From an optimization exercise on the open Yosys and OpenROAD flow, aimed at small area; shortcuts taken in it are not production practice. RTL that was checked went through simulation tests only; none was proved equivalent to the original. Some runs may be left out. An edit can pass the tests and still lose a function that they never use. The RTL of runs 1 and 3 to 7 was laid out without a check of its function. Power and IR drop assume default switching activity.

### Cells colored by class, run 1

Scale bar: 20 um.
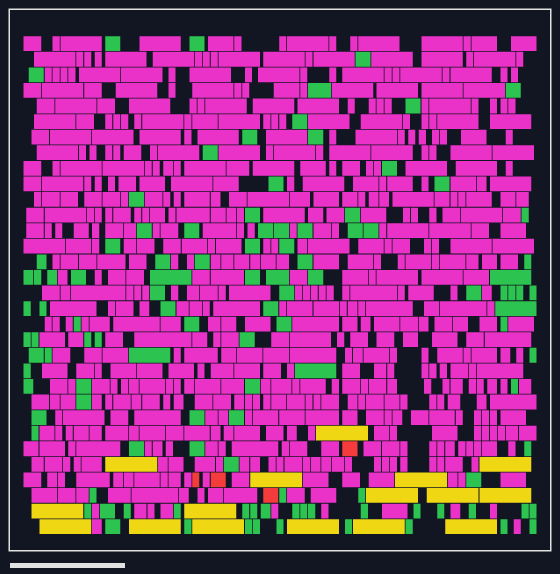
### Port wiring, run 1

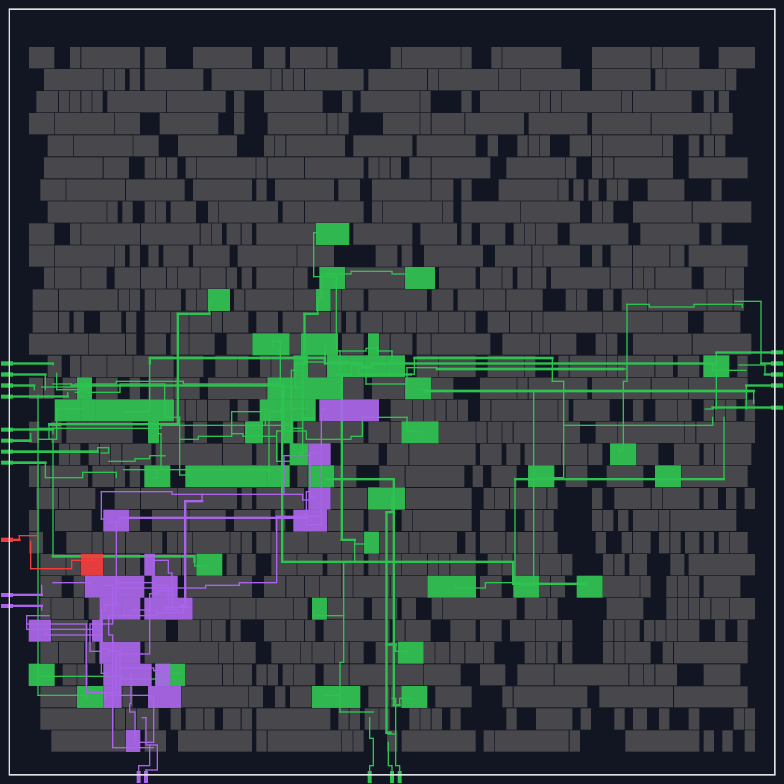
### Met2 routing, run 1

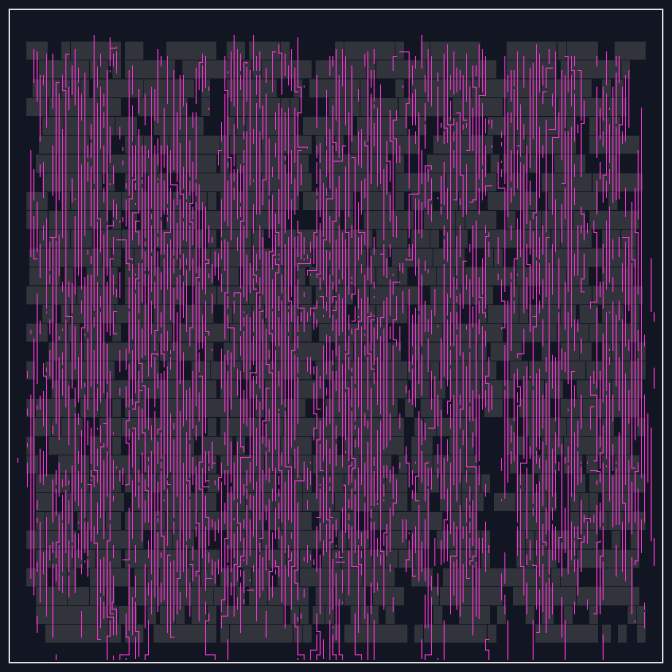
### Critical path on the layout, run 1

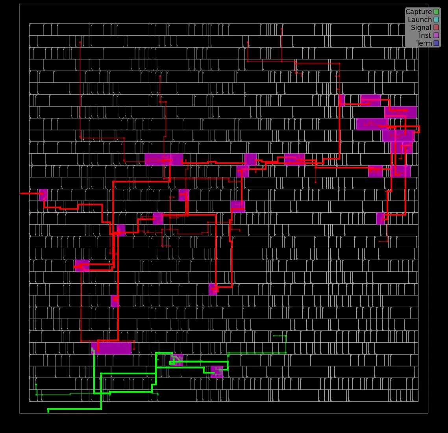
## design/flow/constraint.sdc

```tcl
create_clock -name core_clock -period 6.5 [get_ports {clk}]
set_input_delay 1.3000 -clock core_clock [delete_from_list [all_inputs] [get_ports {clk}]]
set_output_delay 1.3000 -clock core_clock [all_outputs]
set_load 0.01 [all_outputs]
```

## design/flow/flow/abc_area.script

```
&get -n
&st
&dch
&nf -R 1000
&put
topo
stime -c
```

## design/flow/standard.sh

```bash
#!/bin/bash
# synth_recipe.tcl (not shown) runs the flow's synth.tcl, then flattens the netlist and writes it again
# the make line also repeats each setting of config.mk as NAME=value (left out here)
make -C /OpenROAD-flow-scripts/flow DESIGN_CONFIG=/design/flow/config.mk WORK_HOME=/design/flow/orfs CLKGATE_MAP_FILE= SYNTH_SCRIPT=/design/flow/synth_recipe.tcl "${@:-finish}"
```

## design/flow/flow/run.sh

```bash
#!/bin/bash
# Layout flow: the standard flow (standard.sh), with two changes:
#  - synthesis is the standard synthesis script, except that the final ABC
#    mapping uses an area-oriented script (flow/abc_area.script) instead of
#    ORFS's delay-oriented one; timing is then repaired by OpenROAD as usual.
#  - port buffers are sky130_fd_sc_hd__buf_1 instead of the default choice.
# Each tool's output goes to a log file in this folder.
set -euo pipefail
W=$(pwd)
ABC=$W/flow/abc_area.script
# synthesis script: ORFS synth.tcl with the abc script swapped
sed "s#^  log_cmd abc {\*}\$abc_args#  lset abc_args 1 $ABC\n  log_cmd abc {*}\$abc_args#" \
  "$FLOW_HOME/scripts/synth.tcl" > "$W/synth_area.tcl"
grep -q "lset abc_args 1" "$W/synth_area.tcl"
sed "s#^source .*synth.tcl\$#source $W/synth_area.tcl#" "$W/synth_recipe.tcl" > "$W/synth_recipe_area.tcl"
grep -q "synth_area.tcl" "$W/synth_recipe_area.tcl"
bash standard.sh SYNTH_SCRIPT="$W/synth_recipe_area.tcl" \
  BUFFER_PORTS_ARGS="-buffer_cell sky130_fd_sc_hd__buf_1" finish > "$W/standard.log" 2>&1
```

## design/flow/design.v

```verilog
module alu (
    input wire clk,
    input wire reset,
    input wire [3:0] opcode,
    input wire [15:0] operand_a,
    input wire [15:0] operand_b,
    output reg [15:0] result,
    output wire overflow_flag
);
  wire        sub = ~opcode[1] & (opcode[0] ^ opcode[2]);
  wire [15:0] bx = operand_b ^ {16{sub}};
  wire ap0 = operand_a[0] ^ bx[0];
  wire ag0 = operand_a[0] & bx[0];
  wire ap1 = operand_a[1] ^ bx[1];
  wire ag1 = operand_a[1] & bx[1];
  wire ap2 = operand_a[2] ^ bx[2];
  wire ag2 = operand_a[2] & bx[2];
  wire ap3 = operand_a[3] ^ bx[3];
  wire ag3 = operand_a[3] & bx[3];
  wire ap4 = operand_a[4] ^ bx[4];
  wire ag4 = operand_a[4] & bx[4];
  wire ap5 = operand_a[5] ^ bx[5];
  wire ag5 = operand_a[5] & bx[5];
  wire ap6 = operand_a[6] ^ bx[6];
  wire ag6 = operand_a[6] & bx[6];
  wire ap7 = operand_a[7] ^ bx[7];
  wire ag7 = operand_a[7] & bx[7];
  wire ap8 = operand_a[8] ^ bx[8];
  wire ag8 = operand_a[8] & bx[8];
  wire ap9 = operand_a[9] ^ bx[9];
  wire ag9 = operand_a[9] & bx[9];
  wire ap10 = operand_a[10] ^ bx[10];
  wire ag10 = operand_a[10] & bx[10];
  wire ap11 = operand_a[11] ^ bx[11];
  wire ag11 = operand_a[11] & bx[11];
  wire ap12 = operand_a[12] ^ bx[12];
  wire ag12 = operand_a[12] & bx[12];
  wire ap13 = operand_a[13] ^ bx[13];
  wire ag13 = operand_a[13] & bx[13];
  wire ap14 = operand_a[14] ^ bx[14];
  wire ag14 = operand_a[14] & bx[14];
  wire ap15 = operand_a[15] ^ bx[15];
  wire ag15 = operand_a[15] & bx[15];
  wire agc0 = ag0 | (ap0 & sub);
  wire aG1_1 = ag1 | (ap1 & agc0);
  wire aG1_2 = ag2 | (ap2 & ag1);
  wire aP1_2 = ap2 & ap1;
  wire aG1_3 = ag3 | (ap3 & ag2);
  wire aP1_3 = ap3 & ap2;
  wire aG1_4 = ag4 | (ap4 & ag3);
  wire aP1_4 = ap4 & ap3;
  wire aG1_5 = ag5 | (ap5 & ag4);
  wire aP1_5 = ap5 & ap4;
  wire aG1_6 = ag6 | (ap6 & ag5);
  wire aP1_6 = ap6 & ap5;
  wire aG1_7 = ag7 | (ap7 & ag6);
  wire aP1_7 = ap7 & ap6;
  wire aG1_8 = ag8 | (ap8 & ag7);
  wire aP1_8 = ap8 & ap7;
  wire aG1_9 = ag9 | (ap9 & ag8);
  wire aP1_9 = ap9 & ap8;
  wire aG1_10 = ag10 | (ap10 & ag9);
  wire aP1_10 = ap10 & ap9;
  wire aG1_11 = ag11 | (ap11 & ag10);
  wire aP1_11 = ap11 & ap10;
  wire aG1_12 = ag12 | (ap12 & ag11);
  wire aP1_12 = ap12 & ap11;
  wire aG1_13 = ag13 | (ap13 & ag12);
  wire aP1_13 = ap13 & ap12;
  wire aG1_14 = ag14 | (ap14 & ag13);
  wire aP1_14 = ap14 & ap13;
  wire aG1_15 = ag15 | (ap15 & ag14);
  wire aP1_15 = ap15 & ap14;
  wire aG2_2 = aG1_2 | (aP1_2 & agc0);
  wire aG2_3 = aG1_3 | (aP1_3 & aG1_1);
  wire aG2_4 = aG1_4 | (aP1_4 & aG1_2);
  wire aP2_4 = aP1_4 & aP1_2;
  wire aG2_5 = aG1_5 | (aP1_5 & aG1_3);
  wire aP2_5 = aP1_5 & aP1_3;
  wire aG2_6 = aG1_6 | (aP1_6 & aG1_4);
  wire aP2_6 = aP1_6 & aP1_4;
  wire aG2_7 = aG1_7 | (aP1_7 & aG1_5);
  wire aP2_7 = aP1_7 & aP1_5;
  wire aG2_8 = aG1_8 | (aP1_8 & aG1_6);
  wire aP2_8 = aP1_8 & aP1_6;
  wire aG2_9 = aG1_9 | (aP1_9 & aG1_7);
  wire aP2_9 = aP1_9 & aP1_7;
  wire aG2_10 = aG1_10 | (aP1_10 & aG1_8);
  wire aP2_10 = aP1_10 & aP1_8;
  wire aG2_11 = aG1_11 | (aP1_11 & aG1_9);
  wire aP2_11 = aP1_11 & aP1_9;
  wire aG2_12 = aG1_12 | (aP1_12 & aG1_10);
  wire aP2_12 = aP1_12 & aP1_10;
  wire aG2_13 = aG1_13 | (aP1_13 & aG1_11);
  wire aP2_13 = aP1_13 & aP1_11;
  wire aG2_14 = aG1_14 | (aP1_14 & aG1_12);
  wire aP2_14 = aP1_14 & aP1_12;
  wire aG2_15 = aG1_15 | (aP1_15 & aG1_13);
  wire aP2_15 = aP1_15 & aP1_13;
  wire aG3_4 = aG2_4 | (aP2_4 & agc0);
  wire aG3_5 = aG2_5 | (aP2_5 & aG1_1);
  wire aG3_6 = aG2_6 | (aP2_6 & aG2_2);
  wire aG3_7 = aG2_7 | (aP2_7 & aG2_3);
  wire aG3_8 = aG2_8 | (aP2_8 & aG2_4);
  wire aP3_8 = aP2_8 & aP2_4;
  wire aG3_9 = aG2_9 | (aP2_9 & aG2_5);
  wire aP3_9 = aP2_9 & aP2_5;
  wire aG3_10 = aG2_10 | (aP2_10 & aG2_6);
  wire aP3_10 = aP2_10 & aP2_6;
  wire aG3_11 = aG2_11 | (aP2_11 & aG2_7);
  wire aP3_11 = aP2_11 & aP2_7;
  wire aG3_12 = aG2_12 | (aP2_12 & aG2_8);
  wire aP3_12 = aP2_12 & aP2_8;
  wire aG3_13 = aG2_13 | (aP2_13 & aG2_9);
  wire aP3_13 = aP2_13 & aP2_9;
  wire aG3_14 = aG2_14 | (aP2_14 & aG2_10);
  wire aP3_14 = aP2_14 & aP2_10;
  wire aG3_15 = aG2_15 | (aP2_15 & aG2_11);
  wire aP3_15 = aP2_15 & aP2_11;
  wire aG4_8 = aG3_8 | (aP3_8 & agc0);
  wire aG4_9 = aG3_9 | (aP3_9 & aG1_1);
  wire aG4_10 = aG3_10 | (aP3_10 & aG2_2);
  wire aG4_11 = aG3_11 | (aP3_11 & aG2_3);
  wire aG4_12 = aG3_12 | (aP3_12 & aG3_4);
  wire aG4_13 = aG3_13 | (aP3_13 & aG3_5);
  wire aG4_14 = aG3_14 | (aP3_14 & aG3_6);
  wire aG4_15 = aG3_15 | (aP3_15 & aG3_7);
  wire as0 = ap0 ^ sub;
  wire as1 = ap1 ^ agc0;
  wire as2 = ap2 ^ aG1_1;
  wire as3 = ap3 ^ aG2_2;
  wire as4 = ap4 ^ aG2_3;
  wire as5 = ap5 ^ aG3_4;
  wire as6 = ap6 ^ aG3_5;
  wire as7 = ap7 ^ aG3_6;
  wire as8 = ap8 ^ aG3_7;
  wire as9 = ap9 ^ aG4_8;
  wire as10 = ap10 ^ aG4_9;
  wire as11 = ap11 ^ aG4_10;
  wire as12 = ap12 ^ aG4_11;
  wire as13 = ap13 ^ aG4_12;
  wire as14 = ap14 ^ aG4_13;
  wire as15 = ap15 ^ aG4_14;
  wire [16:0] sum = {aG4_15, as15, as14, as13, as12, as11, as10, as9, as8, as7, as6, as5, as4, as3, as2, as1, as0};
  wire [15:0] ap = {ap15, ap14, ap13, ap12, ap11, ap10, ap9, ap8, ap7, ap6, ap5, ap4, ap3, ap2, ap1, ap0};
  wire [15:0] ag = {ag15, ag14, ag13, ag12, ag11, ag10, ag9, ag8, ag7, ag6, ag5, ag4, ag3, ag2, ag1, ag0};
  wire        ovf = (operand_a[15] == bx[15]) & (sum[15] != operand_a[15]);
  wire        lt = ~sum[16];
  assign overflow_flag = (opcode[3:1] == 3'b000) ? ovf :
                         (opcode == 4'b0100) ? lt : 1'b0;
  wire [15:0] mul;
  wire        is_sh = opcode[2] & opcode[1];
  wire        is_shr = is_sh & opcode[0];
  wire [15:0] onehot = 16'd1 << operand_b[3:0];
  wire [15:0] arev, mrev;
  genvar gi;
  generate for (gi = 0; gi < 16; gi = gi + 1) begin : g_rev
    assign arev[gi] = operand_a[15 - gi];
    assign mrev[gi] = mul[15 - gi];
  end endgenerate
  wire [15:0] ma = is_shr ? arev : operand_a;
  wire [15:0] mb = is_sh ? onehot : operand_b;
  wire pp0_0 = ma[0] & mb[0];
  wire pp0_1 = ma[0] & mb[1];
  wire pp0_2 = ma[0] & mb[2];
  wire pp0_3 = ma[0] & mb[3];
  wire pp0_4 = ma[0] & mb[4];
  wire pp0_5 = ma[0] & mb[5];
  wire pp0_6 = ma[0] & mb[6];
  wire pp0_7 = ma[0] & mb[7];
  wire pp0_8 = ma[0] & mb[8];
  wire pp0_9 = ma[0] & mb[9];
  wire pp0_10 = ma[0] & mb[10];
  wire pp0_11 = ma[0] & mb[11];
  wire pp0_12 = ma[0] & mb[12];
  wire pp0_13 = ma[0] & mb[13];
  wire pp0_14 = ma[0] & mb[14];
  wire pp0_15 = ma[0] & mb[15];
  wire pp1_0 = ma[1] & mb[0];
  wire pp1_1 = ma[1] & mb[1];
  wire pp1_2 = ma[1] & mb[2];
  wire pp1_3 = ma[1] & mb[3];
  wire pp1_4 = ma[1] & mb[4];
  wire pp1_5 = ma[1] & mb[5];
  wire pp1_6 = ma[1] & mb[6];
  wire pp1_7 = ma[1] & mb[7];
  wire pp1_8 = ma[1] & mb[8];
  wire pp1_9 = ma[1] & mb[9];
  wire pp1_10 = ma[1] & mb[10];
  wire pp1_11 = ma[1] & mb[11];
  wire pp1_12 = ma[1] & mb[12];
  wire pp1_13 = ma[1] & mb[13];
  wire pp1_14 = ma[1] & mb[14];
  wire pp2_0 = ma[2] & mb[0];
  wire pp2_1 = ma[2] & mb[1];
  wire pp2_2 = ma[2] & mb[2];
  wire pp2_3 = ma[2] & mb[3];
  wire pp2_4 = ma[2] & mb[4];
  wire pp2_5 = ma[2] & mb[5];
  wire pp2_6 = ma[2] & mb[6];
  wire pp2_7 = ma[2] & mb[7];
  wire pp2_8 = ma[2] & mb[8];
  wire pp2_9 = ma[2] & mb[9];
  wire pp2_10 = ma[2] & mb[10];
  wire pp2_11 = ma[2] & mb[11];
  wire pp2_12 = ma[2] & mb[12];
  wire pp2_13 = ma[2] & mb[13];
  wire pp3_0 = ma[3] & mb[0];
  wire pp3_1 = ma[3] & mb[1];
  wire pp3_2 = ma[3] & mb[2];
  wire pp3_3 = ma[3] & mb[3];
  wire pp3_4 = ma[3] & mb[4];
  wire pp3_5 = ma[3] & mb[5];
  wire pp3_6 = ma[3] & mb[6];
  wire pp3_7 = ma[3] & mb[7];
  wire pp3_8 = ma[3] & mb[8];
  wire pp3_9 = ma[3] & mb[9];
  wire pp3_10 = ma[3] & mb[10];
  wire pp3_11 = ma[3] & mb[11];
  wire pp3_12 = ma[3] & mb[12];
  wire pp4_0 = ma[4] & mb[0];
  wire pp4_1 = ma[4] & mb[1];
  wire pp4_2 = ma[4] & mb[2];
  wire pp4_3 = ma[4] & mb[3];
  wire pp4_4 = ma[4] & mb[4];
  wire pp4_5 = ma[4] & mb[5];
  wire pp4_6 = ma[4] & mb[6];
  wire pp4_7 = ma[4] & mb[7];
  wire pp4_8 = ma[4] & mb[8];
  wire pp4_9 = ma[4] & mb[9];
  wire pp4_10 = ma[4] & mb[10];
  wire pp4_11 = ma[4] & mb[11];
  wire pp5_0 = ma[5] & mb[0];
  wire pp5_1 = ma[5] & mb[1];
  wire pp5_2 = ma[5] & mb[2];
  wire pp5_3 = ma[5] & mb[3];
  wire pp5_4 = ma[5] & mb[4];
  wire pp5_5 = ma[5] & mb[5];
  wire pp5_6 = ma[5] & mb[6];
  wire pp5_7 = ma[5] & mb[7];
  wire pp5_8 = ma[5] & mb[8];
  wire pp5_9 = ma[5] & mb[9];
  wire pp5_10 = ma[5] & mb[10];
  wire pp6_0 = ma[6] & mb[0];
  wire pp6_1 = ma[6] & mb[1];
  wire pp6_2 = ma[6] & mb[2];
  wire pp6_3 = ma[6] & mb[3];
  wire pp6_4 = ma[6] & mb[4];
  wire pp6_5 = ma[6] & mb[5];
  wire pp6_6 = ma[6] & mb[6];
  wire pp6_7 = ma[6] & mb[7];
  wire pp6_8 = ma[6] & mb[8];
  wire pp6_9 = ma[6] & mb[9];
  wire pp7_0 = ma[7] & mb[0];
  wire pp7_1 = ma[7] & mb[1];
  wire pp7_2 = ma[7] & mb[2];
  wire pp7_3 = ma[7] & mb[3];
  wire pp7_4 = ma[7] & mb[4];
  wire pp7_5 = ma[7] & mb[5];
  wire pp7_6 = ma[7] & mb[6];
  wire pp7_7 = ma[7] & mb[7];
  wire pp7_8 = ma[7] & mb[8];
  wire pp8_0 = ma[8] & mb[0];
  wire pp8_1 = ma[8] & mb[1];
  wire pp8_2 = ma[8] & mb[2];
  wire pp8_3 = ma[8] & mb[3];
  wire pp8_4 = ma[8] & mb[4];
  wire pp8_5 = ma[8] & mb[5];
  wire pp8_6 = ma[8] & mb[6];
  wire pp8_7 = ma[8] & mb[7];
  wire pp9_0 = ma[9] & mb[0];
  wire pp9_1 = ma[9] & mb[1];
  wire pp9_2 = ma[9] & mb[2];
  wire pp9_3 = ma[9] & mb[3];
  wire pp9_4 = ma[9] & mb[4];
  wire pp9_5 = ma[9] & mb[5];
  wire pp9_6 = ma[9] & mb[6];
  wire pp10_0 = ma[10] & mb[0];
  wire pp10_1 = ma[10] & mb[1];
  wire pp10_2 = ma[10] & mb[2];
  wire pp10_3 = ma[10] & mb[3];
  wire pp10_4 = ma[10] & mb[4];
  wire pp10_5 = ma[10] & mb[5];
  wire pp11_0 = ma[11] & mb[0];
  wire pp11_1 = ma[11] & mb[1];
  wire pp11_2 = ma[11] & mb[2];
  wire pp11_3 = ma[11] & mb[3];
  wire pp11_4 = ma[11] & mb[4];
  wire pp12_0 = ma[12] & mb[0];
  wire pp12_1 = ma[12] & mb[1];
  wire pp12_2 = ma[12] & mb[2];
  wire pp12_3 = ma[12] & mb[3];
  wire pp13_0 = ma[13] & mb[0];
  wire pp13_1 = ma[13] & mb[1];
  wire pp13_2 = ma[13] & mb[2];
  wire pp14_0 = ma[14] & mb[0];
  wire pp14_1 = ma[14] & mb[1];
  wire pp15_0 = ma[15] & mb[0];
  wire s1, c2;
  ha_cell us1 (.a(pp0_13), .b(pp10_3), .s(s1), .co(c2));
  wire s3, c4;
  fa_cell us3 (.a(pp0_14), .b(pp10_4), .c(pp11_3), .s(s3), .co(c4));
  wire s5, c6;
  ha_cell us5 (.a(pp12_2), .b(pp13_1), .s(s5), .co(c6));
  wire s7, c8;
  ha_cell us7 (.a(pp0_9), .b(pp1_8), .s(s7), .co(c8));
  wire s9, c10;
  fa_cell us9 (.a(pp0_10), .b(pp10_0), .c(pp1_9), .s(s9), .co(c10));
  wire s11, c12;
  ha_cell us11 (.a(pp2_8), .b(pp3_7), .s(s11), .co(c12));
  wire s13, c14;
  fa_cell us13 (.a(pp0_11), .b(pp10_1), .c(pp11_0), .s(s13), .co(c14));
  wire s15, c16;
  fa_cell us15 (.a(pp1_10), .b(pp2_9), .c(pp3_8), .s(s15), .co(c16));
  wire s17, c18;
  ha_cell us17 (.a(pp4_7), .b(pp5_6), .s(s17), .co(c18));
  wire s19, c20;
  fa_cell us19 (.a(pp0_12), .b(pp10_2), .c(pp11_1), .s(s19), .co(c20));
  wire s21, c22;
  fa_cell us21 (.a(pp12_0), .b(pp1_11), .c(pp2_10), .s(s21), .co(c22));
  wire s23, c24;
  fa_cell us23 (.a(pp3_9), .b(pp4_8), .c(pp5_7), .s(s23), .co(c24));
  wire s25, c26;
  ha_cell us25 (.a(pp6_6), .b(pp7_5), .s(s25), .co(c26));
  wire s27, c28;
  fa_cell us27 (.a(pp11_2), .b(pp12_1), .c(pp13_0), .s(s27), .co(c28));
  wire s29, c30;
  fa_cell us29 (.a(pp1_12), .b(pp2_11), .c(pp3_10), .s(s29), .co(c30));
  wire s31, c32;
  fa_cell us31 (.a(pp4_9), .b(pp5_8), .c(pp6_7), .s(s31), .co(c32));
  wire s33, c34;
  fa_cell us33 (.a(pp7_6), .b(pp8_5), .c(pp9_4), .s(s33), .co(c34));
  wire s35, c36;
  fa_cell us35 (.a(pp14_0), .b(pp1_13), .c(pp2_12), .s(s35), .co(c36));
  wire s37, c38;
  fa_cell us37 (.a(pp3_11), .b(pp4_10), .c(pp5_9), .s(s37), .co(c38));
  wire s39, c40;
  fa_cell us39 (.a(pp6_8), .b(pp7_7), .c(pp8_6), .s(s39), .co(c40));
  wire s41, c42;
  fa_cell us41 (.a(pp9_5), .b(c2), .c(s5), .s(s41), .co(c42));
  wire s43, c44;
  ha_cell us43 (.a(pp0_6), .b(pp1_5), .s(s43), .co(c44));
  wire s45, c46;
  fa_cell us45 (.a(pp0_7), .b(pp1_6), .c(pp2_5), .s(s45), .co(c46));
  wire s47, c48;
  ha_cell us47 (.a(pp3_4), .b(pp4_3), .s(s47), .co(c48));
  wire s49, c50;
  fa_cell us49 (.a(pp0_8), .b(pp1_7), .c(pp2_6), .s(s49), .co(c50));
  wire s51, c52;
  fa_cell us51 (.a(pp3_5), .b(pp4_4), .c(pp5_3), .s(s51), .co(c52));
  wire s53, c54;
  ha_cell us53 (.a(pp6_2), .b(pp7_1), .s(s53), .co(c54));
  wire s55, c56;
  fa_cell us55 (.a(pp2_7), .b(pp3_6), .c(pp4_5), .s(s55), .co(c56));
  wire s57, c58;
  fa_cell us57 (.a(pp5_4), .b(pp6_3), .c(pp7_2), .s(s57), .co(c58));
  wire s59, c60;
  fa_cell us59 (.a(pp8_1), .b(pp9_0), .c(s7), .s(s59), .co(c60));
  wire s61, c62;
  fa_cell us61 (.a(pp4_6), .b(pp5_5), .c(pp6_4), .s(s61), .co(c62));
  wire s63, c64;
  fa_cell us63 (.a(pp7_3), .b(pp8_2), .c(pp9_1), .s(s63), .co(c64));
  wire s65, c66;
  fa_cell us65 (.a(c8), .b(s11), .c(s9), .s(s65), .co(c66));
  wire s67, c68;
  fa_cell us67 (.a(pp6_5), .b(pp7_4), .c(pp8_3), .s(s67), .co(c68));
  wire s69, c70;
  fa_cell us69 (.a(pp9_2), .b(c12), .c(s17), .s(s69), .co(c70));
  wire s71, c72;
  fa_cell us71 (.a(c10), .b(s13), .c(s15), .s(s71), .co(c72));
  wire s73, c74;
  fa_cell us73 (.a(pp8_4), .b(pp9_3), .c(c18), .s(s73), .co(c74));
  wire s75, c76;
  fa_cell us75 (.a(s25), .b(c14), .c(c16), .s(s75), .co(c76));
  wire s77, c78;
  fa_cell us77 (.a(s19), .b(s21), .c(s23), .s(s77), .co(c78));
  wire s79, c80;
  fa_cell us79 (.a(c26), .b(s1), .c(c20), .s(s79), .co(c80));
  wire s81, c82;
  fa_cell us81 (.a(c22), .b(c24), .c(s27), .s(s81), .co(c82));
  wire s83, c84;
  fa_cell us83 (.a(s29), .b(s31), .c(s33), .s(s83), .co(c84));
  wire s85, c86;
  fa_cell us85 (.a(c28), .b(c30), .c(c32), .s(s85), .co(c86));
  wire s87, c88;
  fa_cell us87 (.a(c34), .b(s3), .c(s35), .s(s87), .co(c88));
  wire s89, c90;
  fa_cell us89 (.a(s37), .b(s39), .c(s41), .s(s89), .co(c90));
  wire s91, c92;
  ha_cell us91 (.a(pp0_4), .b(pp1_3), .s(s91), .co(c92));
  wire s93, c94;
  fa_cell us93 (.a(pp0_5), .b(pp1_4), .c(pp2_3), .s(s93), .co(c94));
  wire s95, c96;
  ha_cell us95 (.a(pp3_2), .b(pp4_1), .s(s95), .co(c96));
  wire s97, c98;
  fa_cell us97 (.a(pp2_4), .b(pp3_3), .c(pp4_2), .s(s97), .co(c98));
  wire s99, c100;
  fa_cell us99 (.a(pp5_1), .b(pp6_0), .c(s43), .s(s99), .co(c100));
  wire s101, c102;
  fa_cell us101 (.a(pp5_2), .b(pp6_1), .c(pp7_0), .s(s101), .co(c102));
  wire s103, c104;
  fa_cell us103 (.a(c44), .b(s47), .c(s45), .s(s103), .co(c104));
  wire s105, c106;
  fa_cell us105 (.a(pp8_0), .b(c48), .c(s53), .s(s105), .co(c106));
  wire s107, c108;
  fa_cell us107 (.a(c46), .b(s49), .c(s51), .s(s107), .co(c108));
  wire s109, c110;
  fa_cell us109 (.a(c54), .b(c50), .c(c52), .s(s109), .co(c110));
  wire s111, c112;
  fa_cell us111 (.a(s55), .b(s57), .c(s59), .s(s111), .co(c112));
  wire s113, c114;
  fa_cell us113 (.a(c56), .b(c58), .c(s61), .s(s113), .co(c114));
  wire s115, c116;
  fa_cell us115 (.a(s63), .b(c60), .c(s65), .s(s115), .co(c116));
  wire s117, c118;
  fa_cell us117 (.a(c62), .b(c64), .c(s67), .s(s117), .co(c118));
  wire s119, c120;
  fa_cell us119 (.a(s69), .b(c66), .c(s71), .s(s119), .co(c120));
  wire s121, c122;
  fa_cell us121 (.a(c68), .b(c70), .c(s73), .s(s121), .co(c122));
  wire s123, c124;
  fa_cell us123 (.a(c72), .b(s75), .c(s77), .s(s123), .co(c124));
  wire s125, c126;
  fa_cell us125 (.a(c74), .b(c76), .c(c78), .s(s125), .co(c126));
  wire s127, c128;
  fa_cell us127 (.a(s79), .b(s81), .c(s83), .s(s127), .co(c128));
  wire s129, c130;
  fa_cell us129 (.a(c80), .b(c82), .c(c84), .s(s129), .co(c130));
  wire s131, c132;
  fa_cell us131 (.a(s85), .b(s87), .c(s89), .s(s131), .co(c132));
  wire s133, c134;
  ha_cell us133 (.a(pp0_3), .b(pp1_2), .s(s133), .co(c134));
  wire s135, c136;
  fa_cell us135 (.a(pp2_2), .b(pp3_1), .c(pp4_0), .s(s135), .co(c136));
  wire s137, c138;
  fa_cell us137 (.a(pp5_0), .b(c92), .c(s95), .s(s137), .co(c138));
  wire s139, c140;
  fa_cell us139 (.a(c96), .b(c94), .c(s97), .s(s139), .co(c140));
  wire s141, c142;
  fa_cell us141 (.a(c98), .b(s101), .c(c100), .s(s141), .co(c142));
  wire s143, c144;
  fa_cell us143 (.a(c102), .b(s105), .c(c104), .s(s143), .co(c144));
  wire s145, c146;
  fa_cell us145 (.a(c106), .b(c108), .c(s109), .s(s145), .co(c146));
  wire s147, c148;
  fa_cell us147 (.a(c110), .b(s113), .c(c112), .s(s147), .co(c148));
  wire s149, c150;
  fa_cell us149 (.a(c114), .b(s117), .c(c116), .s(s149), .co(c150));
  wire s151, c152;
  fa_cell us151 (.a(c118), .b(s121), .c(c120), .s(s151), .co(c152));
  wire s153, c154;
  fa_cell us153 (.a(c122), .b(c124), .c(s125), .s(s153), .co(c154));
  wire s155, c156;
  fa_cell us155 (.a(c126), .b(c128), .c(s129), .s(s155), .co(c156));
  wire s157, c158;
  ha_cell us157 (.a(pp0_2), .b(pp1_1), .s(s157), .co(c158));
  wire s159, c160;
  fa_cell us159 (.a(pp2_1), .b(pp3_0), .c(s133), .s(s159), .co(c160));
  wire s161, c162;
  fa_cell us161 (.a(c134), .b(s91), .c(s135), .s(s161), .co(c162));
  wire s163, c164;
  fa_cell us163 (.a(c136), .b(s93), .c(s137), .s(s163), .co(c164));
  wire s165, c166;
  fa_cell us165 (.a(c138), .b(s99), .c(s139), .s(s165), .co(c166));
  wire s167, c168;
  fa_cell us167 (.a(c140), .b(s103), .c(s141), .s(s167), .co(c168));
  wire s169, c170;
  fa_cell us169 (.a(s107), .b(c142), .c(s143), .s(s169), .co(c170));
  wire s171, c172;
  fa_cell us171 (.a(s111), .b(c144), .c(s145), .s(s171), .co(c172));
  wire s173, c174;
  fa_cell us173 (.a(c146), .b(s115), .c(s147), .s(s173), .co(c174));
  wire s175, c176;
  fa_cell us175 (.a(s119), .b(c148), .c(s149), .s(s175), .co(c176));
  wire s177, c178;
  fa_cell us177 (.a(s123), .b(c150), .c(s151), .s(s177), .co(c178));
  wire s179, c180;
  fa_cell us179 (.a(s127), .b(c152), .c(s153), .s(s179), .co(c180));
  wire s181, c182;
  fa_cell us181 (.a(s131), .b(c154), .c(s155), .s(s181), .co(c182));
  wire x183 = pp0_15 ^ pp10_5;
  wire x184 = pp11_4 ^ pp12_3;
  wire x185 = pp13_2 ^ pp14_1;
  wire x186 = pp15_0 ^ pp1_14;
  wire x187 = pp2_13 ^ pp3_12;
  wire x188 = pp4_11 ^ pp5_10;
  wire x189 = pp6_9 ^ pp7_8;
  wire x190 = pp8_7 ^ pp9_6;
  wire x191 = x183 ^ x184;
  wire x192 = x185 ^ x186;
  wire x193 = x187 ^ x188;
  wire x194 = x189 ^ x190;
  wire x195 = c6 ^ x191;
  wire x196 = x192 ^ x193;
  wire x197 = x194 ^ c36;
  wire x198 = c38 ^ c4;
  wire x199 = c40 ^ x195;
  wire x200 = x196 ^ x197;
  wire x201 = x198 ^ c42;
  wire x202 = x199 ^ x200;
  wire x203 = c86 ^ x201;
  wire x204 = c88 ^ x202;
  wire x205 = x203 ^ x204;
  wire x206 = c90 ^ x205;
  wire x207 = c130 ^ x206;
  wire x208 = x207 ^ c132;
  wire x209 = c156 ^ x208;
  wire [14:0] fsum = {c182, c180, c178, c176, c174, c172, c170, c168, c166, c164, c162, c160, c158, pp2_0, pp0_1} + {x209, s181, s179, s177, s175, s173, s171, s169, s167, s165, s163, s161, s159, s157, pp1_0};
  assign mul = {fsum[14], fsum[13], fsum[12], fsum[11], fsum[10], fsum[9], fsum[8], fsum[7], fsum[6], fsum[5], fsum[4], fsum[3], fsum[2], fsum[1], fsum[0], pp0_0};
  always @(posedge clk or posedge reset) begin
    if (reset) begin
      result <= 16'h0000;
    end else begin
      case (opcode)
        4'b0000: result <= sum[15:0];
        4'b0001: result <= sum[15:0];
        4'b0010: result <= mul;
        4'b0011: result <= ag;
        4'b0100: result <= ~ap | operand_a;
        4'b0101: result <= ap;
        4'b0110: result <= mul;
        4'b0111: result <= mrev;
        default: result <= 16'h0000;
      endcase
    end
  end
endmodule
module fa_cell (input wire a, input wire b, input wire c, output wire s, output wire co);
  assign s = a ^ b ^ c;
  assign co = (a & b) | (a & c) | (b & c);
endmodule
module ha_cell (input wire a, input wire b, output wire s, output wire co);
  assign s = a ^ b;
  assign co = a & b;
endmodule
module carry_p (input wire x, input wire y, input wire p, input wire ci, output wire con);
  assign con = ~((x & y) | (p & ci));
endmodule
module carry_n (input wire x, input wire y, input wire cin, output wire co);
  assign co = ~(~(x & y) & (~(x | y) | cin));
endmodule
```

## design/flow/config.mk

```make
export PLATFORM = sky130hd
export DESIGN_NAME = alu
export DESIGN_NICKNAME = alu
export VERILOG_FILES = /design/flow/design.v
export SDC_FILE = /design/flow/constraint.sdc
export NUM_CORES = 4
export LEC_CHECK = 0
export CAP_MARGIN = 20
export CORE_MARGIN = 2
export CORE_UTILIZATION = 65
export CTS_BUF_LIST = sky130_fd_sc_hd__clkbuf_4
export GPL_TIMING_DRIVEN = 0
export SLEW_MARGIN = 20
export SYNTH_HIERARCHICAL = 1
export SYNTH_MINIMUM_KEEP_SIZE = 0
```

==> impl_metrics.tcl, run 1 <==
set metrics [dict create \
    clkTransAtPathRegs_ns 0.10 \
    dp.cells 786 \
    areaGrowthSynthToFinish_pct 25.2 \
    cts_max_path_buffers 2 \
    violations "negative setup slack" \
    startpoint_type "input port" \
    min_period_over_period_pct 100 \
    syn_area_um2 5300 \
    setup_viol 1 \
    wire_per_inst_um 21.5 \
    rsz0062_at_grt "yes" \
    setup_ws_ns -0.0111 \
    ys.flop_type "dfrtp_1" \
    worstPathArrival_ns 6.66 \
    worst-path-max-fanout 8 \
    fp.dieH_um 94.3 \
    grt_util_all_layers_pct 39.4 \
    drt-initial-drc-count 565 \
    synth_nets 802 \
    maxCapViolCount 0 \
    cts_tree "done" \
    cts_buffers 3 \
    ioPinCount 55 \
    ys_seq_area_share_pct 7.56 \
    syn-instance-count 625 \
    synth-edff-count 0 \
    irDropWorstVdd_mv 0.343 \
    holdBufCountCts 0 \
    grt_pass1_vias 5361 \
    grt_pass1_wl_um 26800 \
    fin_worst_hold_slack_ns 0.948 \
    diodes 0 \
    final_cell_mix "nor2_1, fa_1, ha_1" \
    maxSlewViolCount 0 \
    ant_nets 0 \
    outcome "finished with violations" \
    largest_reg_flops 16 \
    critPathRequiredTime_ns 6.65 \
    nets 923 \
]
## Picture notes: 'Cells colored by class'
flip-flops -> yellow  # cells 16, share of their area 6.2%
clock drivers and dummy loads -> red  # cells 4, share of their area 0.40%
other buffers and delay cells -> green  # cells 111, share of their area 11%
all other logic -> magenta  # cells 614, share of their area 82%
final core occ: 84.9%
Rows: 32
core box area: 7810 um2

## Picture notes: 'Port wiring'
`operand_b` -> green  # direction input, end cells 50, buffers 16, wire 1140 um
`overflow_flag` -> red  # direction output, end cells 1, buffers 1, wire 16.2 um
`opcode` -> purple  # direction input, end cells 21, buffers 4, wire 361 um

## Picture notes: 'Met2 routing'
wire length on this layer = 8590 um
longest straight run = 53.4 um
main direction = vertical
final wirelength: 18200 um
met2 Usage GRT: 65.8%
DR vias: 5545

## Picture notes: 'Critical path on the layout'
Final min period: 6.51 ns
Final TNS setup: -0.0111 ns
worst setup margin: -0.0111 ns
non-filler instance count after layout: 847

-- run 1: power breakdown --
group / switching [W] / internal (W)
Clock: 0.0000340 / 0.0000224
Sequential: 0.00000900 / 0.000139
Combinational: 0.00126 / 0.000949
Total: 0.00131 / 0.00111
-- run 1: worst max path at each step --
stage                          to  slack [ns]         start  cells past startpoint
finish                 result[14]       -0.01  operand_b[1]                     23
global placement       result[15]       -1.42     opcode[1]                     20
floorplan              result[14]       -0.01     opcode[2]                     18
CTS                    result[14]       0.002  operand_b[2]                     23
global route        overflow_flag       -0.09     opcode[2]                     28
detailed placement     result[15]       -1.56     opcode[1]                     20
-- run 1: modules after synthesis (local to each module, per instance) --
module   cells  flops+latches  area, um2
alu        534             16       3570
fa_cell      1              0       20.0
ha_cell      1              0       12.5
-- run 1: synth_stat cells (all sizes together), types with 2 or more instances --
cell,number,share of area (%)
a221oi,2,0.33
o22ai,8,0.94
o21ai,22,2.1
a21o,7,0.99
mux2i,15,2.8
nor2,191,14
nand2,30,2.1
o21bai,2,0.28
a22oi,9,1.3
nor3,9,0.85
o31ai,3,0.43
or3,3,0.35
ha,59,14
nor2b,3,0.35
nor4,2,0.24
dfrtp,16,7.6
a211oi,4,0.57
clkinv,28,2.0
xnor2,43,7.1
fa,80,30
a211o,2,0.33
o211ai,7,0.99
o221ai,11,1.8
a21oi,27,2.6
nand3,3,0.28
nand2b,5,0.59
xor2,25,4.1
-- run 1: area by class of cell --
cell class | instances | area, um2
repair buffers | 111 | 718
inverters | 28 | 105
flip-flops and latches | 16 | 400
clock inverters | 1 | 3.75
well taps | 102 | 128
fillers | 447 | 1180
multi-input cells | 586 | 5250
clock buffers | 3 | 22.5
-- run 1: critical path, cell delays in order --
cell and delay, ns:
clkbuf_2 0.21, nand2b_1 0.23, or2_0 0.28, o21ai_0 0.30, o21ai_2 0.20, buf_4 0.21
nor2_1 0.10, ha_1 0.25, fa_1 0.39, fa_1 0.52, fa_1 0.43, ha_1 0.33
o21ai_0 0.12, nand2b_1 0.12, a21o_1 0.20, a21oi_2 0.21, o31ai_2 0.10, a21o_1 0.20
a21o_1 0.20, xnor2_2 0.27, o221ai_1 0.20, a21oi_1 0.18, o21ai_0 0.12
-- run 1: logic make-up after synthesis --
group | Yosys count | synth area share, %
flops | 16 | 7.56
xor+xnor | 68 | 11.2
simple gates | 252 | 19.1
fa+ha+maj | 139 | 44.2
buf+inv | 28 | 1.98
mux | 15 | 2.83
compound gates | 107 | 13.1
-- run 1: per-layer routing --
layer / GRT usage (%) / vias to the layer above / wire, um
met2: 65.8 / 413 / 8590
met4: 10.3 / 0 / 772
met5: 0 / - / 0
met1: 52.0 / 2665 / 6690
li1: - / 2365 / -
met3: 8.75 / 102 / 2170
-- run 1: timing repair --
item,4_1_cts,5_1_grt
endpoints found under the setup margin,15,9
pin swaps,4,16
buffers inserted,31,21
cloned,1,4
gates resized for setup,32,46
hold endpoints to repair,0,0
-- run 1: metrics by stage --
stage / TNS (ns) / setup WS (ns)
floorplan: -0.0146 / -0.0146
global placement: -13.87 / -1.42
detailed placement: -15.52 / -1.56
CTS: 0 / 0.00180
global route: -0.342 / -0.0864
finish: -0.0111 / -0.0111
### Routed clock nets over the placement, run 1

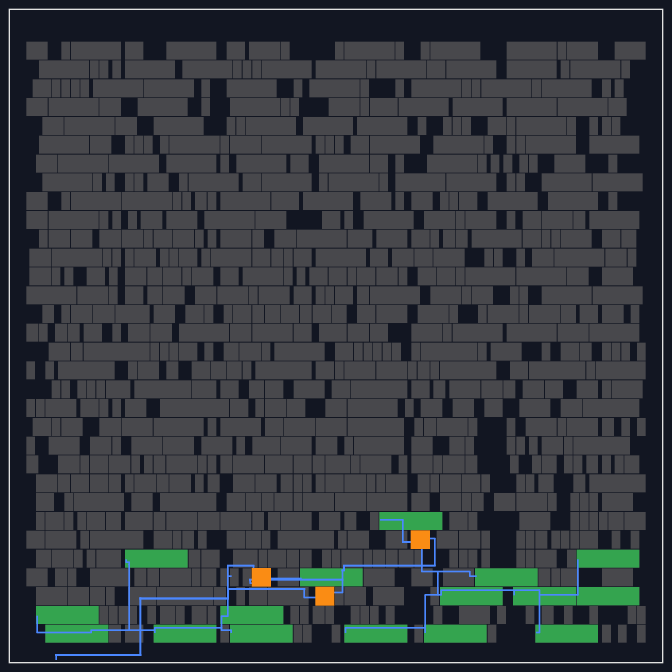

## Run 2: what changed since run 1
--- a/design/flow/design.v
+++ b/design/flow/design.v
@@ -151,4 +151,2 @@
   wire [15:0] mul;
-  wire        is_sh = opcode[2] & opcode[1];
-  wire        is_shr = is_sh & opcode[0];
   wire [15:0] onehot = 16'd1 << operand_b[3:0];
@@ -160,140 +158,278 @@
   end endgenerate
-  wire [15:0] ma = is_shr ? arev : operand_a;
-  wire [15:0] mb = is_sh ? onehot : operand_b;
-  wire pp0_0 = ma[0] & mb[0];
-  wire pp0_1 = ma[0] & mb[1];
-  wire pp0_2 = ma[0] & mb[2];
-  wire pp0_3 = ma[0] & mb[3];
-  wire pp0_4 = ma[0] & mb[4];
-  wire pp0_5 = ma[0] & mb[5];
-  wire pp0_6 = ma[0] & mb[6];
-  wire pp0_7 = ma[0] & mb[7];
-  wire pp0_8 = ma[0] & mb[8];
-  wire pp0_9 = ma[0] & mb[9];
-  wire pp0_10 = ma[0] & mb[10];
-  wire pp0_11 = ma[0] & mb[11];
-  wire pp0_12 = ma[0] & mb[12];
-  wire pp0_13 = ma[0] & mb[13];
-  wire pp0_14 = ma[0] & mb[14];
-  wire pp0_15 = ma[0] & mb[15];
-  wire pp1_0 = ma[1] & mb[0];
-  wire pp1_1 = ma[1] & mb[1];
-  wire pp1_2 = ma[1] & mb[2];
-  wire pp1_3 = ma[1] & mb[3];
-  wire pp1_4 = ma[1] & mb[4];
-  wire pp1_5 = ma[1] & mb[5];
-  wire pp1_6 = ma[1] & mb[6];
-  wire pp1_7 = ma[1] & mb[7];
-  wire pp1_8 = ma[1] & mb[8];
-  wire pp1_9 = ma[1] & mb[9];
-  wire pp1_10 = ma[1] & mb[10];
-  wire pp1_11 = ma[1] & mb[11];
-  wire pp1_12 = ma[1] & mb[12];
-  wire pp1_13 = ma[1] & mb[13];
-  wire pp1_14 = ma[1] & mb[14];
-  wire pp2_0 = ma[2] & mb[0];
-  wire pp2_1 = ma[2] & mb[1];
-  wire pp2_2 = ma[2] & mb[2];
-  wire pp2_3 = ma[2] & mb[3];
-  wire pp2_4 = ma[2] & mb[4];
-  wire pp2_5 = ma[2] & mb[5];
-  wire pp2_6 = ma[2] & mb[6];
-  wire pp2_7 = ma[2] & mb[7];
-  wire pp2_8 = ma[2] & mb[8];
-  wire pp2_9 = ma[2] & mb[9];
-  wire pp2_10 = ma[2] & mb[10];
-  wire pp2_11 = ma[2] & mb[11];
-  wire pp2_12 = ma[2] & mb[12];
-  wire pp2_13 = ma[2] & mb[13];
-  wire pp3_0 = ma[3] & mb[0];
-  wire pp3_1 = ma[3] & mb[1];
-  wire pp3_2 = ma[3] & mb[2];
-  wire pp3_3 = ma[3] & mb[3];
-  wire pp3_4 = ma[3] & mb[4];
-  wire pp3_5 = ma[3] & mb[5];
-  wire pp3_6 = ma[3] & mb[6];
-  wire pp3_7 = ma[3] & mb[7];
-  wire pp3_8 = ma[3] & mb[8];
-  wire pp3_9 = ma[3] & mb[9];
-  wire pp3_10 = ma[3] & mb[10];
-  wire pp3_11 = ma[3] & mb[11];
-  wire pp3_12 = ma[3] & mb[12];
-  wire pp4_0 = ma[4] & mb[0];
-  wire pp4_1 = ma[4] & mb[1];
-  wire pp4_2 = ma[4] & mb[2];
-  wire pp4_3 = ma[4] & mb[3];
-  wire pp4_4 = ma[4] & mb[4];
-  wire pp4_5 = ma[4] & mb[5];
-  wire pp4_6 = ma[4] & mb[6];
-  wire pp4_7 = ma[4] & mb[7];
-  wire pp4_8 = ma[4] & mb[8];
-  wire pp4_9 = ma[4] & mb[9];
-  wire pp4_10 = ma[4] & mb[10];
-  wire pp4_11 = ma[4] & mb[11];
-  wire pp5_0 = ma[5] & mb[0];
-  wire pp5_1 = ma[5] & mb[1];
-  wire pp5_2 = ma[5] & mb[2];
-  wire pp5_3 = ma[5] & mb[3];
-  wire pp5_4 = ma[5] & mb[4];
-  wire pp5_5 = ma[5] & mb[5];
-  wire pp5_6 = ma[5] & mb[6];
-  wire pp5_7 = ma[5] & mb[7];
-  wire pp5_8 = ma[5] & mb[8];
-  wire pp5_9 = ma[5] & mb[9];
-  wire pp5_10 = ma[5] & mb[10];
-  wire pp6_0 = ma[6] & mb[0];
-  wire pp6_1 = ma[6] & mb[1];
-  wire pp6_2 = ma[6] & mb[2];
-  wire pp6_3 = ma[6] & mb[3];
-  wire pp6_4 = ma[6] & mb[4];
-  wire pp6_5 = ma[6] & mb[5];
-  wire pp6_6 = ma[6] & mb[6];
-  wire pp6_7 = ma[6] & mb[7];
-  wire pp6_8 = ma[6] & mb[8];
-  wire pp6_9 = ma[6] & mb[9];
-  wire pp7_0 = ma[7] & mb[0];
-  wire pp7_1 = ma[7] & mb[1];
-  wire pp7_2 = ma[7] & mb[2];
-  wire pp7_3 = ma[7] & mb[3];
-  wire pp7_4 = ma[7] & mb[4];
-  wire pp7_5 = ma[7] & mb[5];
-  wire pp7_6 = ma[7] & mb[6];
-  wire pp7_7 = ma[7] & mb[7];
-  wire pp7_8 = ma[7] & mb[8];
-  wire pp8_0 = ma[8] & mb[0];
-  wire pp8_1 = ma[8] & mb[1];
-  wire pp8_2 = ma[8] & mb[2];
-  wire pp8_3 = ma[8] & mb[3];
-  wire pp8_4 = ma[8] & mb[4];
-  wire pp8_5 = ma[8] & mb[5];
-  wire pp8_6 = ma[8] & mb[6];
-  wire pp8_7 = ma[8] & mb[7];
-  wire pp9_0 = ma[9] & mb[0];
-  wire pp9_1 = ma[9] & mb[1];
-  wire pp9_2 = ma[9] & mb[2];
-  wire pp9_3 = ma[9] & mb[3];
-  wire pp9_4 = ma[9] & mb[4];
-  wire pp9_5 = ma[9] & mb[5];
-  wire pp9_6 = ma[9] & mb[6];
-  wire pp10_0 = ma[10] & mb[0];
-  wire pp10_1 = ma[10] & mb[1];
-  wire pp10_2 = ma[10] & mb[2];
-  wire pp10_3 = ma[10] & mb[3];
-  wire pp10_4 = ma[10] & mb[4];
-  wire pp10_5 = ma[10] & mb[5];
-  wire pp11_0 = ma[11] & mb[0];
-  wire pp11_1 = ma[11] & mb[1];
-  wire pp11_2 = ma[11] & mb[2];
-  wire pp11_3 = ma[11] & mb[3];
-  wire pp11_4 = ma[11] & mb[4];
-  wire pp12_0 = ma[12] & mb[0];
-  wire pp12_1 = ma[12] & mb[1];
-  wire pp12_2 = ma[12] & mb[2];
-  wire pp12_3 = ma[12] & mb[3];
-  wire pp13_0 = ma[13] & mb[0];
-  wire pp13_1 = ma[13] & mb[1];
-  wire pp13_2 = ma[13] & mb[2];
-  wire pp14_0 = ma[14] & mb[0];
-  wire pp14_1 = ma[14] & mb[1];
-  wire pp15_0 = ma[15] & mb[0];
+  wire [15:0] ma = opcode[0] ? arev : operand_a;
+  wire [15:0] mb = opcode[2] ? onehot : operand_b;
+  wire [15:0] man = ~ma;
+  wire [15:0] mbn = ~mb;
+  wire pp0_0;
+  pp_nor upp0_0 (.an(man[0]), .bn(mbn[0]), .y(pp0_0));
+  wire pp0_1;
+  pp_nor upp0_1 (.an(man[0]), .bn(mbn[1]), .y(pp0_1));
+  wire pp0_2;
+  pp_nor upp0_2 (.an(man[0]), .bn(mbn[2]), .y(pp0_2));
+  wire pp0_3;
+  pp_nor upp0_3 (.an(man[0]), .bn(mbn[3]), .y(pp0_3));
+  wire pp0_4;
+  pp_nor upp0_4 (.an(man[0]), .bn(mbn[4]), .y(pp0_4));
+  wire pp0_5;
+  pp_nor upp0_5 (.an(man[0]), .bn(mbn[5]), .y(pp0_5));
+  wire pp0_6;
+  pp_nor upp0_6 (.an(man[0]), .bn(mbn[6]), .y(pp0_6));
+  wire pp0_7;
+  pp_nor upp0_7 (.an(man[0]), .bn(mbn[7]), .y(pp0_7));
+  wire pp0_8;
+  pp_nor upp0_8 (.an(man[0]), .bn(mbn[8]), .y(pp0_8));
+  wire pp0_9;
+  pp_nor upp0_9 (.an(man[0]), .bn(mbn[9]), .y(pp0_9));
+  wire pp0_10;
+  pp_nor upp0_10 (.an(man[0]), .bn(mbn[10]), .y(pp0_10));
+  wire pp0_11;
+  pp_nor upp0_11 (.an(man[0]), .bn(mbn[11]), .y(pp0_11));
+  wire pp0_12;
+  pp_nor upp0_12 (.an(man[0]), .bn(mbn[12]), .y(pp0_12));
+  wire pp0_13;
+  pp_nor upp0_13 (.an(man[0]), .bn(mbn[13]), .y(pp0_13));
+  wire pp0_14;
+  pp_nor upp0_14 (.an(man[0]), .bn(mbn[14]), .y(pp0_14));
+  wire pp0_15;
+  pp_nor upp0_15 (.an(man[0]), .bn(mbn[15]), .y(pp0_15));
+  wire pp1_0;
+  pp_nor upp1_0 (.an(man[1]), .bn(mbn[0]), .y(pp1_0));
+  wire pp1_1;
+  pp_nor upp1_1 (.an(man[1]), .bn(mbn[1]), .y(pp1_1));
+  wire pp1_2;
+  pp_nor upp1_2 (.an(man[1]), .bn(mbn[2]), .y(pp1_2));
+  wire pp1_3;
+  pp_nor upp1_3 (.an(man[1]), .bn(mbn[3]), .y(pp1_3));
+  wire pp1_4;
+  pp_nor upp1_4 (.an(man[1]), .bn(mbn[4]), .y(pp1_4));
+  wire pp1_5;
+  pp_nor upp1_5 (.an(man[1]), .bn(mbn[5]), .y(pp1_5));
+  wire pp1_6;
+  pp_nor upp1_6 (.an(man[1]), .bn(mbn[6]), .y(pp1_6));
+  wire pp1_7;
+  pp_nor upp1_7 (.an(man[1]), .bn(mbn[7]), .y(pp1_7));
+  wire pp1_8;
+  pp_nor upp1_8 (.an(man[1]), .bn(mbn[8]), .y(pp1_8));
+  wire pp1_9;
+  pp_nor upp1_9 (.an(man[1]), .bn(mbn[9]), .y(pp1_9));
+  wire pp1_10;
+  pp_nor upp1_10 (.an(man[1]), .bn(mbn[10]), .y(pp1_10));
+  wire pp1_11;
+  pp_nor upp1_11 (.an(man[1]), .bn(mbn[11]), .y(pp1_11));
+  wire pp1_12;
+  pp_nor upp1_12 (.an(man[1]), .bn(mbn[12]), .y(pp1_12));
+  wire pp1_13;
+  pp_nor upp1_13 (.an(man[1]), .bn(mbn[13]), .y(pp1_13));
+  wire pp1_14;
+  pp_nor upp1_14 (.an(man[1]), .bn(mbn[14]), .y(pp1_14));
+  wire pp2_0;
+  pp_nor upp2_0 (.an(man[2]), .bn(mbn[0]), .y(pp2_0));
+  wire pp2_1;
+  pp_nor upp2_1 (.an(man[2]), .bn(mbn[1]), .y(pp2_1));
+  wire pp2_2;
+  pp_nor upp2_2 (.an(man[2]), .bn(mbn[2]), .y(pp2_2));
+  wire pp2_3;
+  pp_nor upp2_3 (.an(man[2]), .bn(mbn[3]), .y(pp2_3));
+  wire pp2_4;
+  pp_nor upp2_4 (.an(man[2]), .bn(mbn[4]), .y(pp2_4));
+  wire pp2_5;
+  pp_nor upp2_5 (.an(man[2]), .bn(mbn[5]), .y(pp2_5));
+  wire pp2_6;
+  pp_nor upp2_6 (.an(man[2]), .bn(mbn[6]), .y(pp2_6));
+  wire pp2_7;
+  pp_nor upp2_7 (.an(man[2]), .bn(mbn[7]), .y(pp2_7));
+  wire pp2_8;
+  pp_nor upp2_8 (.an(man[2]), .bn(mbn[8]), .y(pp2_8));
+  wire pp2_9;
+  pp_nor upp2_9 (.an(man[2]), .bn(mbn[9]), .y(pp2_9));
+  wire pp2_10;
+  pp_nor upp2_10 (.an(man[2]), .bn(mbn[10]), .y(pp2_10));
+  wire pp2_11;
+  pp_nor upp2_11 (.an(man[2]), .bn(mbn[11]), .y(pp2_11));
+  wire pp2_12;
+  pp_nor upp2_12 (.an(man[2]), .bn(mbn[12]), .y(pp2_12));
+  wire pp2_13;
+  pp_nor upp2_13 (.an(man[2]), .bn(mbn[13]), .y(pp2_13));
+  wire pp3_0;
+  pp_nor upp3_0 (.an(man[3]), .bn(mbn[0]), .y(pp3_0));
+  wire pp3_1;
+  pp_nor upp3_1 (.an(man[3]), .bn(mbn[1]), .y(pp3_1));
+  wire pp3_2;
+  pp_nor upp3_2 (.an(man[3]), .bn(mbn[2]), .y(pp3_2));
+  wire pp3_3;
+  pp_nor upp3_3 (.an(man[3]), .bn(mbn[3]), .y(pp3_3));
+  wire pp3_4;
+  pp_nor upp3_4 (.an(man[3]), .bn(mbn[4]), .y(pp3_4));
+  wire pp3_5;
+  pp_nor upp3_5 (.an(man[3]), .bn(mbn[5]), .y(pp3_5));
+  wire pp3_6;
+  pp_nor upp3_6 (.an(man[3]), .bn(mbn[6]), .y(pp3_6));
+  wire pp3_7;
+  pp_nor upp3_7 (.an(man[3]), .bn(mbn[7]), .y(pp3_7));
+  wire pp3_8;
+  pp_nor upp3_8 (.an(man[3]), .bn(mbn[8]), .y(pp3_8));
+  wire pp3_9;
+  pp_nor upp3_9 (.an(man[3]), .bn(mbn[9]), .y(pp3_9));
+  wire pp3_10;
+  pp_nor upp3_10 (.an(man[3]), .bn(mbn[10]), .y(pp3_10));
+  wire pp3_11;
+  pp_nor upp3_11 (.an(man[3]), .bn(mbn[11]), .y(pp3_11));
+  wire pp3_12;
+  pp_nor upp3_12 (.an(man[3]), .bn(mbn[12]), .y(pp3_12));
+  wire pp4_0;
+  pp_nor upp4_0 (.an(man[4]), .bn(mbn[0]), .y(pp4_0));
+  wire pp4_1;
+  pp_nor upp4_1 (.an(man[4]), .bn(mbn[1]), .y(pp4_1));
+  wire pp4_2;
+  pp_nor upp4_2 (.an(man[4]), .bn(mbn[2]), .y(pp4_2));
+  wire pp4_3;
+  pp_nor upp4_3 (.an(man[4]), .bn(mbn[3]), .y(pp4_3));
+  wire pp4_4;
+  pp_nor upp4_4 (.an(man[4]), .bn(mbn[4]), .y(pp4_4));
+  wire pp4_5;
+  pp_nor upp4_5 (.an(man[4]), .bn(mbn[5]), .y(pp4_5));
+  wire pp4_6;
+  pp_nor upp4_6 (.an(man[4]), .bn(mbn[6]), .y(pp4_6));
+  wire pp4_7;
+  pp_nor upp4_7 (.an(man[4]), .bn(mbn[7]), .y(pp4_7));
+  wire pp4_8;
+  pp_nor upp4_8 (.an(man[4]), .bn(mbn[8]), .y(pp4_8));
+  wire pp4_9;
+  pp_nor upp4_9 (.an(man[4]), .bn(mbn[9]), .y(pp4_9));
+  wire pp4_10;
+  pp_nor upp4_10 (.an(man[4]), .bn(mbn[10]), .y(pp4_10));
+  wire pp4_11;
+  pp_nor upp4_11 (.an(man[4]), .bn(mbn[11]), .y(pp4_11));
+  wire pp5_0;
+  pp_nor upp5_0 (.an(man[5]), .bn(mbn[0]), .y(pp5_0));
+  wire pp5_1;
+  pp_nor upp5_1 (.an(man[5]), .bn(mbn[1]), .y(pp5_1));
+  wire pp5_2;
+  pp_nor upp5_2 (.an(man[5]), .bn(mbn[2]), .y(pp5_2));
+  wire pp5_3;
+  pp_nor upp5_3 (.an(man[5]), .bn(mbn[3]), .y(pp5_3));
+  wire pp5_4;
+  pp_nor upp5_4 (.an(man[5]), .bn(mbn[4]), .y(pp5_4));
+  wire pp5_5;
+  pp_nor upp5_5 (.an(man[5]), .bn(mbn[5]), .y(pp5_5));
+  wire pp5_6;
+  pp_nor upp5_6 (.an(man[5]), .bn(mbn[6]), .y(pp5_6));
+  wire pp5_7;
+  pp_nor upp5_7 (.an(man[5]), .bn(mbn[7]), .y(pp5_7));
+  wire pp5_8;
+  pp_nor upp5_8 (.an(man[5]), .bn(mbn[8]), .y(pp5_8));
+  wire pp5_9;
+  pp_nor upp5_9 (.an(man[5]), .bn(mbn[9]), .y(pp5_9));
+  wire pp5_10;
+  pp_nor upp5_10 (.an(man[5]), .bn(mbn[10]), .y(pp5_10));
+  wire pp6_0;
+  pp_nor upp6_0 (.an(man[6]), .bn(mbn[0]), .y(pp6_0));
+  wire pp6_1;
+  pp_nor upp6_1 (.an(man[6]), .bn(mbn[1]), .y(pp6_1));
+  wire pp6_2;
+  pp_nor upp6_2 (.an(man[6]), .bn(mbn[2]), .y(pp6_2));
+  wire pp6_3;
+  pp_nor upp6_3 (.an(man[6]), .bn(mbn[3]), .y(pp6_3));
+  wire pp6_4;
+  pp_nor upp6_4 (.an(man[6]), .bn(mbn[4]), .y(pp6_4));
+  wire pp6_5;
+  pp_nor upp6_5 (.an(man[6]), .bn(mbn[5]), .y(pp6_5));
+  wire pp6_6;
+  pp_nor upp6_6 (.an(man[6]), .bn(mbn[6]), .y(pp6_6));
+  wire pp6_7;
+  pp_nor upp6_7 (.an(man[6]), .bn(mbn[7]), .y(pp6_7));
+  wire pp6_8;
+  pp_nor upp6_8 (.an(man[6]), .bn(mbn[8]), .y(pp6_8));
+  wire pp6_9;
+  pp_nor upp6_9 (.an(man[6]), .bn(mbn[9]), .y(pp6_9));
+  wire pp7_0;
+  pp_nor upp7_0 (.an(man[7]), .bn(mbn[0]), .y(pp7_0));
+  wire pp7_1;
+  pp_nor upp7_1 (.an(man[7]), .bn(mbn[1]), .y(pp7_1));
+  wire pp7_2;
+  pp_nor upp7_2 (.an(man[7]), .bn(mbn[2]), .y(pp7_2));
+  wire pp7_3;
+  pp_nor upp7_3 (.an(man[7]), .bn(mbn[3]), .y(pp7_3));
+  wire pp7_4;
+  pp_nor upp7_4 (.an(man[7]), .bn(mbn[4]), .y(pp7_4));
+  wire pp7_5;
+  pp_nor upp7_5 (.an(man[7]), .bn(mbn[5]), .y(pp7_5));
+  wire pp7_6;
+  pp_nor upp7_6 (.an(man[7]), .bn(mbn[6]), .y(pp7_6));
+  wire pp7_7;
+  pp_nor upp7_7 (.an(man[7]), .bn(mbn[7]), .y(pp7_7));
+  wire pp7_8;
+  pp_nor upp7_8 (.an(man[7]), .bn(mbn[8]), .y(pp7_8));
+  wire pp8_0;
+  pp_nor upp8_0 (.an(man[8]), .bn(mbn[0]), .y(pp8_0));
+  wire pp8_1;
+  pp_nor upp8_1 (.an(man[8]), .bn(mbn[1]), .y(pp8_1));
+  wire pp8_2;
+  pp_nor upp8_2 (.an(man[8]), .bn(mbn[2]), .y(pp8_2));
+  wire pp8_3;
+  pp_nor upp8_3 (.an(man[8]), .bn(mbn[3]), .y(pp8_3));
+  wire pp8_4;
+  pp_nor upp8_4 (.an(man[8]), .bn(mbn[4]), .y(pp8_4));
+  wire pp8_5;
+  pp_nor upp8_5 (.an(man[8]), .bn(mbn[5]), .y(pp8_5));
+  wire pp8_6;
+  pp_nor upp8_6 (.an(man[8]), .bn(mbn[6]), .y(pp8_6));
+  wire pp8_7;
+  pp_nor upp8_7 (.an(man[8]), .bn(mbn[7]), .y(pp8_7));
+  wire pp9_0;
+  pp_nor upp9_0 (.an(man[9]), .bn(mbn[0]), .y(pp9_0));
+  wire pp9_1;
+  pp_nor upp9_1 (.an(man[9]), .bn(mbn[1]), .y(pp9_1));
+  wire pp9_2;
+  pp_nor upp9_2 (.an(man[9]), .bn(mbn[2]), .y(pp9_2));
+  wire pp9_3;
+  pp_nor upp9_3 (.an(man[9]), .bn(mbn[3]), .y(pp9_3));
+  wire pp9_4;
+  pp_nor upp9_4 (.an(man[9]), .bn(mbn[4]), .y(pp9_4));
+  wire pp9_5;
+  pp_nor upp9_5 (.an(man[9]), .bn(mbn[5]), .y(pp9_5));
+  wire pp9_6;
+  pp_nor upp9_6 (.an(man[9]), .bn(mbn[6]), .y(pp9_6));
+  wire pp10_0;
+  pp_nor upp10_0 (.an(man[10]), .bn(mbn[0]), .y(pp10_0));
+  wire pp10_1;
+  pp_nor upp10_1 (.an(man[10]), .bn(mbn[1]), .y(pp10_1));
+  wire pp10_2;
+  pp_nor upp10_2 (.an(man[10]), .bn(mbn[2]), .y(pp10_2));
+  wire pp10_3;
+  pp_nor upp10_3 (.an(man[10]), .bn(mbn[3]), .y(pp10_3));
+  wire pp10_4;
+  pp_nor upp10_4 (.an(man[10]), .bn(mbn[4]), .y(pp10_4));
+  wire pp10_5;
+  pp_nor upp10_5 (.an(man[10]), .bn(mbn[5]), .y(pp10_5));
+  wire pp11_0;
+  pp_nor upp11_0 (.an(man[11]), .bn(mbn[0]), .y(pp11_0));
+  wire pp11_1;
+  pp_nor upp11_1 (.an(man[11]), .bn(mbn[1]), .y(pp11_1));
+  wire pp11_2;
+  pp_nor upp11_2 (.an(man[11]), .bn(mbn[2]), .y(pp11_2));
+  wire pp11_3;
+  pp_nor upp11_3 (.an(man[11]), .bn(mbn[3]), .y(pp11_3));
+  wire pp11_4;
+  pp_nor upp11_4 (.an(man[11]), .bn(mbn[4]), .y(pp11_4));
+  wire pp12_0;
+  pp_nor upp12_0 (.an(man[12]), .bn(mbn[0]), .y(pp12_0));
+  wire pp12_1;
+  pp_nor upp12_1 (.an(man[12]), .bn(mbn[1]), .y(pp12_1));
+  wire pp12_2;
+  pp_nor upp12_2 (.an(man[12]), .bn(mbn[2]), .y(pp12_2));
+  wire pp12_3;
+  pp_nor upp12_3 (.an(man[12]), .bn(mbn[3]), .y(pp12_3));
+  wire pp13_0;
+  pp_nor upp13_0 (.an(man[13]), .bn(mbn[0]), .y(pp13_0));
+  wire pp13_1;
+  pp_nor upp13_1 (.an(man[13]), .bn(mbn[1]), .y(pp13_1));
+  wire pp13_2;
+  pp_nor upp13_2 (.an(man[13]), .bn(mbn[2]), .y(pp13_2));
+  wire pp14_0;
+  pp_nor upp14_0 (.an(man[14]), .bn(mbn[0]), .y(pp14_0));
+  wire pp14_1;
+  pp_nor upp14_1 (.an(man[14]), .bn(mbn[1]), .y(pp14_1));
+  wire pp15_0;
+  pp_nor upp15_0 (.an(man[15]), .bn(mbn[0]), .y(pp15_0));
   wire s1, c2;
@@ -541 +677,4 @@
 endmodule
+module pp_nor (input wire an, input wire bn, output wire y);
+  assign y = ~(an | bn);
+endmodule
==> design/flow/flow/abc_area.script (replaced) <==
&get -n
&st
&dc2
&dch -f
&nf -R 1000
&put
topo
stime -c
### Routed clock nets over the placement, run 2

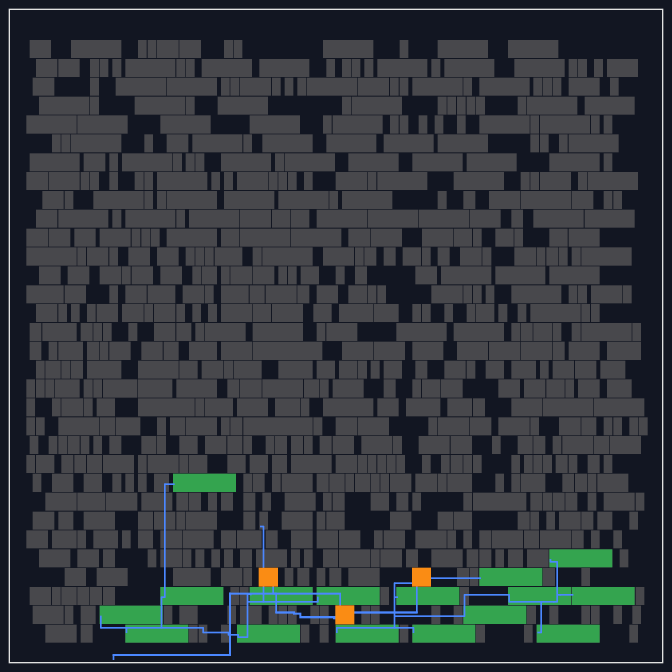
cells driving clock nets -> orange  # count 3
flip-flops -> green  # count 16
clock wires -> blue  # length 231 um
routed clock nets = 4

==> impl_metrics.tcl, run 2 <==
set metrics [dict create \
    dr_wl_met3_um 1500 \
    ioPinCount 55 \
    cp_top_family "adder cells" \
    worst_path_max_delay_cell "a22oi_1" \
    outcome "no timing/DRC/antenna violations" \
    multi_input_area_um2 4950 \
    ys_seq_area_share_pct 7.60 \
    wl_met2_um 7340 \
    setup_ws_ns 0.127 \
    grt_util_all_layers_pct 35.9 \
    startpoint_type "input port" \
    critPathMaxStageDelay_ns 0.65 \
    worst-path-buf-inv 1 \
    cp_cell_sequence "buf_2 > nor2b_1 > nor2b_1 > a22oi_1 > nor2_1 > ha_1 > fa_1 > fa_1 > fa_1 > fa_1 > ha_1 > a21oi_1 > o21bai_1 > a21oi_1 > o21bai_1 > a21oi_2 > xnor2_1 > a221o_1" \
    maxSlewViolCount 0 \
    synth_nets 795 \
    final_cell_mix "nor2_1, fa_1, ha_1" \
    rsz0062_at_grt "yes" \
    ys.flop_type "dfrtp_1" \
    grt_pass1_vias 4990 \
    rows 32 \
    core_um2 7810 \
    cts_buffers 3 \
    min_period_over_period_pct 98.1 \
    topRoutingLayerUsed "met4" \
    worstPathArrival_ns 6.56 \
    n_fill_cell 599 \
    clkTransAtPathRegs_ns 0.10 \
    worst-path-max-fanout 11 \
    ant_nets 0 \
    routed_wl_um 15400 \
    synth_top_area_share_pct 30.4 \
    setup_viol 0 \
    largest_reg_flops 16 \
    vias 5020 \
    fin_worst_hold_slack_ns 0.954 \
    areaGrowthSynthToFinish_pct 13.9 \
]
### Met2 routing, run 2

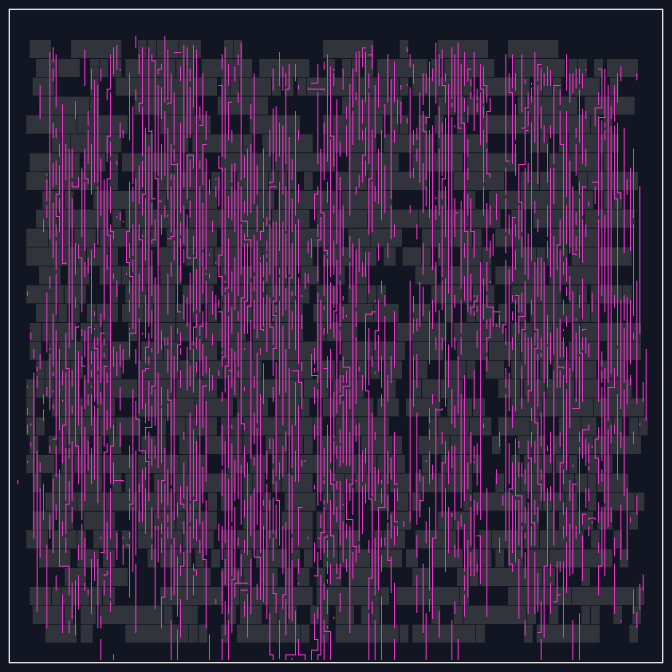
main direction = vertical
longest straight run = 42.8 um

## run 2: cell count changes in the layout (fill, tap and decap cells not counted), moves of 5 or more
cell	delta
buf_4	-39
mux2i_1	+7
a221o_1	+5
o21bai_1	+7
a21o_1	-5
nand3_1	+6
o22ai_1	+5
mux2i_2	+6
a21oi_1	+8
o221ai_1	-6
o211ai_1	-6
buf_12	-5
mux2i_4	-13
## run 2: logic make-up after synthesis
family,Yosys count,share of synthesized area (%)
compound gates,106,13.0
xor+xnor,68,11.3
buf+inv,32,2.28
mux,16,3.04
fa+ha+maj,139,44.4
flops,16,7.60
simple gates,241,18.3
## run 2: worst min path at each step
stage,cells past startpoint,to,from
6_report,2,result[3],reset
5_1_grt,2,result[6],reset
4_1_cts,2,result[6],reset
3_5_place_dp,2,result[6],reset
3_3_place_gp,2,result[9],reset
2_1_floorplan,1,result[0],reset
## run 2: power breakdown
| part | leakage, nW | internal [W] | total [W] | switching (W) |
|---|---|---|---|---|
| registers | 0.208 | 0.000133 | 0.000141 | 0.00000778 |
| logic | 2.51 | 0.000511 | 0.00125 | 0.000736 |
| clock network | 0.0154 | 0.0000223 | 0.0000556 | 0.0000333 |
## run 2: layout make-up
type,count,share of cell area (%)
multi-input combinational,570,82.5
clock buffer,3,0.375
clock inverter,1,0.0625
inverter,32,2.04
tap,102,2.13
timing repair buffer,72,6.23
sequential,16,6.67
## run 2: layer usage
metal,track usage (%),up-vias
met2,58.6,315
met5,0,-
met4,9.30,0
li1,-,2232
met3,5.30,45
met1,50.3,2428
## run 2: per-stage QoR
step | instance area [um2] | TNS [ns] | total power [W] | instances | utilization, %
after floorplan | 5270 | 0 | 0.00101 | 618 | -
after global placement | 5600 | -11.96 | 0.00128 | 774 | 71.7
after detailed placement | 5730 | -7.32 | 0.00132 | 784 | 73.4
after CTS | 5830 | 0 | 0.00139 | 791 | 74.7
after global routing | 6000 | -0.141 | 0.00154 | 796 | 76.9
final | 6000 | 0 | 0.00144 | 796 | 76.9
## run 2: timing repair
action                     4_1_cts  5_1_grt
setup endpoints to repair       10        3
hold buffers                     0        0
pin swaps                        1        9
resized for setup               13       31
buffers inserted                 3        5
## run 2: modules after synthesis, one instance, submodules excluded
| module | cell area [um2] | copies in the design | cells | flip-flops and latches |
|---|---|---|---|---|
| alu | 3030 | 1 | 391 | 16 |
| fa_cell | 20.0 | 78 | 1 | 0 |
| ha_cell | 12.5 | 13 | 1 | 0 |
| pp_nor | 3.75 | 136 | 1 | 0 |
### Port wiring, run 2

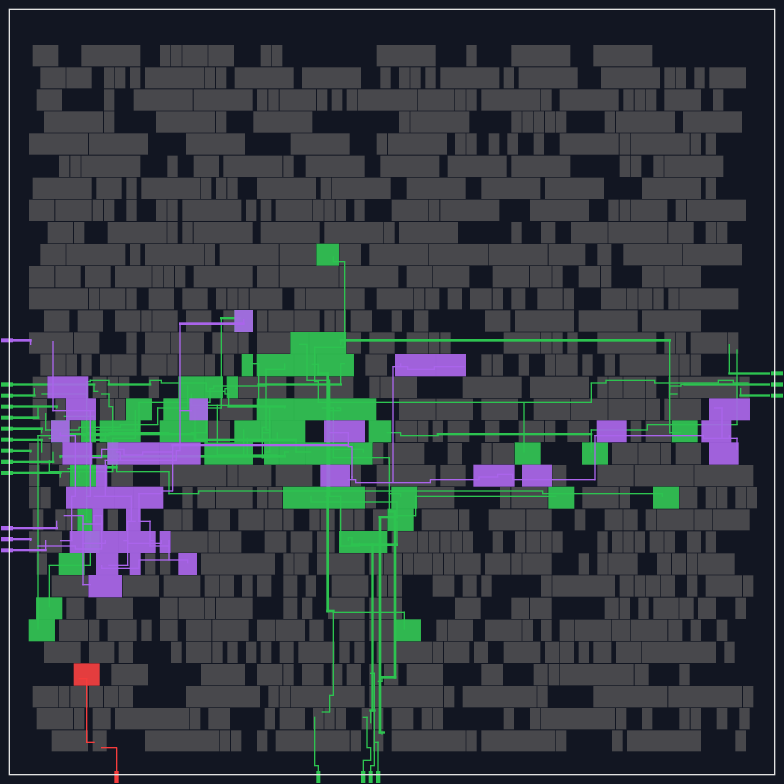

## Run 3: what changed since run 2
--- a/design/flow/design.v
+++ b/design/flow/design.v
@@ -127,17 +127,33 @@
   wire aG4_15 = aG3_15 | (aP3_15 & aG3_7);
+  wire ac0 = sub;
   wire as0 = ap0 ^ sub;
+  wire ac1 = agc0;
   wire as1 = ap1 ^ agc0;
+  wire ac2 = aG1_1;
   wire as2 = ap2 ^ aG1_1;
+  wire ac3 = aG2_2;
   wire as3 = ap3 ^ aG2_2;
+  wire ac4 = aG2_3;
   wire as4 = ap4 ^ aG2_3;
+  wire ac5 = aG3_4;
   wire as5 = ap5 ^ aG3_4;
+  wire ac6 = aG3_5;
   wire as6 = ap6 ^ aG3_5;
+  wire ac7 = aG3_6;
   wire as7 = ap7 ^ aG3_6;
+  wire ac8 = aG3_7;
   wire as8 = ap8 ^ aG3_7;
+  wire ac9 = aG4_8;
   wire as9 = ap9 ^ aG4_8;
+  wire ac10 = aG4_9;
   wire as10 = ap10 ^ aG4_9;
+  wire ac11 = aG4_10;
   wire as11 = ap11 ^ aG4_10;
+  wire ac12 = aG4_11;
   wire as12 = ap12 ^ aG4_11;
+  wire ac13 = aG4_12;
   wire as13 = ap13 ^ aG4_12;
+  wire ac14 = aG4_13;
   wire as14 = ap14 ^ aG4_13;
+  wire ac15 = aG4_14;
   wire as15 = ap15 ^ aG4_14;
@@ -146,2 +162,3 @@
   wire [15:0] ag = {ag15, ag14, ag13, ag12, ag11, ag10, ag9, ag8, ag7, ag6, ag5, ag4, ag3, ag2, ag1, ag0};
+  wire [15:0] ac = {ac15, ac14, ac13, ac12, ac11, ac10, ac9, ac8, ac7, ac6, ac5, ac4, ac3, ac2, ac1, ac0};
   wire        ovf = (operand_a[15] == bx[15]) & (sum[15] != operand_a[15]);
@@ -645,2 +662,11 @@
   assign mul = {fsum[14], fsum[13], fsum[12], fsum[11], fsum[10], fsum[9], fsum[8], fsum[7], fsum[6], fsum[5], fsum[4], fsum[3], fsum[2], fsum[1], fsum[0], pp0_0};
+  wire        op_arith = ~opcode[3] & ~opcode[2] & ~opcode[1];
+  wire        sel_x = op_arith | (opcode == 4'b0101);
+  wire        sel_mul = ~opcode[3] & opcode[1] & ~opcode[0];
+  wire        sel_rev = (opcode == 4'b0111);
+  wire        sel_and = (opcode == 4'b0011);
+  wire        sel_or = (opcode == 4'b0100);
+  wire [15:0] xs = ap ^ (ac & {16{op_arith}});
+  wire [15:0] next = ({16{sel_x}} & xs) | ({16{sel_mul}} & mul) | ({16{sel_rev}} & mrev) |
+                     ({16{sel_and}} & ag) | ({16{sel_or}} & (operand_a | ~ap));
   always @(posedge clk or posedge reset) begin
@@ -649,13 +675,3 @@
     end else begin
-      case (opcode)
-        4'b0000: result <= sum[15:0];
-        4'b0001: result <= sum[15:0];
-        4'b0010: result <= mul;
-        4'b0011: result <= ag;
-        4'b0100: result <= ~ap | operand_a;
-        4'b0101: result <= ap;
-        4'b0110: result <= mul;
-        4'b0111: result <= mrev;
-        default: result <= 16'h0000;
-      endcase
+      result <= next;
     end
--- a/design/flow/config.mk
+++ b/design/flow/config.mk
@@ -9,3 +9,3 @@
 export CORE_MARGIN = 2
-export CORE_UTILIZATION = 65
+export CORE_UTILIZATION = 72
 export CTS_BUF_LIST = sky130_fd_sc_hd__clkbuf_4
### Port wiring, run 3

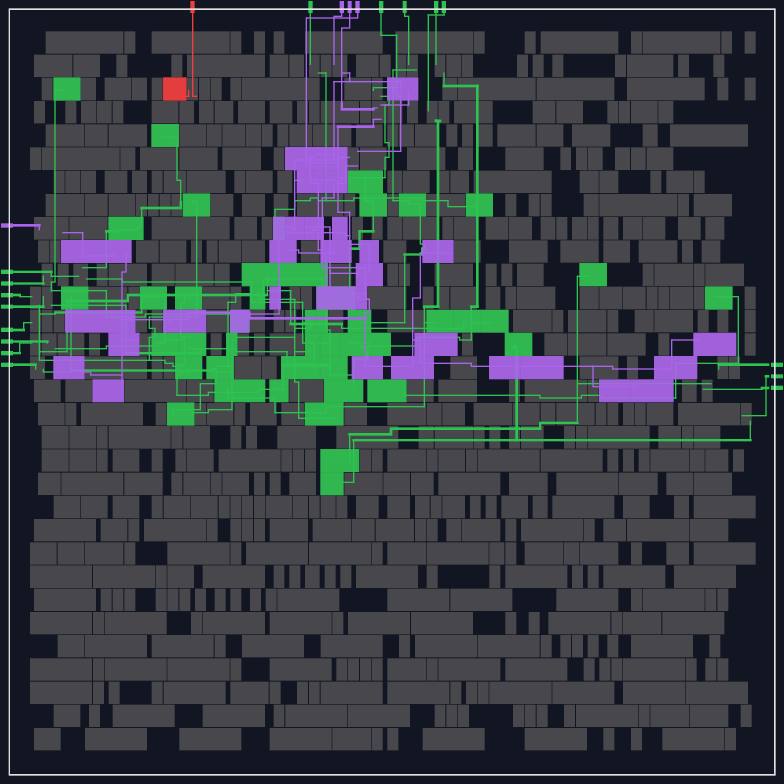
`overflow_flag` -> red  # direction output, end cells 1, buffers 1, wire 11.5 um
`opcode` -> purple  # direction input, end cells 34, buffers 4, wire 382 um
`operand_b` -> green  # direction input, end cells 44, buffers 16, wire 1020 um

### Critical path on the layout, run 3

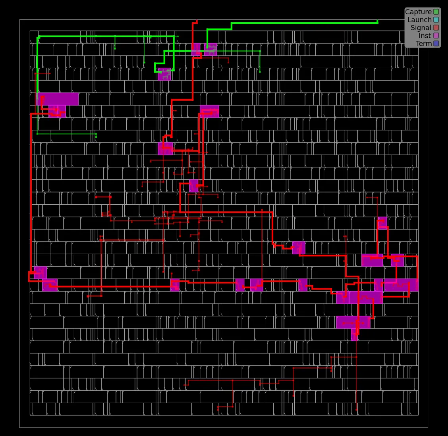
worst setup margin: 0.200 ns
final core occ: 82.7%
Final min period: 6.30 ns
Final TNS setup: 0 ns
non-filler instance count after layout: 781

==> impl_metrics.tcl, run 3 <==
set metrics [dict create \
    ys_seq_area_share_pct 7.61 \
    cts_buffers 3 \
    critPathMaxStageDelay_ns 0.54 \
    worstPathArrival_ns 6.45 \
    multi_input_area_um2 4890 \
    setup_viol 0 \
    dp.cells 769 \
    vias 5162 \
    synth_nets 786 \
    final_cell_mix "nor2_1, fa_1, ha_1" \
    grt_pass1_vias 5075 \
    grt_util_all_layers_pct 40.9 \
    ioPinCount 55 \
    startpoint_type "input port" \
    fin_total_pwr_w 0.00147 \
    fin_worst_hold_slack_ns 0.967 \
    rows 31 \
    core_um2 7180 \
    maxSlewViolCount 0 \
    ant_nets 0 \
    cp_cell_sequence "buf_2 > clkinv_4 > nor2_4 > a21oi_1 > buf_4 > nor2_1 > fa_1 > fa_1 > fa_1 > ha_1 > a21oi_1 > o21bai_1 > a21oi_1 > o21bai_1 > a21oi_1 > o21bai_1 > a21oi_1 > o21ai_0 > xnor2_1 > buf_4 > a21oi_1 > o21ai_0" \
    cp_top_family "compound AO/OA/AOI/OAI gates" \
    synth_top_area_share_pct 30.1 \
    outcome "no timing/DRC/antenna violations" \
    worst_path_max_delay_cell "a21oi_1" \
]
[run 3: changes by cell type after synthesis, moves of 4 or more]
cell	delta
o31ai_1	+5
a221o_1	-5
a211oi_1	+6
o22ai_1	-7
nor2_1	-23
a21oi_1	-11
a22oi_1	+4
nor3_1	+9
xnor2_1	-6
clkinv_1	+4
[run 3: power by group]
group / internal, W / leakage [nW] / switching (W)
clock: 0.0000224 / 0.0154 / 0.0000337
sequential: 0.000132 / 0.207 / 0.00000862
combinational: 0.000530 / 2.45 / 0.000746
total: 0.000685 / 2.68 / 0.000788
[run 3: modules after synthesis (local to each module, per instance)]
module	area (um2)	flops+latches
alu	3030	16
pp_nor	3.75	0
fa_cell	20.0	0
ha_cell	12.5	0
[run 3: area by class of cell]
class	count	share of cell area, %
multi-input combinational	556	82.4
clock inverter	1	0.0632
inverter	36	2.36
sequential	16	6.75
tap	99	2.09
clock buffer	3	0.379
timing repair buffer	70	5.99
[run 3: cell families (layout without fill, tap and decap cells)]
kind of cell,count (synthesis),in the layout,share of synthesized area (%)
adder cells (fa/ha/maj),140,140,44.6
AND/OR/NAND/NOR,225,225,17.3
multiplexers,17,17,3.26
buffers and inverters,36,110,2.57
AO/OA/AOI/OAI,114,114,14.8
flip-flops,16,16,7.61
XOR/XNOR,60,60,9.99
[run 3: repair_timing]
item	in CTS	in global routing
pin swaps	0	3
resized for setup	10	20
setup buffers	0	8
hold endpoints to repair	0	0
setup endpoints to repair	11	3
[run 3: path summary, 6_finish.rpt]
kind	from	endpoint	slack, ns	cells past startpoint
setup / recovery	opcode[2]	result[0]	0.20	22
hold / removal	reset	result[9]	0.97	2
max in group asynchronous	reset	result[0]	5.22	2
min in group core_clock	opcode[1]	result[6]	1.55	4
[run 3: stage by stage]
step           instance area, um2  TNS [ns]
2_1_floorplan                5260         0
3_3_place_gp                 5590    -11.56
3_5_place_dp                 5710     -6.44
4_1_cts                      5780         0
5_1_grt                      5940   -0.0643
6_report                     5940         0
[run 3: routing by layer]
metal,global-route usage [%],wire length [um]
met5,0,0
met2,67.1,7640
met1,53.8,5930
met4,13.6,568
met3,9.42,1670
### Met2 routing, run 3

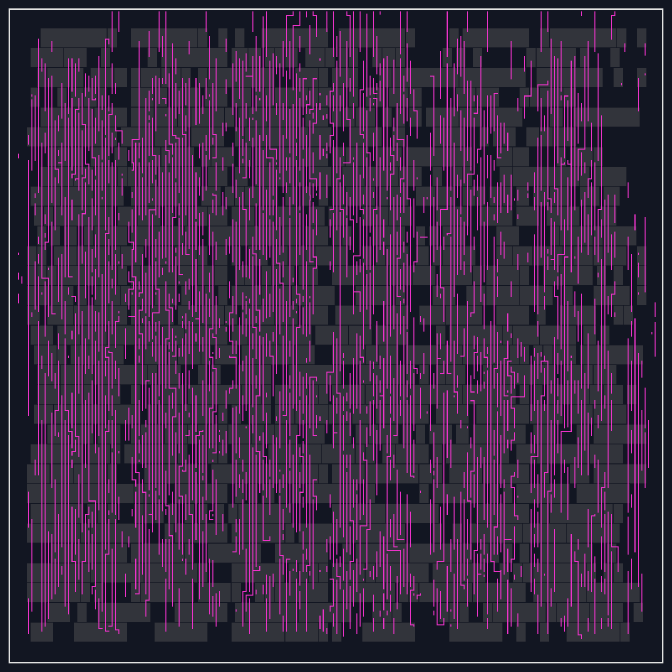

## Run 4: what changed since run 3
--- a/design/flow/config.mk
+++ b/design/flow/config.mk
@@ -9,3 +9,3 @@
 export CORE_MARGIN = 2
-export CORE_UTILIZATION = 72
+export CORE_UTILIZATION = 65
 export CTS_BUF_LIST = sky130_fd_sc_hd__clkbuf_4
### Met2 routing, run 4

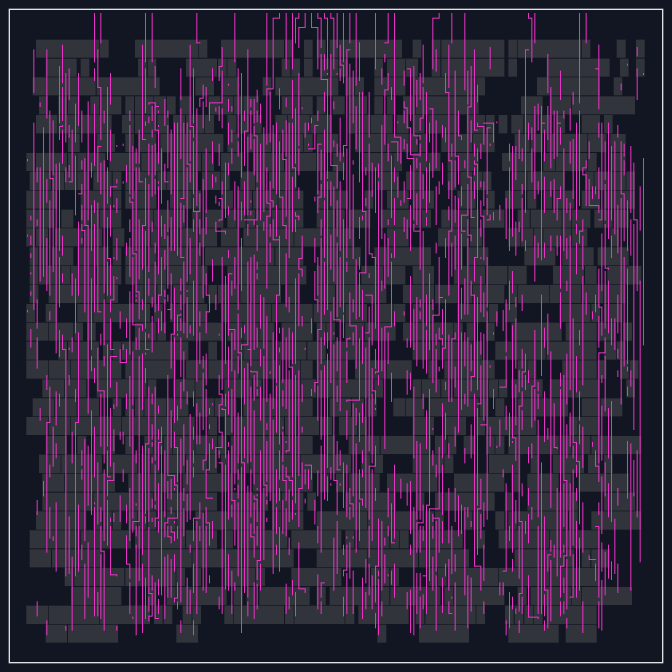
share of all routed wire = 48%
longest straight run = 40.5 um
final wirelength: 15300 um
DR vias: 5005
met2 Usage GRT: 57.4%

### Routed clock nets over the placement, run 4

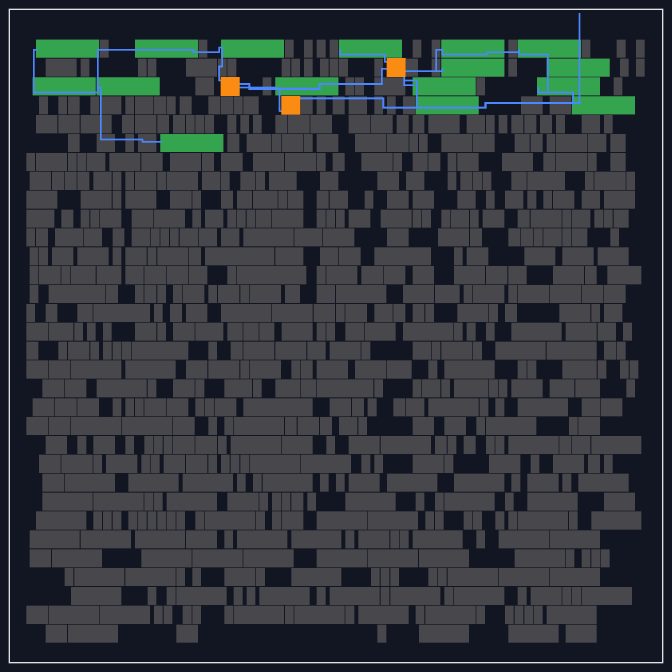
cells driving clock nets -> orange  # count 3
clock wires -> blue  # length 220 um
flip-flops -> green  # count 16
routed clock nets = 4
Clk network pwr share: 3.7%
Clock Power: 0.0000534 W

==> impl_metrics.tcl, run 4 <==
set metrics [dict create \
    worst-path-max-fanout 8 \
    setup_viol 0 \
    outcome "no timing/DRC/antenna violations" \
    hp-class "input port to async pin" \
    worst_pin_slew_ns 1.02 \
    fin_total_pwr_w 0.00144 \
    startpoint_type "input port" \
    fin_crit_ns 6.34 \
    synth.area.top_cells "fa_1, ha_1, nor2_1" \
    clock-root-buffer "clkbuf_4" \
    grt_util_all_layers_pct 35.2 \
    areaGrowthSynthToFinish_pct 14.3 \
    dpl_cell_area_um2 5710 \
    final_cell_mix "nor2_1, fa_1, ha_1" \
    critPathRequiredTime_ns 6.69 \
    core_um2 7770 \
    synth_top_area_share_pct 30.1 \
    ant_nets 0 \
    end_kind "register" \
    maxSlewViolCount 0 \
    synth_nets 786 \
    drcViolationCount 0 \
    final_area_um2 6020 \
    drive_gt1_share_pct 7.77 \
    port-buffer-count 54 \
    powerDensity_nw_per_um2 239 \
    die_area_um2 8830 \
    fin_tns_setup_ns 0 \
    grt-ovfl-total 0 \
    cts_tree "done" \
    fp.dieH_um 94.0 \
    place.gp.congestion 0.951 \
    maxSlewHeadroom_pct 30.1 \
    largest_reg_flops 16 \
    pre_cts_slack_ns -1.10 \
    nets 861 \
    antenna_found_initial 0 \
    final_common_cell "nor2_1" \
    finalCoreUtilization_pct 77.4 \
    ys_seq_area_share_pct 7.61 \
    grt_pass1_vias 5055 \
    ioPinCount 55 \
    setup_ws_ns 0.159 \
    cts_buffers 3 \
    multi_input_area_um2 4960 \
    grt_pass1_wl_um 24100 \
    rows 32 \
    critPathKind "input port to register" \
    dp_hpwl_um 11900 \
    syn_area_um2 5260 \
    clkSinkCount 16 \
    worstPathArrival_ns 6.53 \
    grt_start_max_net_pins 22 \
]
-- run 4: final cells by class --
class / count / area share, %
multi-input cells: 556 / 82.5
flip-flops and latches: 16 / 6.66
repair buffers: 70 / 5.99
inverters: 36 / 2.33
well taps: 102 / 2.12
clock buffers: 3 / 0.374
clock inverters: 1 / 0.0624
-- run 4: worst max-delay path by stage --
stage,end,start,slack [ns]
after detailed placement,result[15],opcode[2],-1.10
after global routing,result[0],operand_b[1],-0.13
after global placement,overflow_flag,opcode[0],-1.60
final,result[0],operand_b[1],0.16
after floorplan,overflow_flag,opcode[1],0.15
after CTS,result[15],opcode[2],0.01
-- run 4: worst max-delay path, cell delays in order --
cell,delay [ns]
clkbuf_2,0.19
nor2b_1,0.37
nor2b_1,0.28
a22oi_2,0.16
buf_4,0.20
buf_4,0.16
nor2_1,0.18
fa_1,0.46
fa_1,0.54
fa_1,0.45
ha_1,0.32
clkinv_1,0.08
o21bai_1,0.08
a21oi_1,0.22
o21bai_1,0.10
a21oi_1,0.24
o21bai_1,0.10
a21oi_1,0.25
o21ai_0,0.25
xnor2_1,0.34
a21oi_1,0.11
o21ai_0,0.14
-- run 4: stage by stage --
stage | hold slack (ns) | std cells
floorplan | 1.15 | 608
global placement | 1.26 | 764
detailed placement | 1.29 | 771
CTS | 0.973 | 775
global route | 0.979 | 784
finish | 0.961 | 784
-- run 4: logic make-up after synthesis --
logic type	Yosys count	synth area share [%]
and+or+nand+nor	225	17.3
adders and majority gates	140	44.6
xor gates and xnor gates	60	9.99
DFF	16	7.61
AOI/OAI and AO/OA	114	14.8
buffers and inverters	36	2.57
muxes	17	3.26
-- run 4: what timing repair did --
action                     CTS  global route
buffers inserted             0             9
gates resized for setup      6            30
setup endpoints to repair   14             6
pin swaps                    0             3
hold endpoints to repair     0             0
-- run 4: power by group --
group	switching, W	internal (W)	leakage, nW
logic	0.000749	0.000498	2.46
clock network	0.0000311	0.0000223	0.0154
registers	0.00000713	0.000132	0.207
total	0.000788	0.000652	2.68
-- run 4: modules after synthesis, one instance, submodules excluded --
module	cell area (um2)	cells inside
ha_cell	12.5	1
fa_cell	20.0	1
alu	3030	381
pp_nor	3.75	1
-- run 4: per-layer routing --
metal | GRT usage, % | share of wire (%)
met1 | 47.0 | 39
met2 | 57.4 | 48
met3 | 7.62 | 9.6
met4 | 11.1 | 3.4
met5 | 0 | 0
### Port wiring, run 4

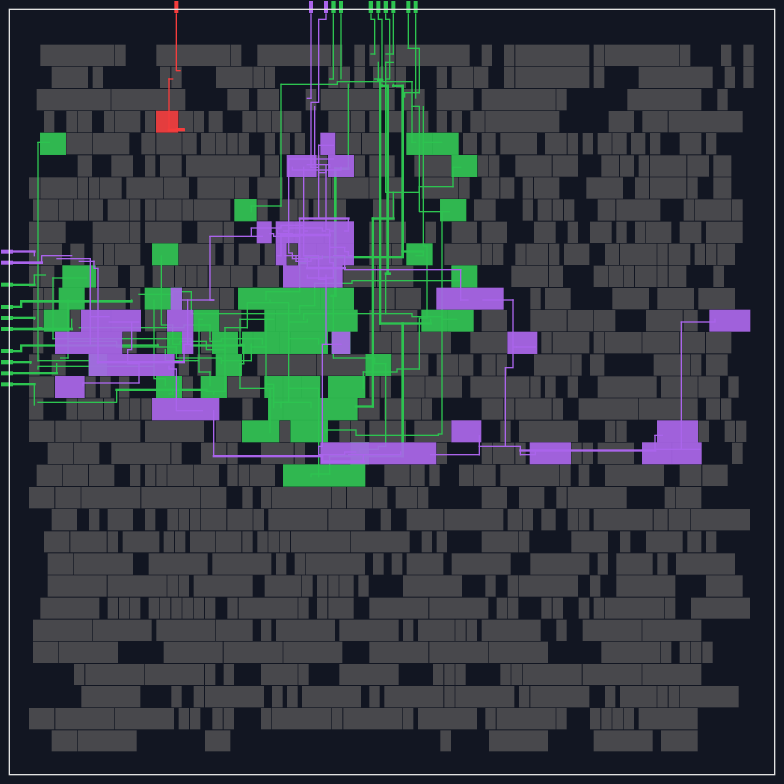

## Run 5: what changed since run 4
--- a/design/flow/design.v
+++ b/design/flow/design.v
@@ -45,84 +45,65 @@
   wire aG1_1 = ag1 | (ap1 & agc0);
-  wire aG1_2 = ag2 | (ap2 & ag1);
-  wire aP1_2 = ap2 & ap1;
+  wire aP1_1 = ap1 & ap0;
   wire aG1_3 = ag3 | (ap3 & ag2);
   wire aP1_3 = ap3 & ap2;
-  wire aG1_4 = ag4 | (ap4 & ag3);
-  wire aP1_4 = ap4 & ap3;
   wire aG1_5 = ag5 | (ap5 & ag4);
   wire aP1_5 = ap5 & ap4;
-  wire aG1_6 = ag6 | (ap6 & ag5);
-  wire aP1_6 = ap6 & ap5;
   wire aG1_7 = ag7 | (ap7 & ag6);
   wire aP1_7 = ap7 & ap6;
-  wire aG1_8 = ag8 | (ap8 & ag7);
-  wire aP1_8 = ap8 & ap7;
   wire aG1_9 = ag9 | (ap9 & ag8);
   wire aP1_9 = ap9 & ap8;
-  wire aG1_10 = ag10 | (ap10 & ag9);
-  wire aP1_10 = ap10 & ap9;
   wire aG1_11 = ag11 | (ap11 & ag10);
   wire aP1_11 = ap11 & ap10;
-  wire aG1_12 = ag12 | (ap12 & ag11);
-  wire aP1_12 = ap12 & ap11;
   wire aG1_13 = ag13 | (ap13 & ag12);
   wire aP1_13 = ap13 & ap12;
-  wire aG1_14 = ag14 | (ap14 & ag13);
-  wire aP1_14 = ap14 & ap13;
   wire aG1_15 = ag15 | (ap15 & ag14);
   wire aP1_15 = ap15 & ap14;
-  wire aG2_2 = aG1_2 | (aP1_2 & agc0);
+  wire aG2_2 = ag2 | (ap2 & aG1_1);
+  wire aP2_2 = ap2 & aP1_1;
   wire aG2_3 = aG1_3 | (aP1_3 & aG1_1);
-  wire aG2_4 = aG1_4 | (aP1_4 & aG1_2);
-  wire aP2_4 = aP1_4 & aP1_2;
-  wire aG2_5 = aG1_5 | (aP1_5 & aG1_3);
-  wire aP2_5 = aP1_5 & aP1_3;
-  wire aG2_6 = aG1_6 | (aP1_6 & aG1_4);
-  wire aP2_6 = aP1_6 & aP1_4;
+  wire aP2_3 = aP1_3 & aP1_1;
+  wire aG2_6 = ag6 | (ap6 & aG1_5);
+  wire aP2_6 = ap6 & aP1_5;
   wire aG2_7 = aG1_7 | (aP1_7 & aG1_5);
   wire aP2_7 = aP1_7 & aP1_5;
-  wire aG2_8 = aG1_8 | (aP1_8 & aG1_6);
-  wire aP2_8 = aP1_8 & aP1_6;
-  wire aG2_9 = aG1_9 | (aP1_9 & aG1_7);
-  wire aP2_9 = aP1_9 & aP1_7;
-  wire aG2_10 = aG1_10 | (aP1_10 & aG1_8);
-  wire aP2_10 = aP1_10 & aP1_8;
+  wire aG2_10 = ag10 | (ap10 & aG1_9);
+  wire aP2_10 = ap10 & aP1_9;
   wire aG2_11 = aG1_11 | (aP1_11 & aG1_9);
   wire aP2_11 = aP1_11 & aP1_9;
-  wire aG2_12 = aG1_12 | (aP1_12 & aG1_10);
-  wire aP2_12 = aP1_12 & aP1_10;
-  wire aG2_13 = aG1_13 | (aP1_13 & aG1_11);
-  wire aP2_13 = aP1_13 & aP1_11;
-  wire aG2_14 = aG1_14 | (aP1_14 & aG1_12);
-  wire aP2_14 = aP1_14 & aP1_12;
+  wire aG2_14 = ag14 | (ap14 & aG1_13);
+  wire aP2_14 = ap14 & aP1_13;
   wire aG2_15 = aG1_15 | (aP1_15 & aG1_13);
   wire aP2_15 = aP1_15 & aP1_13;
-  wire aG3_4 = aG2_4 | (aP2_4 & agc0);
-  wire aG3_5 = aG2_5 | (aP2_5 & aG1_1);
-  wire aG3_6 = aG2_6 | (aP2_6 & aG2_2);
+  wire aG3_4 = ag4 | (ap4 & aG2_3);
+  wire aP3_4 = ap4 & aP2_3;
+  wire aG3_5 = aG1_5 | (aP1_5 & aG2_3);
+  wire aP3_5 = aP1_5 & aP2_3;
+  wire aG3_6 = aG2_6 | (aP2_6 & aG2_3);
+  wire aP3_6 = aP2_6 & aP2_3;
   wire aG3_7 = aG2_7 | (aP2_7 & aG2_3);
-  wire aG3_8 = aG2_8 | (aP2_8 & aG2_4);
-  wire aP3_8 = aP2_8 & aP2_4;
-  wire aG3_9 = aG2_9 | (aP2_9 & aG2_5);
-  wire aP3_9 = aP2_9 & aP2_5;
-  wire aG3_10 = aG2_10 | (aP2_10 & aG2_6);
-  wire aP3_10 = aP2_10 & aP2_6;
-  wire aG3_11 = aG2_11 | (aP2_11 & aG2_7);
-  wire aP3_11 = aP2_11 & aP2_7;
-  wire aG3_12 = aG2_12 | (aP2_12 & aG2_8);
-  wire aP3_12 = aP2_12 & aP2_8;
-  wire aG3_13 = aG2_13 | (aP2_13 & aG2_9);
-  wire aP3_13 = aP2_13 & aP2_9;
-  wire aG3_14 = aG2_14 | (aP2_14 & aG2_10);
-  wire aP3_14 = aP2_14 & aP2_10;
+  wire aP3_7 = aP2_7 & aP2_3;
+  wire aG3_12 = ag12 | (ap12 & aG2_11);
+  wire aP3_12 = ap12 & aP2_11;
+  wire aG3_13 = aG1_13 | (aP1_13 & aG2_11);
+  wire aP3_13 = aP1_13 & aP2_11;
+  wire aG3_14 = aG2_14 | (aP2_14 & aG2_11);
+  wire aP3_14 = aP2_14 & aP2_11;
   wire aG3_15 = aG2_15 | (aP2_15 & aG2_11);
   wire aP3_15 = aP2_15 & aP2_11;
-  wire aG4_8 = aG3_8 | (aP3_8 & agc0);
-  wire aG4_9 = aG3_9 | (aP3_9 & aG1_1);
-  wire aG4_10 = aG3_10 | (aP3_10 & aG2_2);
-  wire aG4_11 = aG3_11 | (aP3_11 & aG2_3);
-  wire aG4_12 = aG3_12 | (aP3_12 & aG3_4);
-  wire aG4_13 = aG3_13 | (aP3_13 & aG3_5);
-  wire aG4_14 = aG3_14 | (aP3_14 & aG3_6);
+  wire aG4_8 = ag8 | (ap8 & aG3_7);
+  wire aP4_8 = ap8 & aP3_7;
+  wire aG4_9 = aG1_9 | (aP1_9 & aG3_7);
+  wire aP4_9 = aP1_9 & aP3_7;
+  wire aG4_10 = aG2_10 | (aP2_10 & aG3_7);
+  wire aP4_10 = aP2_10 & aP3_7;
+  wire aG4_11 = aG2_11 | (aP2_11 & aG3_7);
+  wire aP4_11 = aP2_11 & aP3_7;
+  wire aG4_12 = aG3_12 | (aP3_12 & aG3_7);
+  wire aP4_12 = aP3_12 & aP3_7;
+  wire aG4_13 = aG3_13 | (aP3_13 & aG3_7);
+  wire aP4_13 = aP3_13 & aP3_7;
+  wire aG4_14 = aG3_14 | (aP3_14 & aG3_7);
+  wire aP4_14 = aP3_14 & aP3_7;
   wire aG4_15 = aG3_15 | (aP3_15 & aG3_7);
+  wire aP4_15 = aP3_15 & aP3_7;
   wire ac0 = sub;
--- a/design/flow/config.mk
+++ b/design/flow/config.mk
@@ -9,3 +9,3 @@
 export CORE_MARGIN = 2
-export CORE_UTILIZATION = 65
+export CORE_UTILIZATION = 72
 export CTS_BUF_LIST = sky130_fd_sc_hd__clkbuf_4
### Port wiring, run 5

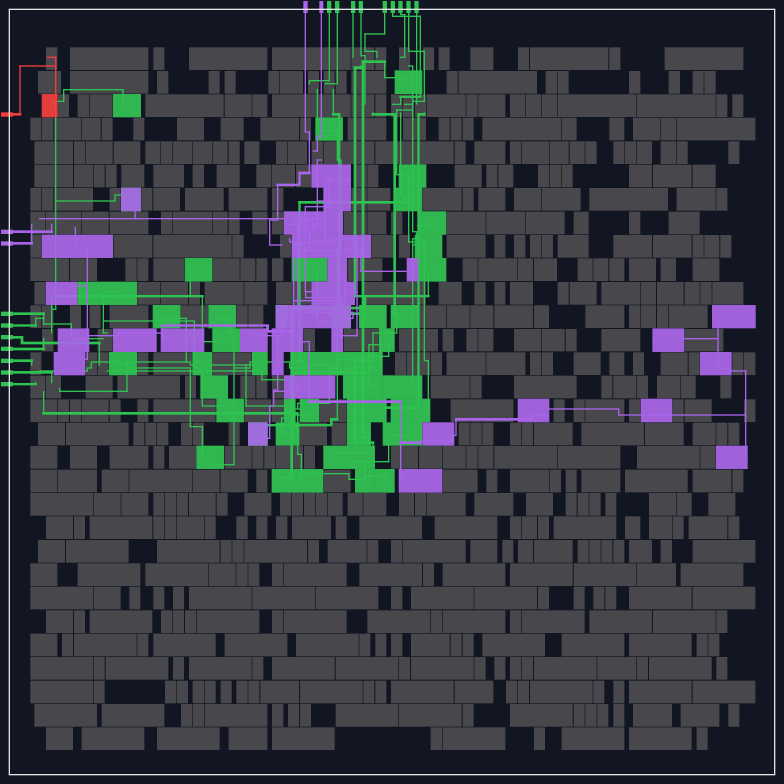
`overflow_flag` -> red  # direction output, end cells 1, buffers 1, wire 16.1 um
`opcode` -> purple  # direction input, end cells 35, buffers 4, wire 404 um
`operand_b` -> green  # direction input, end cells 44, buffers 16, wire 953 um

==> impl_metrics.tcl, run 5 <==
set metrics [dict create \
    outcome "no timing/DRC/antenna violations" \
    cp_cell_sequence "buf_1 > and2_0 > nor2_1 > nand2_1 > nor2_1 > fa_1 > fa_1 > fa_1 > fa_1 > ha_1 > a21oi_1 > o21bai_1 > a21oi_1 > o21bai_1 > a21oi_1 > o21ai_0 > xnor2_1 > nand2_1 > o211ai_1" \
    syn_area_um2 5150 \
    synth_mux_area_share_pct 3.30 \
    dpl_cell_area_um2 5600 \
    worst-path-max-fanout 9 \
    synth_fa_ha_area_share_pct 45.0 \
    setup_viol 0 \
    synth_top_family_by_area "adder cells" \
    grt_pass1_wl_um 23800 \
    critPathRequiredTime_ns 6.71 \
    dp_hpwl_um 11800 \
    clock-root-buffer "clkbuf_4" \
    critPathLaunch "operand_b[3]" \
    cp_top_family "adder cells" \
    final_cell_mix "nor2_1, fa_1, ha_1" \
    powerDensity_nw_per_um2 245 \
    startpoint_type "input port" \
    port-buffer-count 54 \
    critPathMaxStageDelay_ns 0.52 \
    synth_compound_area_share_pct 13.7 \
    ant_nets 0 \
    end_kind "register" \
    largest_reg_flops 16 \
    synth_simple_gate_area_share_pct 17.3 \
    fin_crit_ns 6.36 \
    synth_nets 767 \
    clkSinkCount 16 \
    cpMostUsedCell "fa_1" \
    areaGrowthSynthToFinish_pct 11.4 \
    grt_util_all_layers_pct 39.9 \
    rows 30 \
    maxSlewHeadroom_pct 29.7 \
    maxSlewViolCount 0 \
    drive_gt1_share_pct 6.53 \
    hp-class "input port to async pin" \
    final_common_cell "nor2_1" \
    ioPinCount 55 \
    worstPathArrival_ns 6.57 \
    fin_tns_setup_ns 0 \
    die_area_um2 7850 \
    worst-path-buf-inv 1 \
    routed_wl_um 15200 \
    grt-ovfl-total 0 \
    grt_pass1_vias 5043 \
    synth.area.top_cells "fa_1, ha_1, nor2_1" \
    drcViolationCount 0 \
    critPathKind "input port to register" \
    worst_pin_slew_ns 1.02 \
    fp.dieH_um 88.6 \
    nets 835 \
    antenna_found_initial 0 \
]
### Cells colored by class, run 5

Scale bar: 20 um.
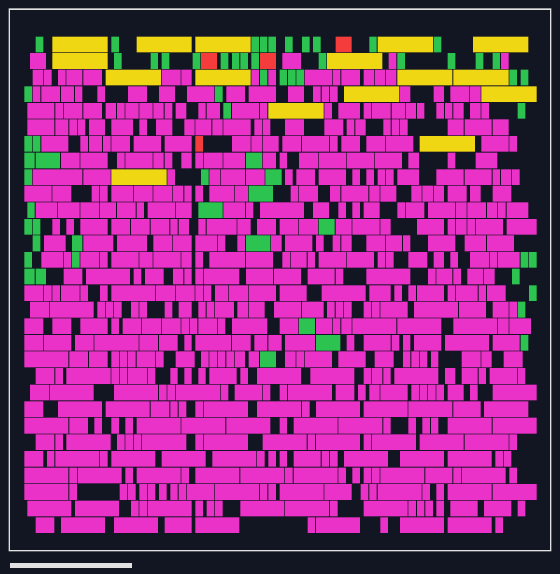
other buffers and delay cells -> green  # cells 63, share of their area 5.3%
all other logic -> magenta  # cells 575, share of their area 87%
clock drivers and dummy loads -> red  # cells 4, share of their area 0.47%
flip-flops -> yellow  # cells 16, share of their area 7.1%
final core occ: 83.6%
cell area after layout: 5740 um2
core box area: 6870 um2

[run 5: per-layer routing]
| metal | GRT usage (%) | up-vias | routed length (um) | part of all wire, % |
|---|---|---|---|---|
| met4 | 20.0 | 0 | 822 | 5.4 |
| met1 | 49.8 | 2346 | 5660 | 37 |
| li1 | - | 2146 | - | - |
| met2 | 65.6 | 373 | 7200 | 47 |
| met5 | 0 | - | 0 | 0 |
| met3 | 9.05 | 100 | 1540 | 10 |
[run 5: metrics by stage]
step	std cells	setup slack (ns)	power, W
detailed placement	749	-1.00	0.00130
global placement	741	-1.40	0.00125
finish	754	0.141	0.00141
CTS	753	0.0109	0.00137
global route	754	-0.0230	0.00151
floorplan	591	0.368	0.000980
[run 5: timing repair]
item | 4_1_cts | 5_1_grt
cloned | 0 | 0
pin swaps | 0 | 1
setup endpoints to repair | 13 | 7
setup buffers | 0 | 1
gates resized for setup | 10 | 13
[run 5: report_power, final]
| group | leakage (nW) | switching, W | internal, W |
|---|---|---|---|
| registers | 0.207 | 0.00000809 | 0.000132 |
| logic | 2.37 | 0.000730 | 0.000484 |
| clock network | 0.0154 | 0.0000333 | 0.0000223 |
| total | 2.60 | 0.000771 | 0.000638 |
[run 5: cell families after synthesis]
| group | count (synthesis) |
|---|---|
| fa+ha+maj | 138 |
| simple gates | 222 |
| xor+xnor | 63 |
| compound gates | 105 |
| buf+inv | 30 |
| flops | 16 |
| mux | 17 |
[run 5: cell type report]
| class | count | area, um2 |
|---|---|---|
| Tap cell | 96 | 120 |
| Clock buffer | 3 | 22.5 |
| Fill cell | 412 | 1130 |
| Sequential cell | 16 | 400 |
| Multi-Input combinational cell | 545 | 4780 |
| Inverter | 30 | 118 |
| Timing Repair Buffer | 63 | 298 |
| Clock inverter | 1 | 3.75 |
[run 5: Yosys stat by module (local to each module, per instance)]
module / cell area [um2] / flip-flops and latches
fa_cell: 20.0 / 0
ha_cell: 12.5 / 0
pp_nor: 3.75 / 0
alu: 2920 / 16
[run 5: worst max-delay path by stage]
stage / end / slack [ns] / cells past startpoint
after floorplan: result[14] / 0.37 / 14
after global placement: overflow_flag / -1.40 / 25
after detailed placement: result[0] / -1.00 / 19
after CTS: overflow_flag / 0.01 / 26
after global routing: overflow_flag / -0.02 / 26
final: result[0] / 0.14 / 19
### Met2 routing, run 5

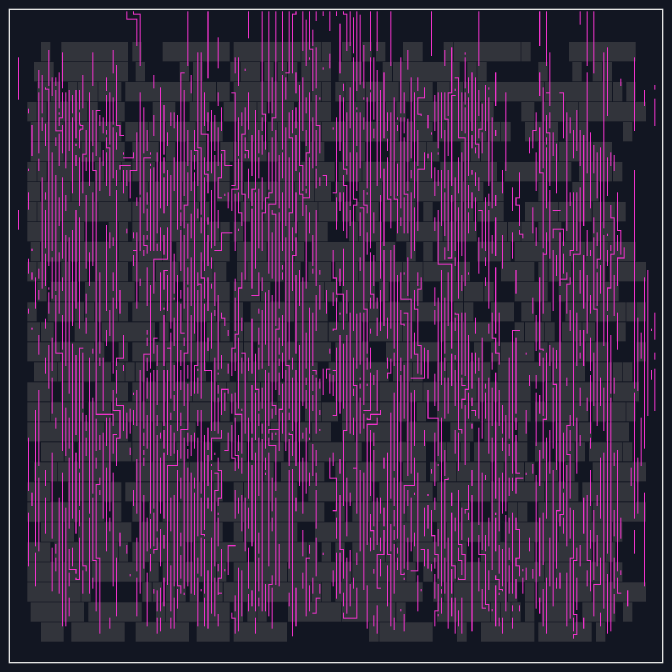

## Run 6: what changed since run 5
--- a/design/flow/design.v
+++ b/design/flow/design.v
@@ -144,4 +144,4 @@
   wire [15:0] ac = {ac15, ac14, ac13, ac12, ac11, ac10, ac9, ac8, ac7, ac6, ac5, ac4, ac3, ac2, ac1, ac0};
-  wire        ovf = (operand_a[15] == bx[15]) & (sum[15] != operand_a[15]);
   wire        lt = ~sum[16];
+  wire        ovf = (operand_a[15] == bx[15]) & (xs[15] != operand_a[15]);
   assign overflow_flag = (opcode[3:1] == 3'b000) ? ovf :
@@ -647,3 +647,3 @@
   wire        sel_rev = (opcode == 4'b0111);
-  wire        sel_and = (opcode == 4'b0011);
+  wire        sel_ag = (opcode == 4'b0011) | (opcode == 4'b0100);
   wire        sel_or = (opcode == 4'b0100);
@@ -651,3 +651,3 @@
   wire [15:0] next = ({16{sel_x}} & xs) | ({16{sel_mul}} & mul) | ({16{sel_rev}} & mrev) |
-                     ({16{sel_and}} & ag) | ({16{sel_or}} & (operand_a | ~ap));
+                     ({16{sel_ag}} & ag) | ({16{sel_or}} & operand_b);
   always @(posedge clk or posedge reset) begin
### Met2 routing, run 6

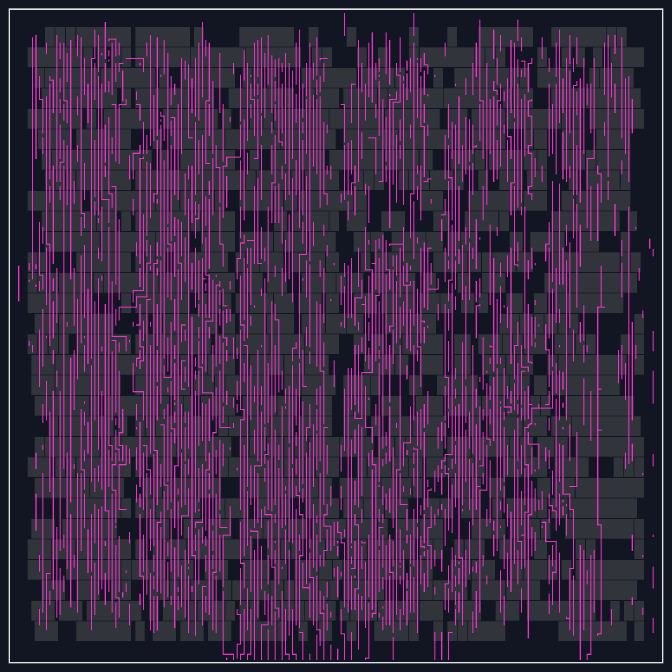
longest straight run = 40.1 um
share of all routed wire = 47%
main direction = vertical
wire length on this layer = 7040 um
final wirelength: 14900 um
met2 Usage GRT: 67.7%
DR vias: 4785

### Cells colored by class, run 6

Scale bar: 20 um.
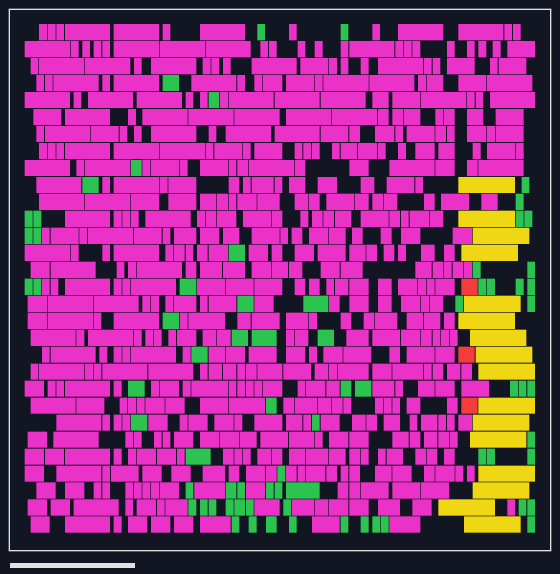
all other logic -> magenta  # cells 542, share of their area 86%
other buffers and delay cells -> green  # cells 72, share of their area 6.6%
flip-flops -> yellow  # cells 16, share of their area 7.4%
cells driving clock nets -> red  # cells 3, share of their area 0.42%

==> impl_metrics.tcl, run 6 <==
set metrics [dict create \
    outcome "no timing/DRC/antenna violations" \
    dpl_cell_area_um2 5350 \
    areaGrowthSynthToFinish_pct 12.1 \
    drcViolationCount 0 \
    avgViaCountPerCell 6.71 \
    synth.area.top_cells "fa_1, nor2_1, ha_1" \
    largest_reg_flops 16 \
    cts_htree_levels 1 \
    power_frac_seq_pct 10.2 \
    worst_pin_slew_ns 1.06 \
    final_common_cell "nor2_1" \
    maxSlewHeadroom_pct 27.3 \
    powerDensity_nw_per_um2 249 \
    setup_viol 0 \
    swShare_pct 54.6 \
    rows 30 \
    p_clk_share_pct 3.4 \
    worst-path-max-fanout 25 \
    min_period_over_period_pct 97.7 \
    internal-power_w 0.000621 \
    core_um2 6680 \
    maxSlewViolCount 0 \
    grt-ovfl-total 0 \
    comb_power_share_pct 86.4 \
    syn_area_um2 4900 \
    port-buffer-count 54 \
    final_cell_mix "nor2_1, fa_1, buf_1" \
    critPathRequiredTime_ns 6.65 \
    grt_pass1_vias 5054 \
    nets 795 \
    ioPinCount 55 \
    yosysMostFrequentCell "nor2_1" \
    n_fill_cell 415 \
    fin_crit_ns 6.35 \
    grt_util_all_layers_pct 41.9 \
    grt_pass1_wl_um 24400 \
    synth_nets 718 \
    clkSinkCount 16 \
    worstPathArrival_ns 6.50 \
    yosys-top-cells-count "nor2_1, fa_1, ha_1" \
    dp_hpwl_um 11800 \
    p_switching_w 0.000747 \
    critPathKind "input port to register" \
    antenna_found_initial 0 \
    ant_nets 0 \
    drive_gt1_share_pct 7.58 \
    clock-root-buffer "clkbuf_4" \
    die_area_um2 7480 \
    hp-class "input port to async pin" \
]
## run 6: changes by cell type in the layout (fill, tap and decap cells not counted), sizes merged, moves of 4 or more
cell and delta:
nor3 -4, ha -16, nand3 +9, buf +9, a211o +4, o21ai -4
nor2 -18, nand2 +5, o22ai +7, clkinv -20, a21oi +7, a21o +8
a221oi -6, a31oi +5
## run 6: critical path, cell delays in order
cell and delay, ns:
buf_6 0.26, mux2i_2 0.91, nor2_1 0.14, fa_1 0.51
fa_1 0.40, fa_1 0.51, fa_1 0.41, ha_1 0.33
a21oi_1 0.23, o21bai_1 0.10, a21oi_1 0.23, o21bai_1 0.09
a21oi_1 0.22, xor2_1 0.37, nor2_1 0.07, or3_1 0.39
## run 6: area by class of cell
cell class / count / area [um2] / area share [%]
Clock buffer: 3 / 22.5 / 0.410
Inverter: 11 / 46.3 / 0.843
Multi-Input combinational cell: 531 / 4570 / 83.1
Sequential cell: 16 / 400 / 7.29
Tap cell: 80 / 100 / 1.82
Timing Repair Buffer: 72 / 358 / 6.51
## run 6: power groups by stage
stage                     sequential (W)  combinational (W)  clock [W]
after global routing            0.000144            0.00129  0.0000499
after global placement          0.000141            0.00108          0
after floorplan                 0.000161           0.000791          0
after CTS                       0.000140            0.00115  0.0000463
final                           0.000140            0.00118  0.0000462
after detailed placement        0.000142            0.00114          0
## run 6: logic make-up after synthesis
| kind of cell | Yosys count | synth area share (%) |
|---|---|---|
| fa+ha+maj | 122 | 43.2 |
| buf+inv | 11 | 0.842 |
| flops | 16 | 8.17 |
| mux | 17 | 3.50 |
| xor+xnor | 64 | 11.4 |
| compound gates | 114 | 15.2 |
| simple gates | 214 | 17.6 |
## run 6: per-module statistics from Yosys, one instance, submodules excluded
module,flip-flops and latches,cells inside
alu,16,331
fa_cell,0,1
pp_nor,0,1
ha_cell,0,1
## run 6: per-stage QoR
step / hold WS, ns / total power (W) / setup WS (ns) / cells
floorplan: 1.15 / 0.000951 / 0.375 / 558
global placement: 1.25 / 0.00122 / -1.40 / 692
detailed placement: 1.26 / 0.00128 / -0.952 / 703
CTS: 0.977 / 0.00133 / 0.124 / 710
global route: 0.997 / 0.00148 / -0.000355 / 713
finish: 0.963 / 0.00137 / 0.147 / 713
## run 6: final timing paths
check	startpoint	endpoint	slack, ns	depth (start not counted)
min in group core_clock	operand_b[15]	result[15]	1.49	3
max in group asynchronous	reset	result[6]	5.27	2
max	opcode[0]	result[2]	0.15	16
min	reset	result[14]	0.96	2
## run 6: what timing repair did
action                                  4_1_cts  5_1_grt
gates resized for setup                       9       11
gates cloned                                  0        0
endpoints found under the setup margin       12        7
buffers inserted                              4        3
pin swaps                                     1        1
## run 6: metal layers
layer | track usage [%] | vias up | routed length, um
li1 | - | 2090 | -
met1 | 53.6 | 2284 | 5590
met2 | 67.7 | 325 | 7040
met3 | 7.62 | 86 | 1480
met4 | 22.4 | 0 | 782
met5 | 0 | - | 0
### Routed clock nets over the placement, run 6

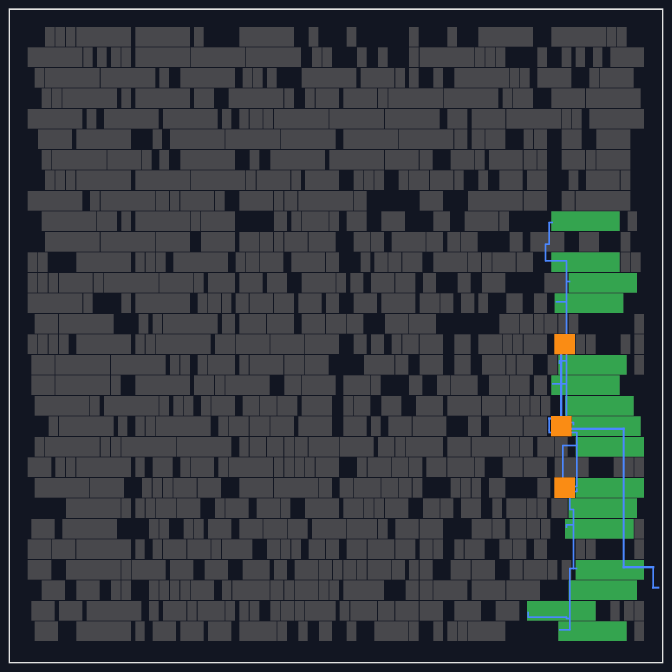

## Run 7: what changed since run 6
--- a/design/flow/config.mk
+++ b/design/flow/config.mk
@@ -11,3 +11,3 @@
 export CTS_BUF_LIST = sky130_fd_sc_hd__clkbuf_4
-export GPL_TIMING_DRIVEN = 0
+export GPL_TIMING_DRIVEN = 1
 export SLEW_MARGIN = 20
### Routed clock nets over the placement, run 7

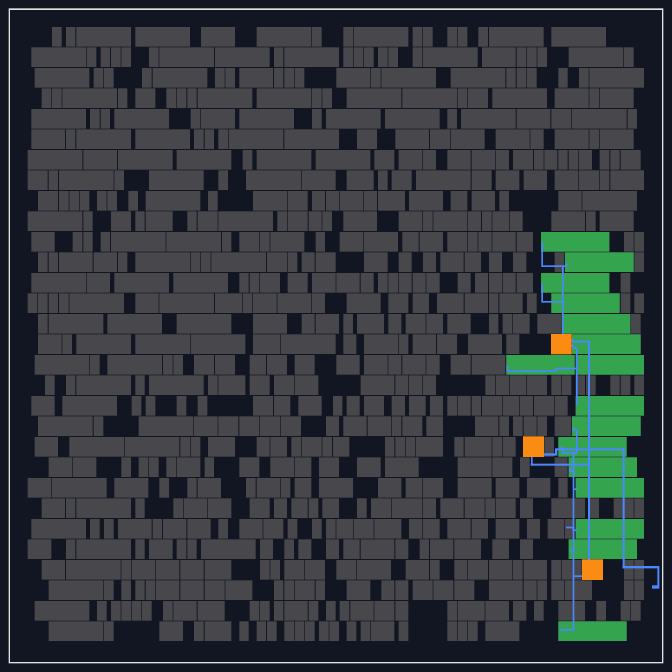
flip-flops -> green  # count 16
clock wires -> blue  # length 164 um
cells driving clock nets -> orange  # count 3
routed clock nets = 4

### Critical path on the layout, run 7

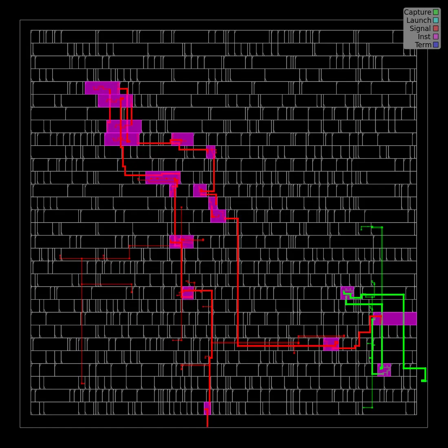
worst setup margin: 0.194 ns
non-filler instance count after layout: 730

==> impl_metrics.tcl, run 7 <==
set metrics [dict create \
    fin_worst_hold_slack_ns 0.947 \
    synth_fa_ha_area_share_pct 43.2 \
    areaGrowthSynthToFinish_pct 12.6 \
    dpl_cell_area_um2 5490 \
    yosysMostFrequentCell "nor2_1" \
    cpMostUsedCell "fa_1" \
    cp_top_family "adder cells" \
    fin_crit_ns 6.31 \
    syn_area_um2 4900 \
    worst-path-max-fanout 9 \
    port-buffer-count 54 \
    largest_reg_flops 16 \
    synth_mux_area_share_pct 3.50 \
    outcome "no timing/DRC/antenna violations" \
    drcViolationCount 0 \
    grt_pass1_vias 4778 \
    synth_top_family_by_area "adder cells" \
    die_area_um2 7480 \
    grt-ovfl-total 0 \
    setup_viol 0 \
    final_cell_mix "nor2_1, fa_1, buf_1" \
    cts_htree_levels 1 \
    core_um2 6680 \
    ant_nets 0 \
    synth_simple_gate_area_share_pct 17.6 \
    clock-root-buffer "clkbuf_4" \
    drive_gt1_share_pct 6.00 \
]
## run 7: kinds of logic (layout without fill, tap and decap cells)
family / count (synthesis) / in the layout
compound gates: 114 / 114
xor+xnor: 64 / 64
fa+ha+maj: 122 / 122
buf+inv: 11 / 103
flops: 16 / 16
mux: 17 / 17
simple gates: 214 / 214
## run 7: path summary, 6_finish.rpt
path                          startpoint          to  slack [ns]  depth (start not counted)
max                         operand_b[1]   result[1]        0.19                         16
min                                reset   result[4]        0.95                          2
max in group asynchronous          reset  result[12]        5.28                          2
min in group core_clock    operand_b[15]  result[15]        1.45                          3
## run 7: area by class of cell
class                      count  area (um2)
inverter                      11        41.3
clock buffer                   3        22.5
clock inverter                 1        3.75
multi-input combinational    531        4470
timing repair buffer          88         483
tap                           80         100
sequential                    16         400
fill                         451        1160
## run 7: what timing repair did
item                       in CTS  in global routing
gates resized for setup         0                  1
setup endpoints to repair       0                  1
setup buffers                   0                  0
## run 7: metrics by stage
step                std cells  setup TNS, ns
finish                    730              0
detailed placement        726        -0.0138
global placement          726              0
CTS                       730              0
floorplan                 558              0
global route              730              0
## run 7: metal layers
| metal | part of all wire [%] | global-route usage (%) | up-vias | wire length [um] |
|---|---|---|---|---|
| met2 | 48 | 68.0 | 344 | 7190 |
| met3 | 10 | 7.43 | 76 | 1540 |
| met1 | 38 | 53.5 | 2345 | 5630 |
| met5 | 0 | 0 | - | 0 |
| li1 | - | - | 2120 | - |
| met4 | 3.8 | 15.1 | 0 | 568 |
## run 7: Yosys stat by module (local to each module, per instance)
module   cells inside  flops+latches
fa_cell             1              0
ha_cell             1              0
pp_nor              1              0
alu               331             16
## run 7: where the power goes
group,internal [W],switching [W],total (W)
sequential,0.000132,0.00000878,0.000141
clock,0.0000223,0.0000288,0.0000511
combinational,0.000472,0.000682,0.00115
total,0.000626,0.000720,0.00135

==> notes/layouts.md <==
Pictures saved along the way, in no particular order.

Critical path on the layout.
picture 1
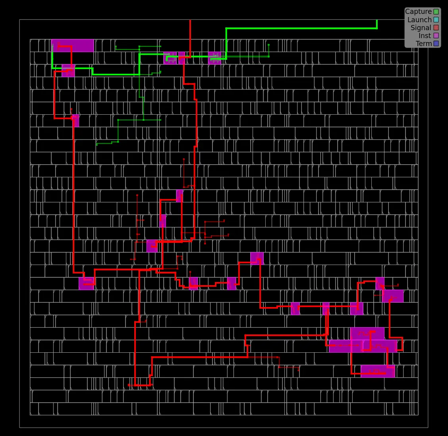
picture 2
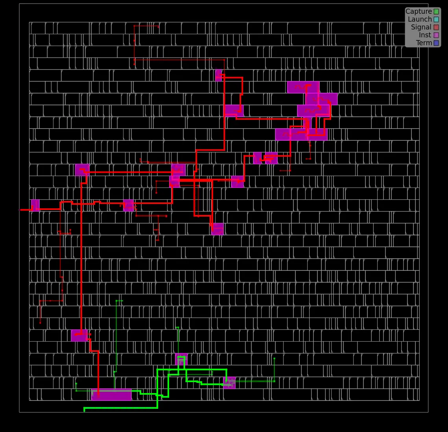
- picture 2 = run 2
- picture 1 = run 5


==> gallery <==
Cells colored by class.
Scale bar: 20 um.
Plate I
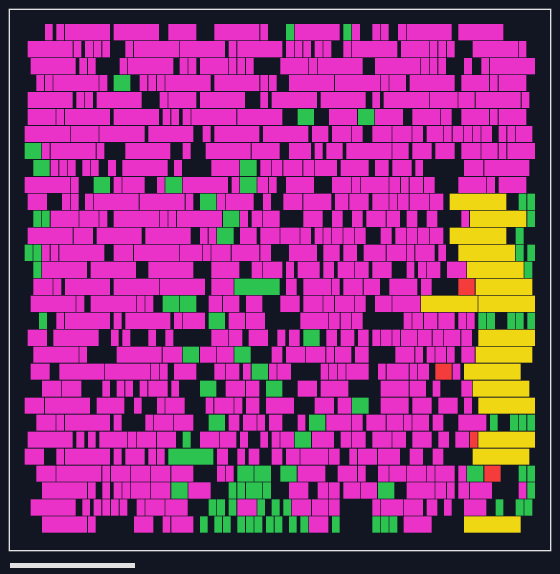
Plate II
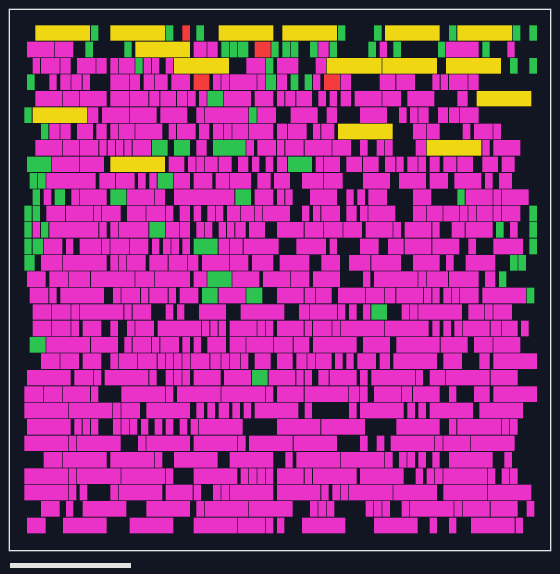
Plate III
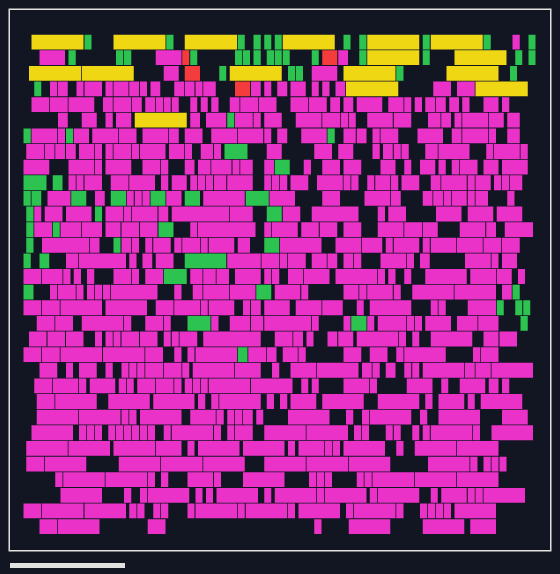
Plate IV
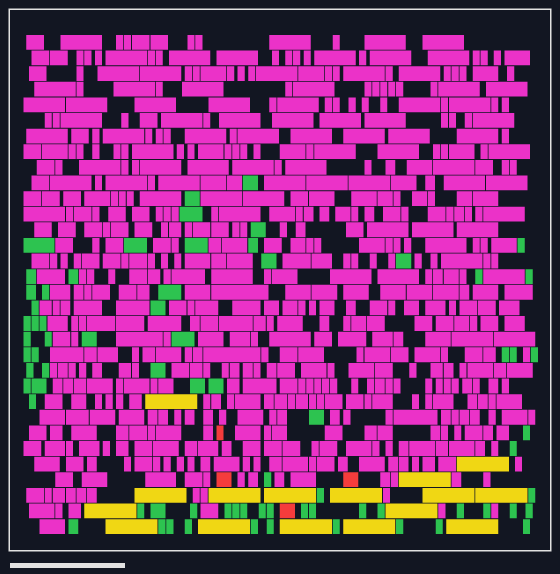
| picture | from |
|---|---|
| Plate I | run 7 |
| Plate II | run 3 |
| Plate IV | run 2 |
| Plate III | run 4 |

static timing again, ports no longer ideal:
How much do the figures lean on ideal ports? The routed layouts below were timed once more, with nothing changed but the port constraints.
Step 1: set_driving_cell puts a clkbuf_16 on clk and a buf_2 on each other input, an assumption about the parent block.
Step 2 times the ports against the registers' clock, not the clock port: input delays grow and output delays shrink by t, the midpoint of the rising clock arrivals with the driver on.
Slacks: ideal ports / drivers / drivers and shift; pairs: ideal ports / drivers.
run	t (ns)	setup slack, ns	worst slew at a driven data input, ns
run 1	0.318	-0.011 / -0.009 / -0.327	0.04
run 2	0.310	0.127 / 0.130 / -0.180	0.05
run 3	0.310	0.200 / 0.171 / -0.110	0.04
run 4	0.309	0.159 / 0.159 / -0.150	0.04
run 5	0.305	0.141 / 0.134 / -0.171	0.05
run 6	0.288	0.147 / 0.117 / -0.171	0.05
run 7	0.305	0.194 / 0.195 / -0.110	0.03
Met with ideal ports but missed after step 2: setup timing in 6 of these runs. The setup slack of run 6, which loses most, moves by -0.030 ns with the drivers and by -0.318 ns with both steps.
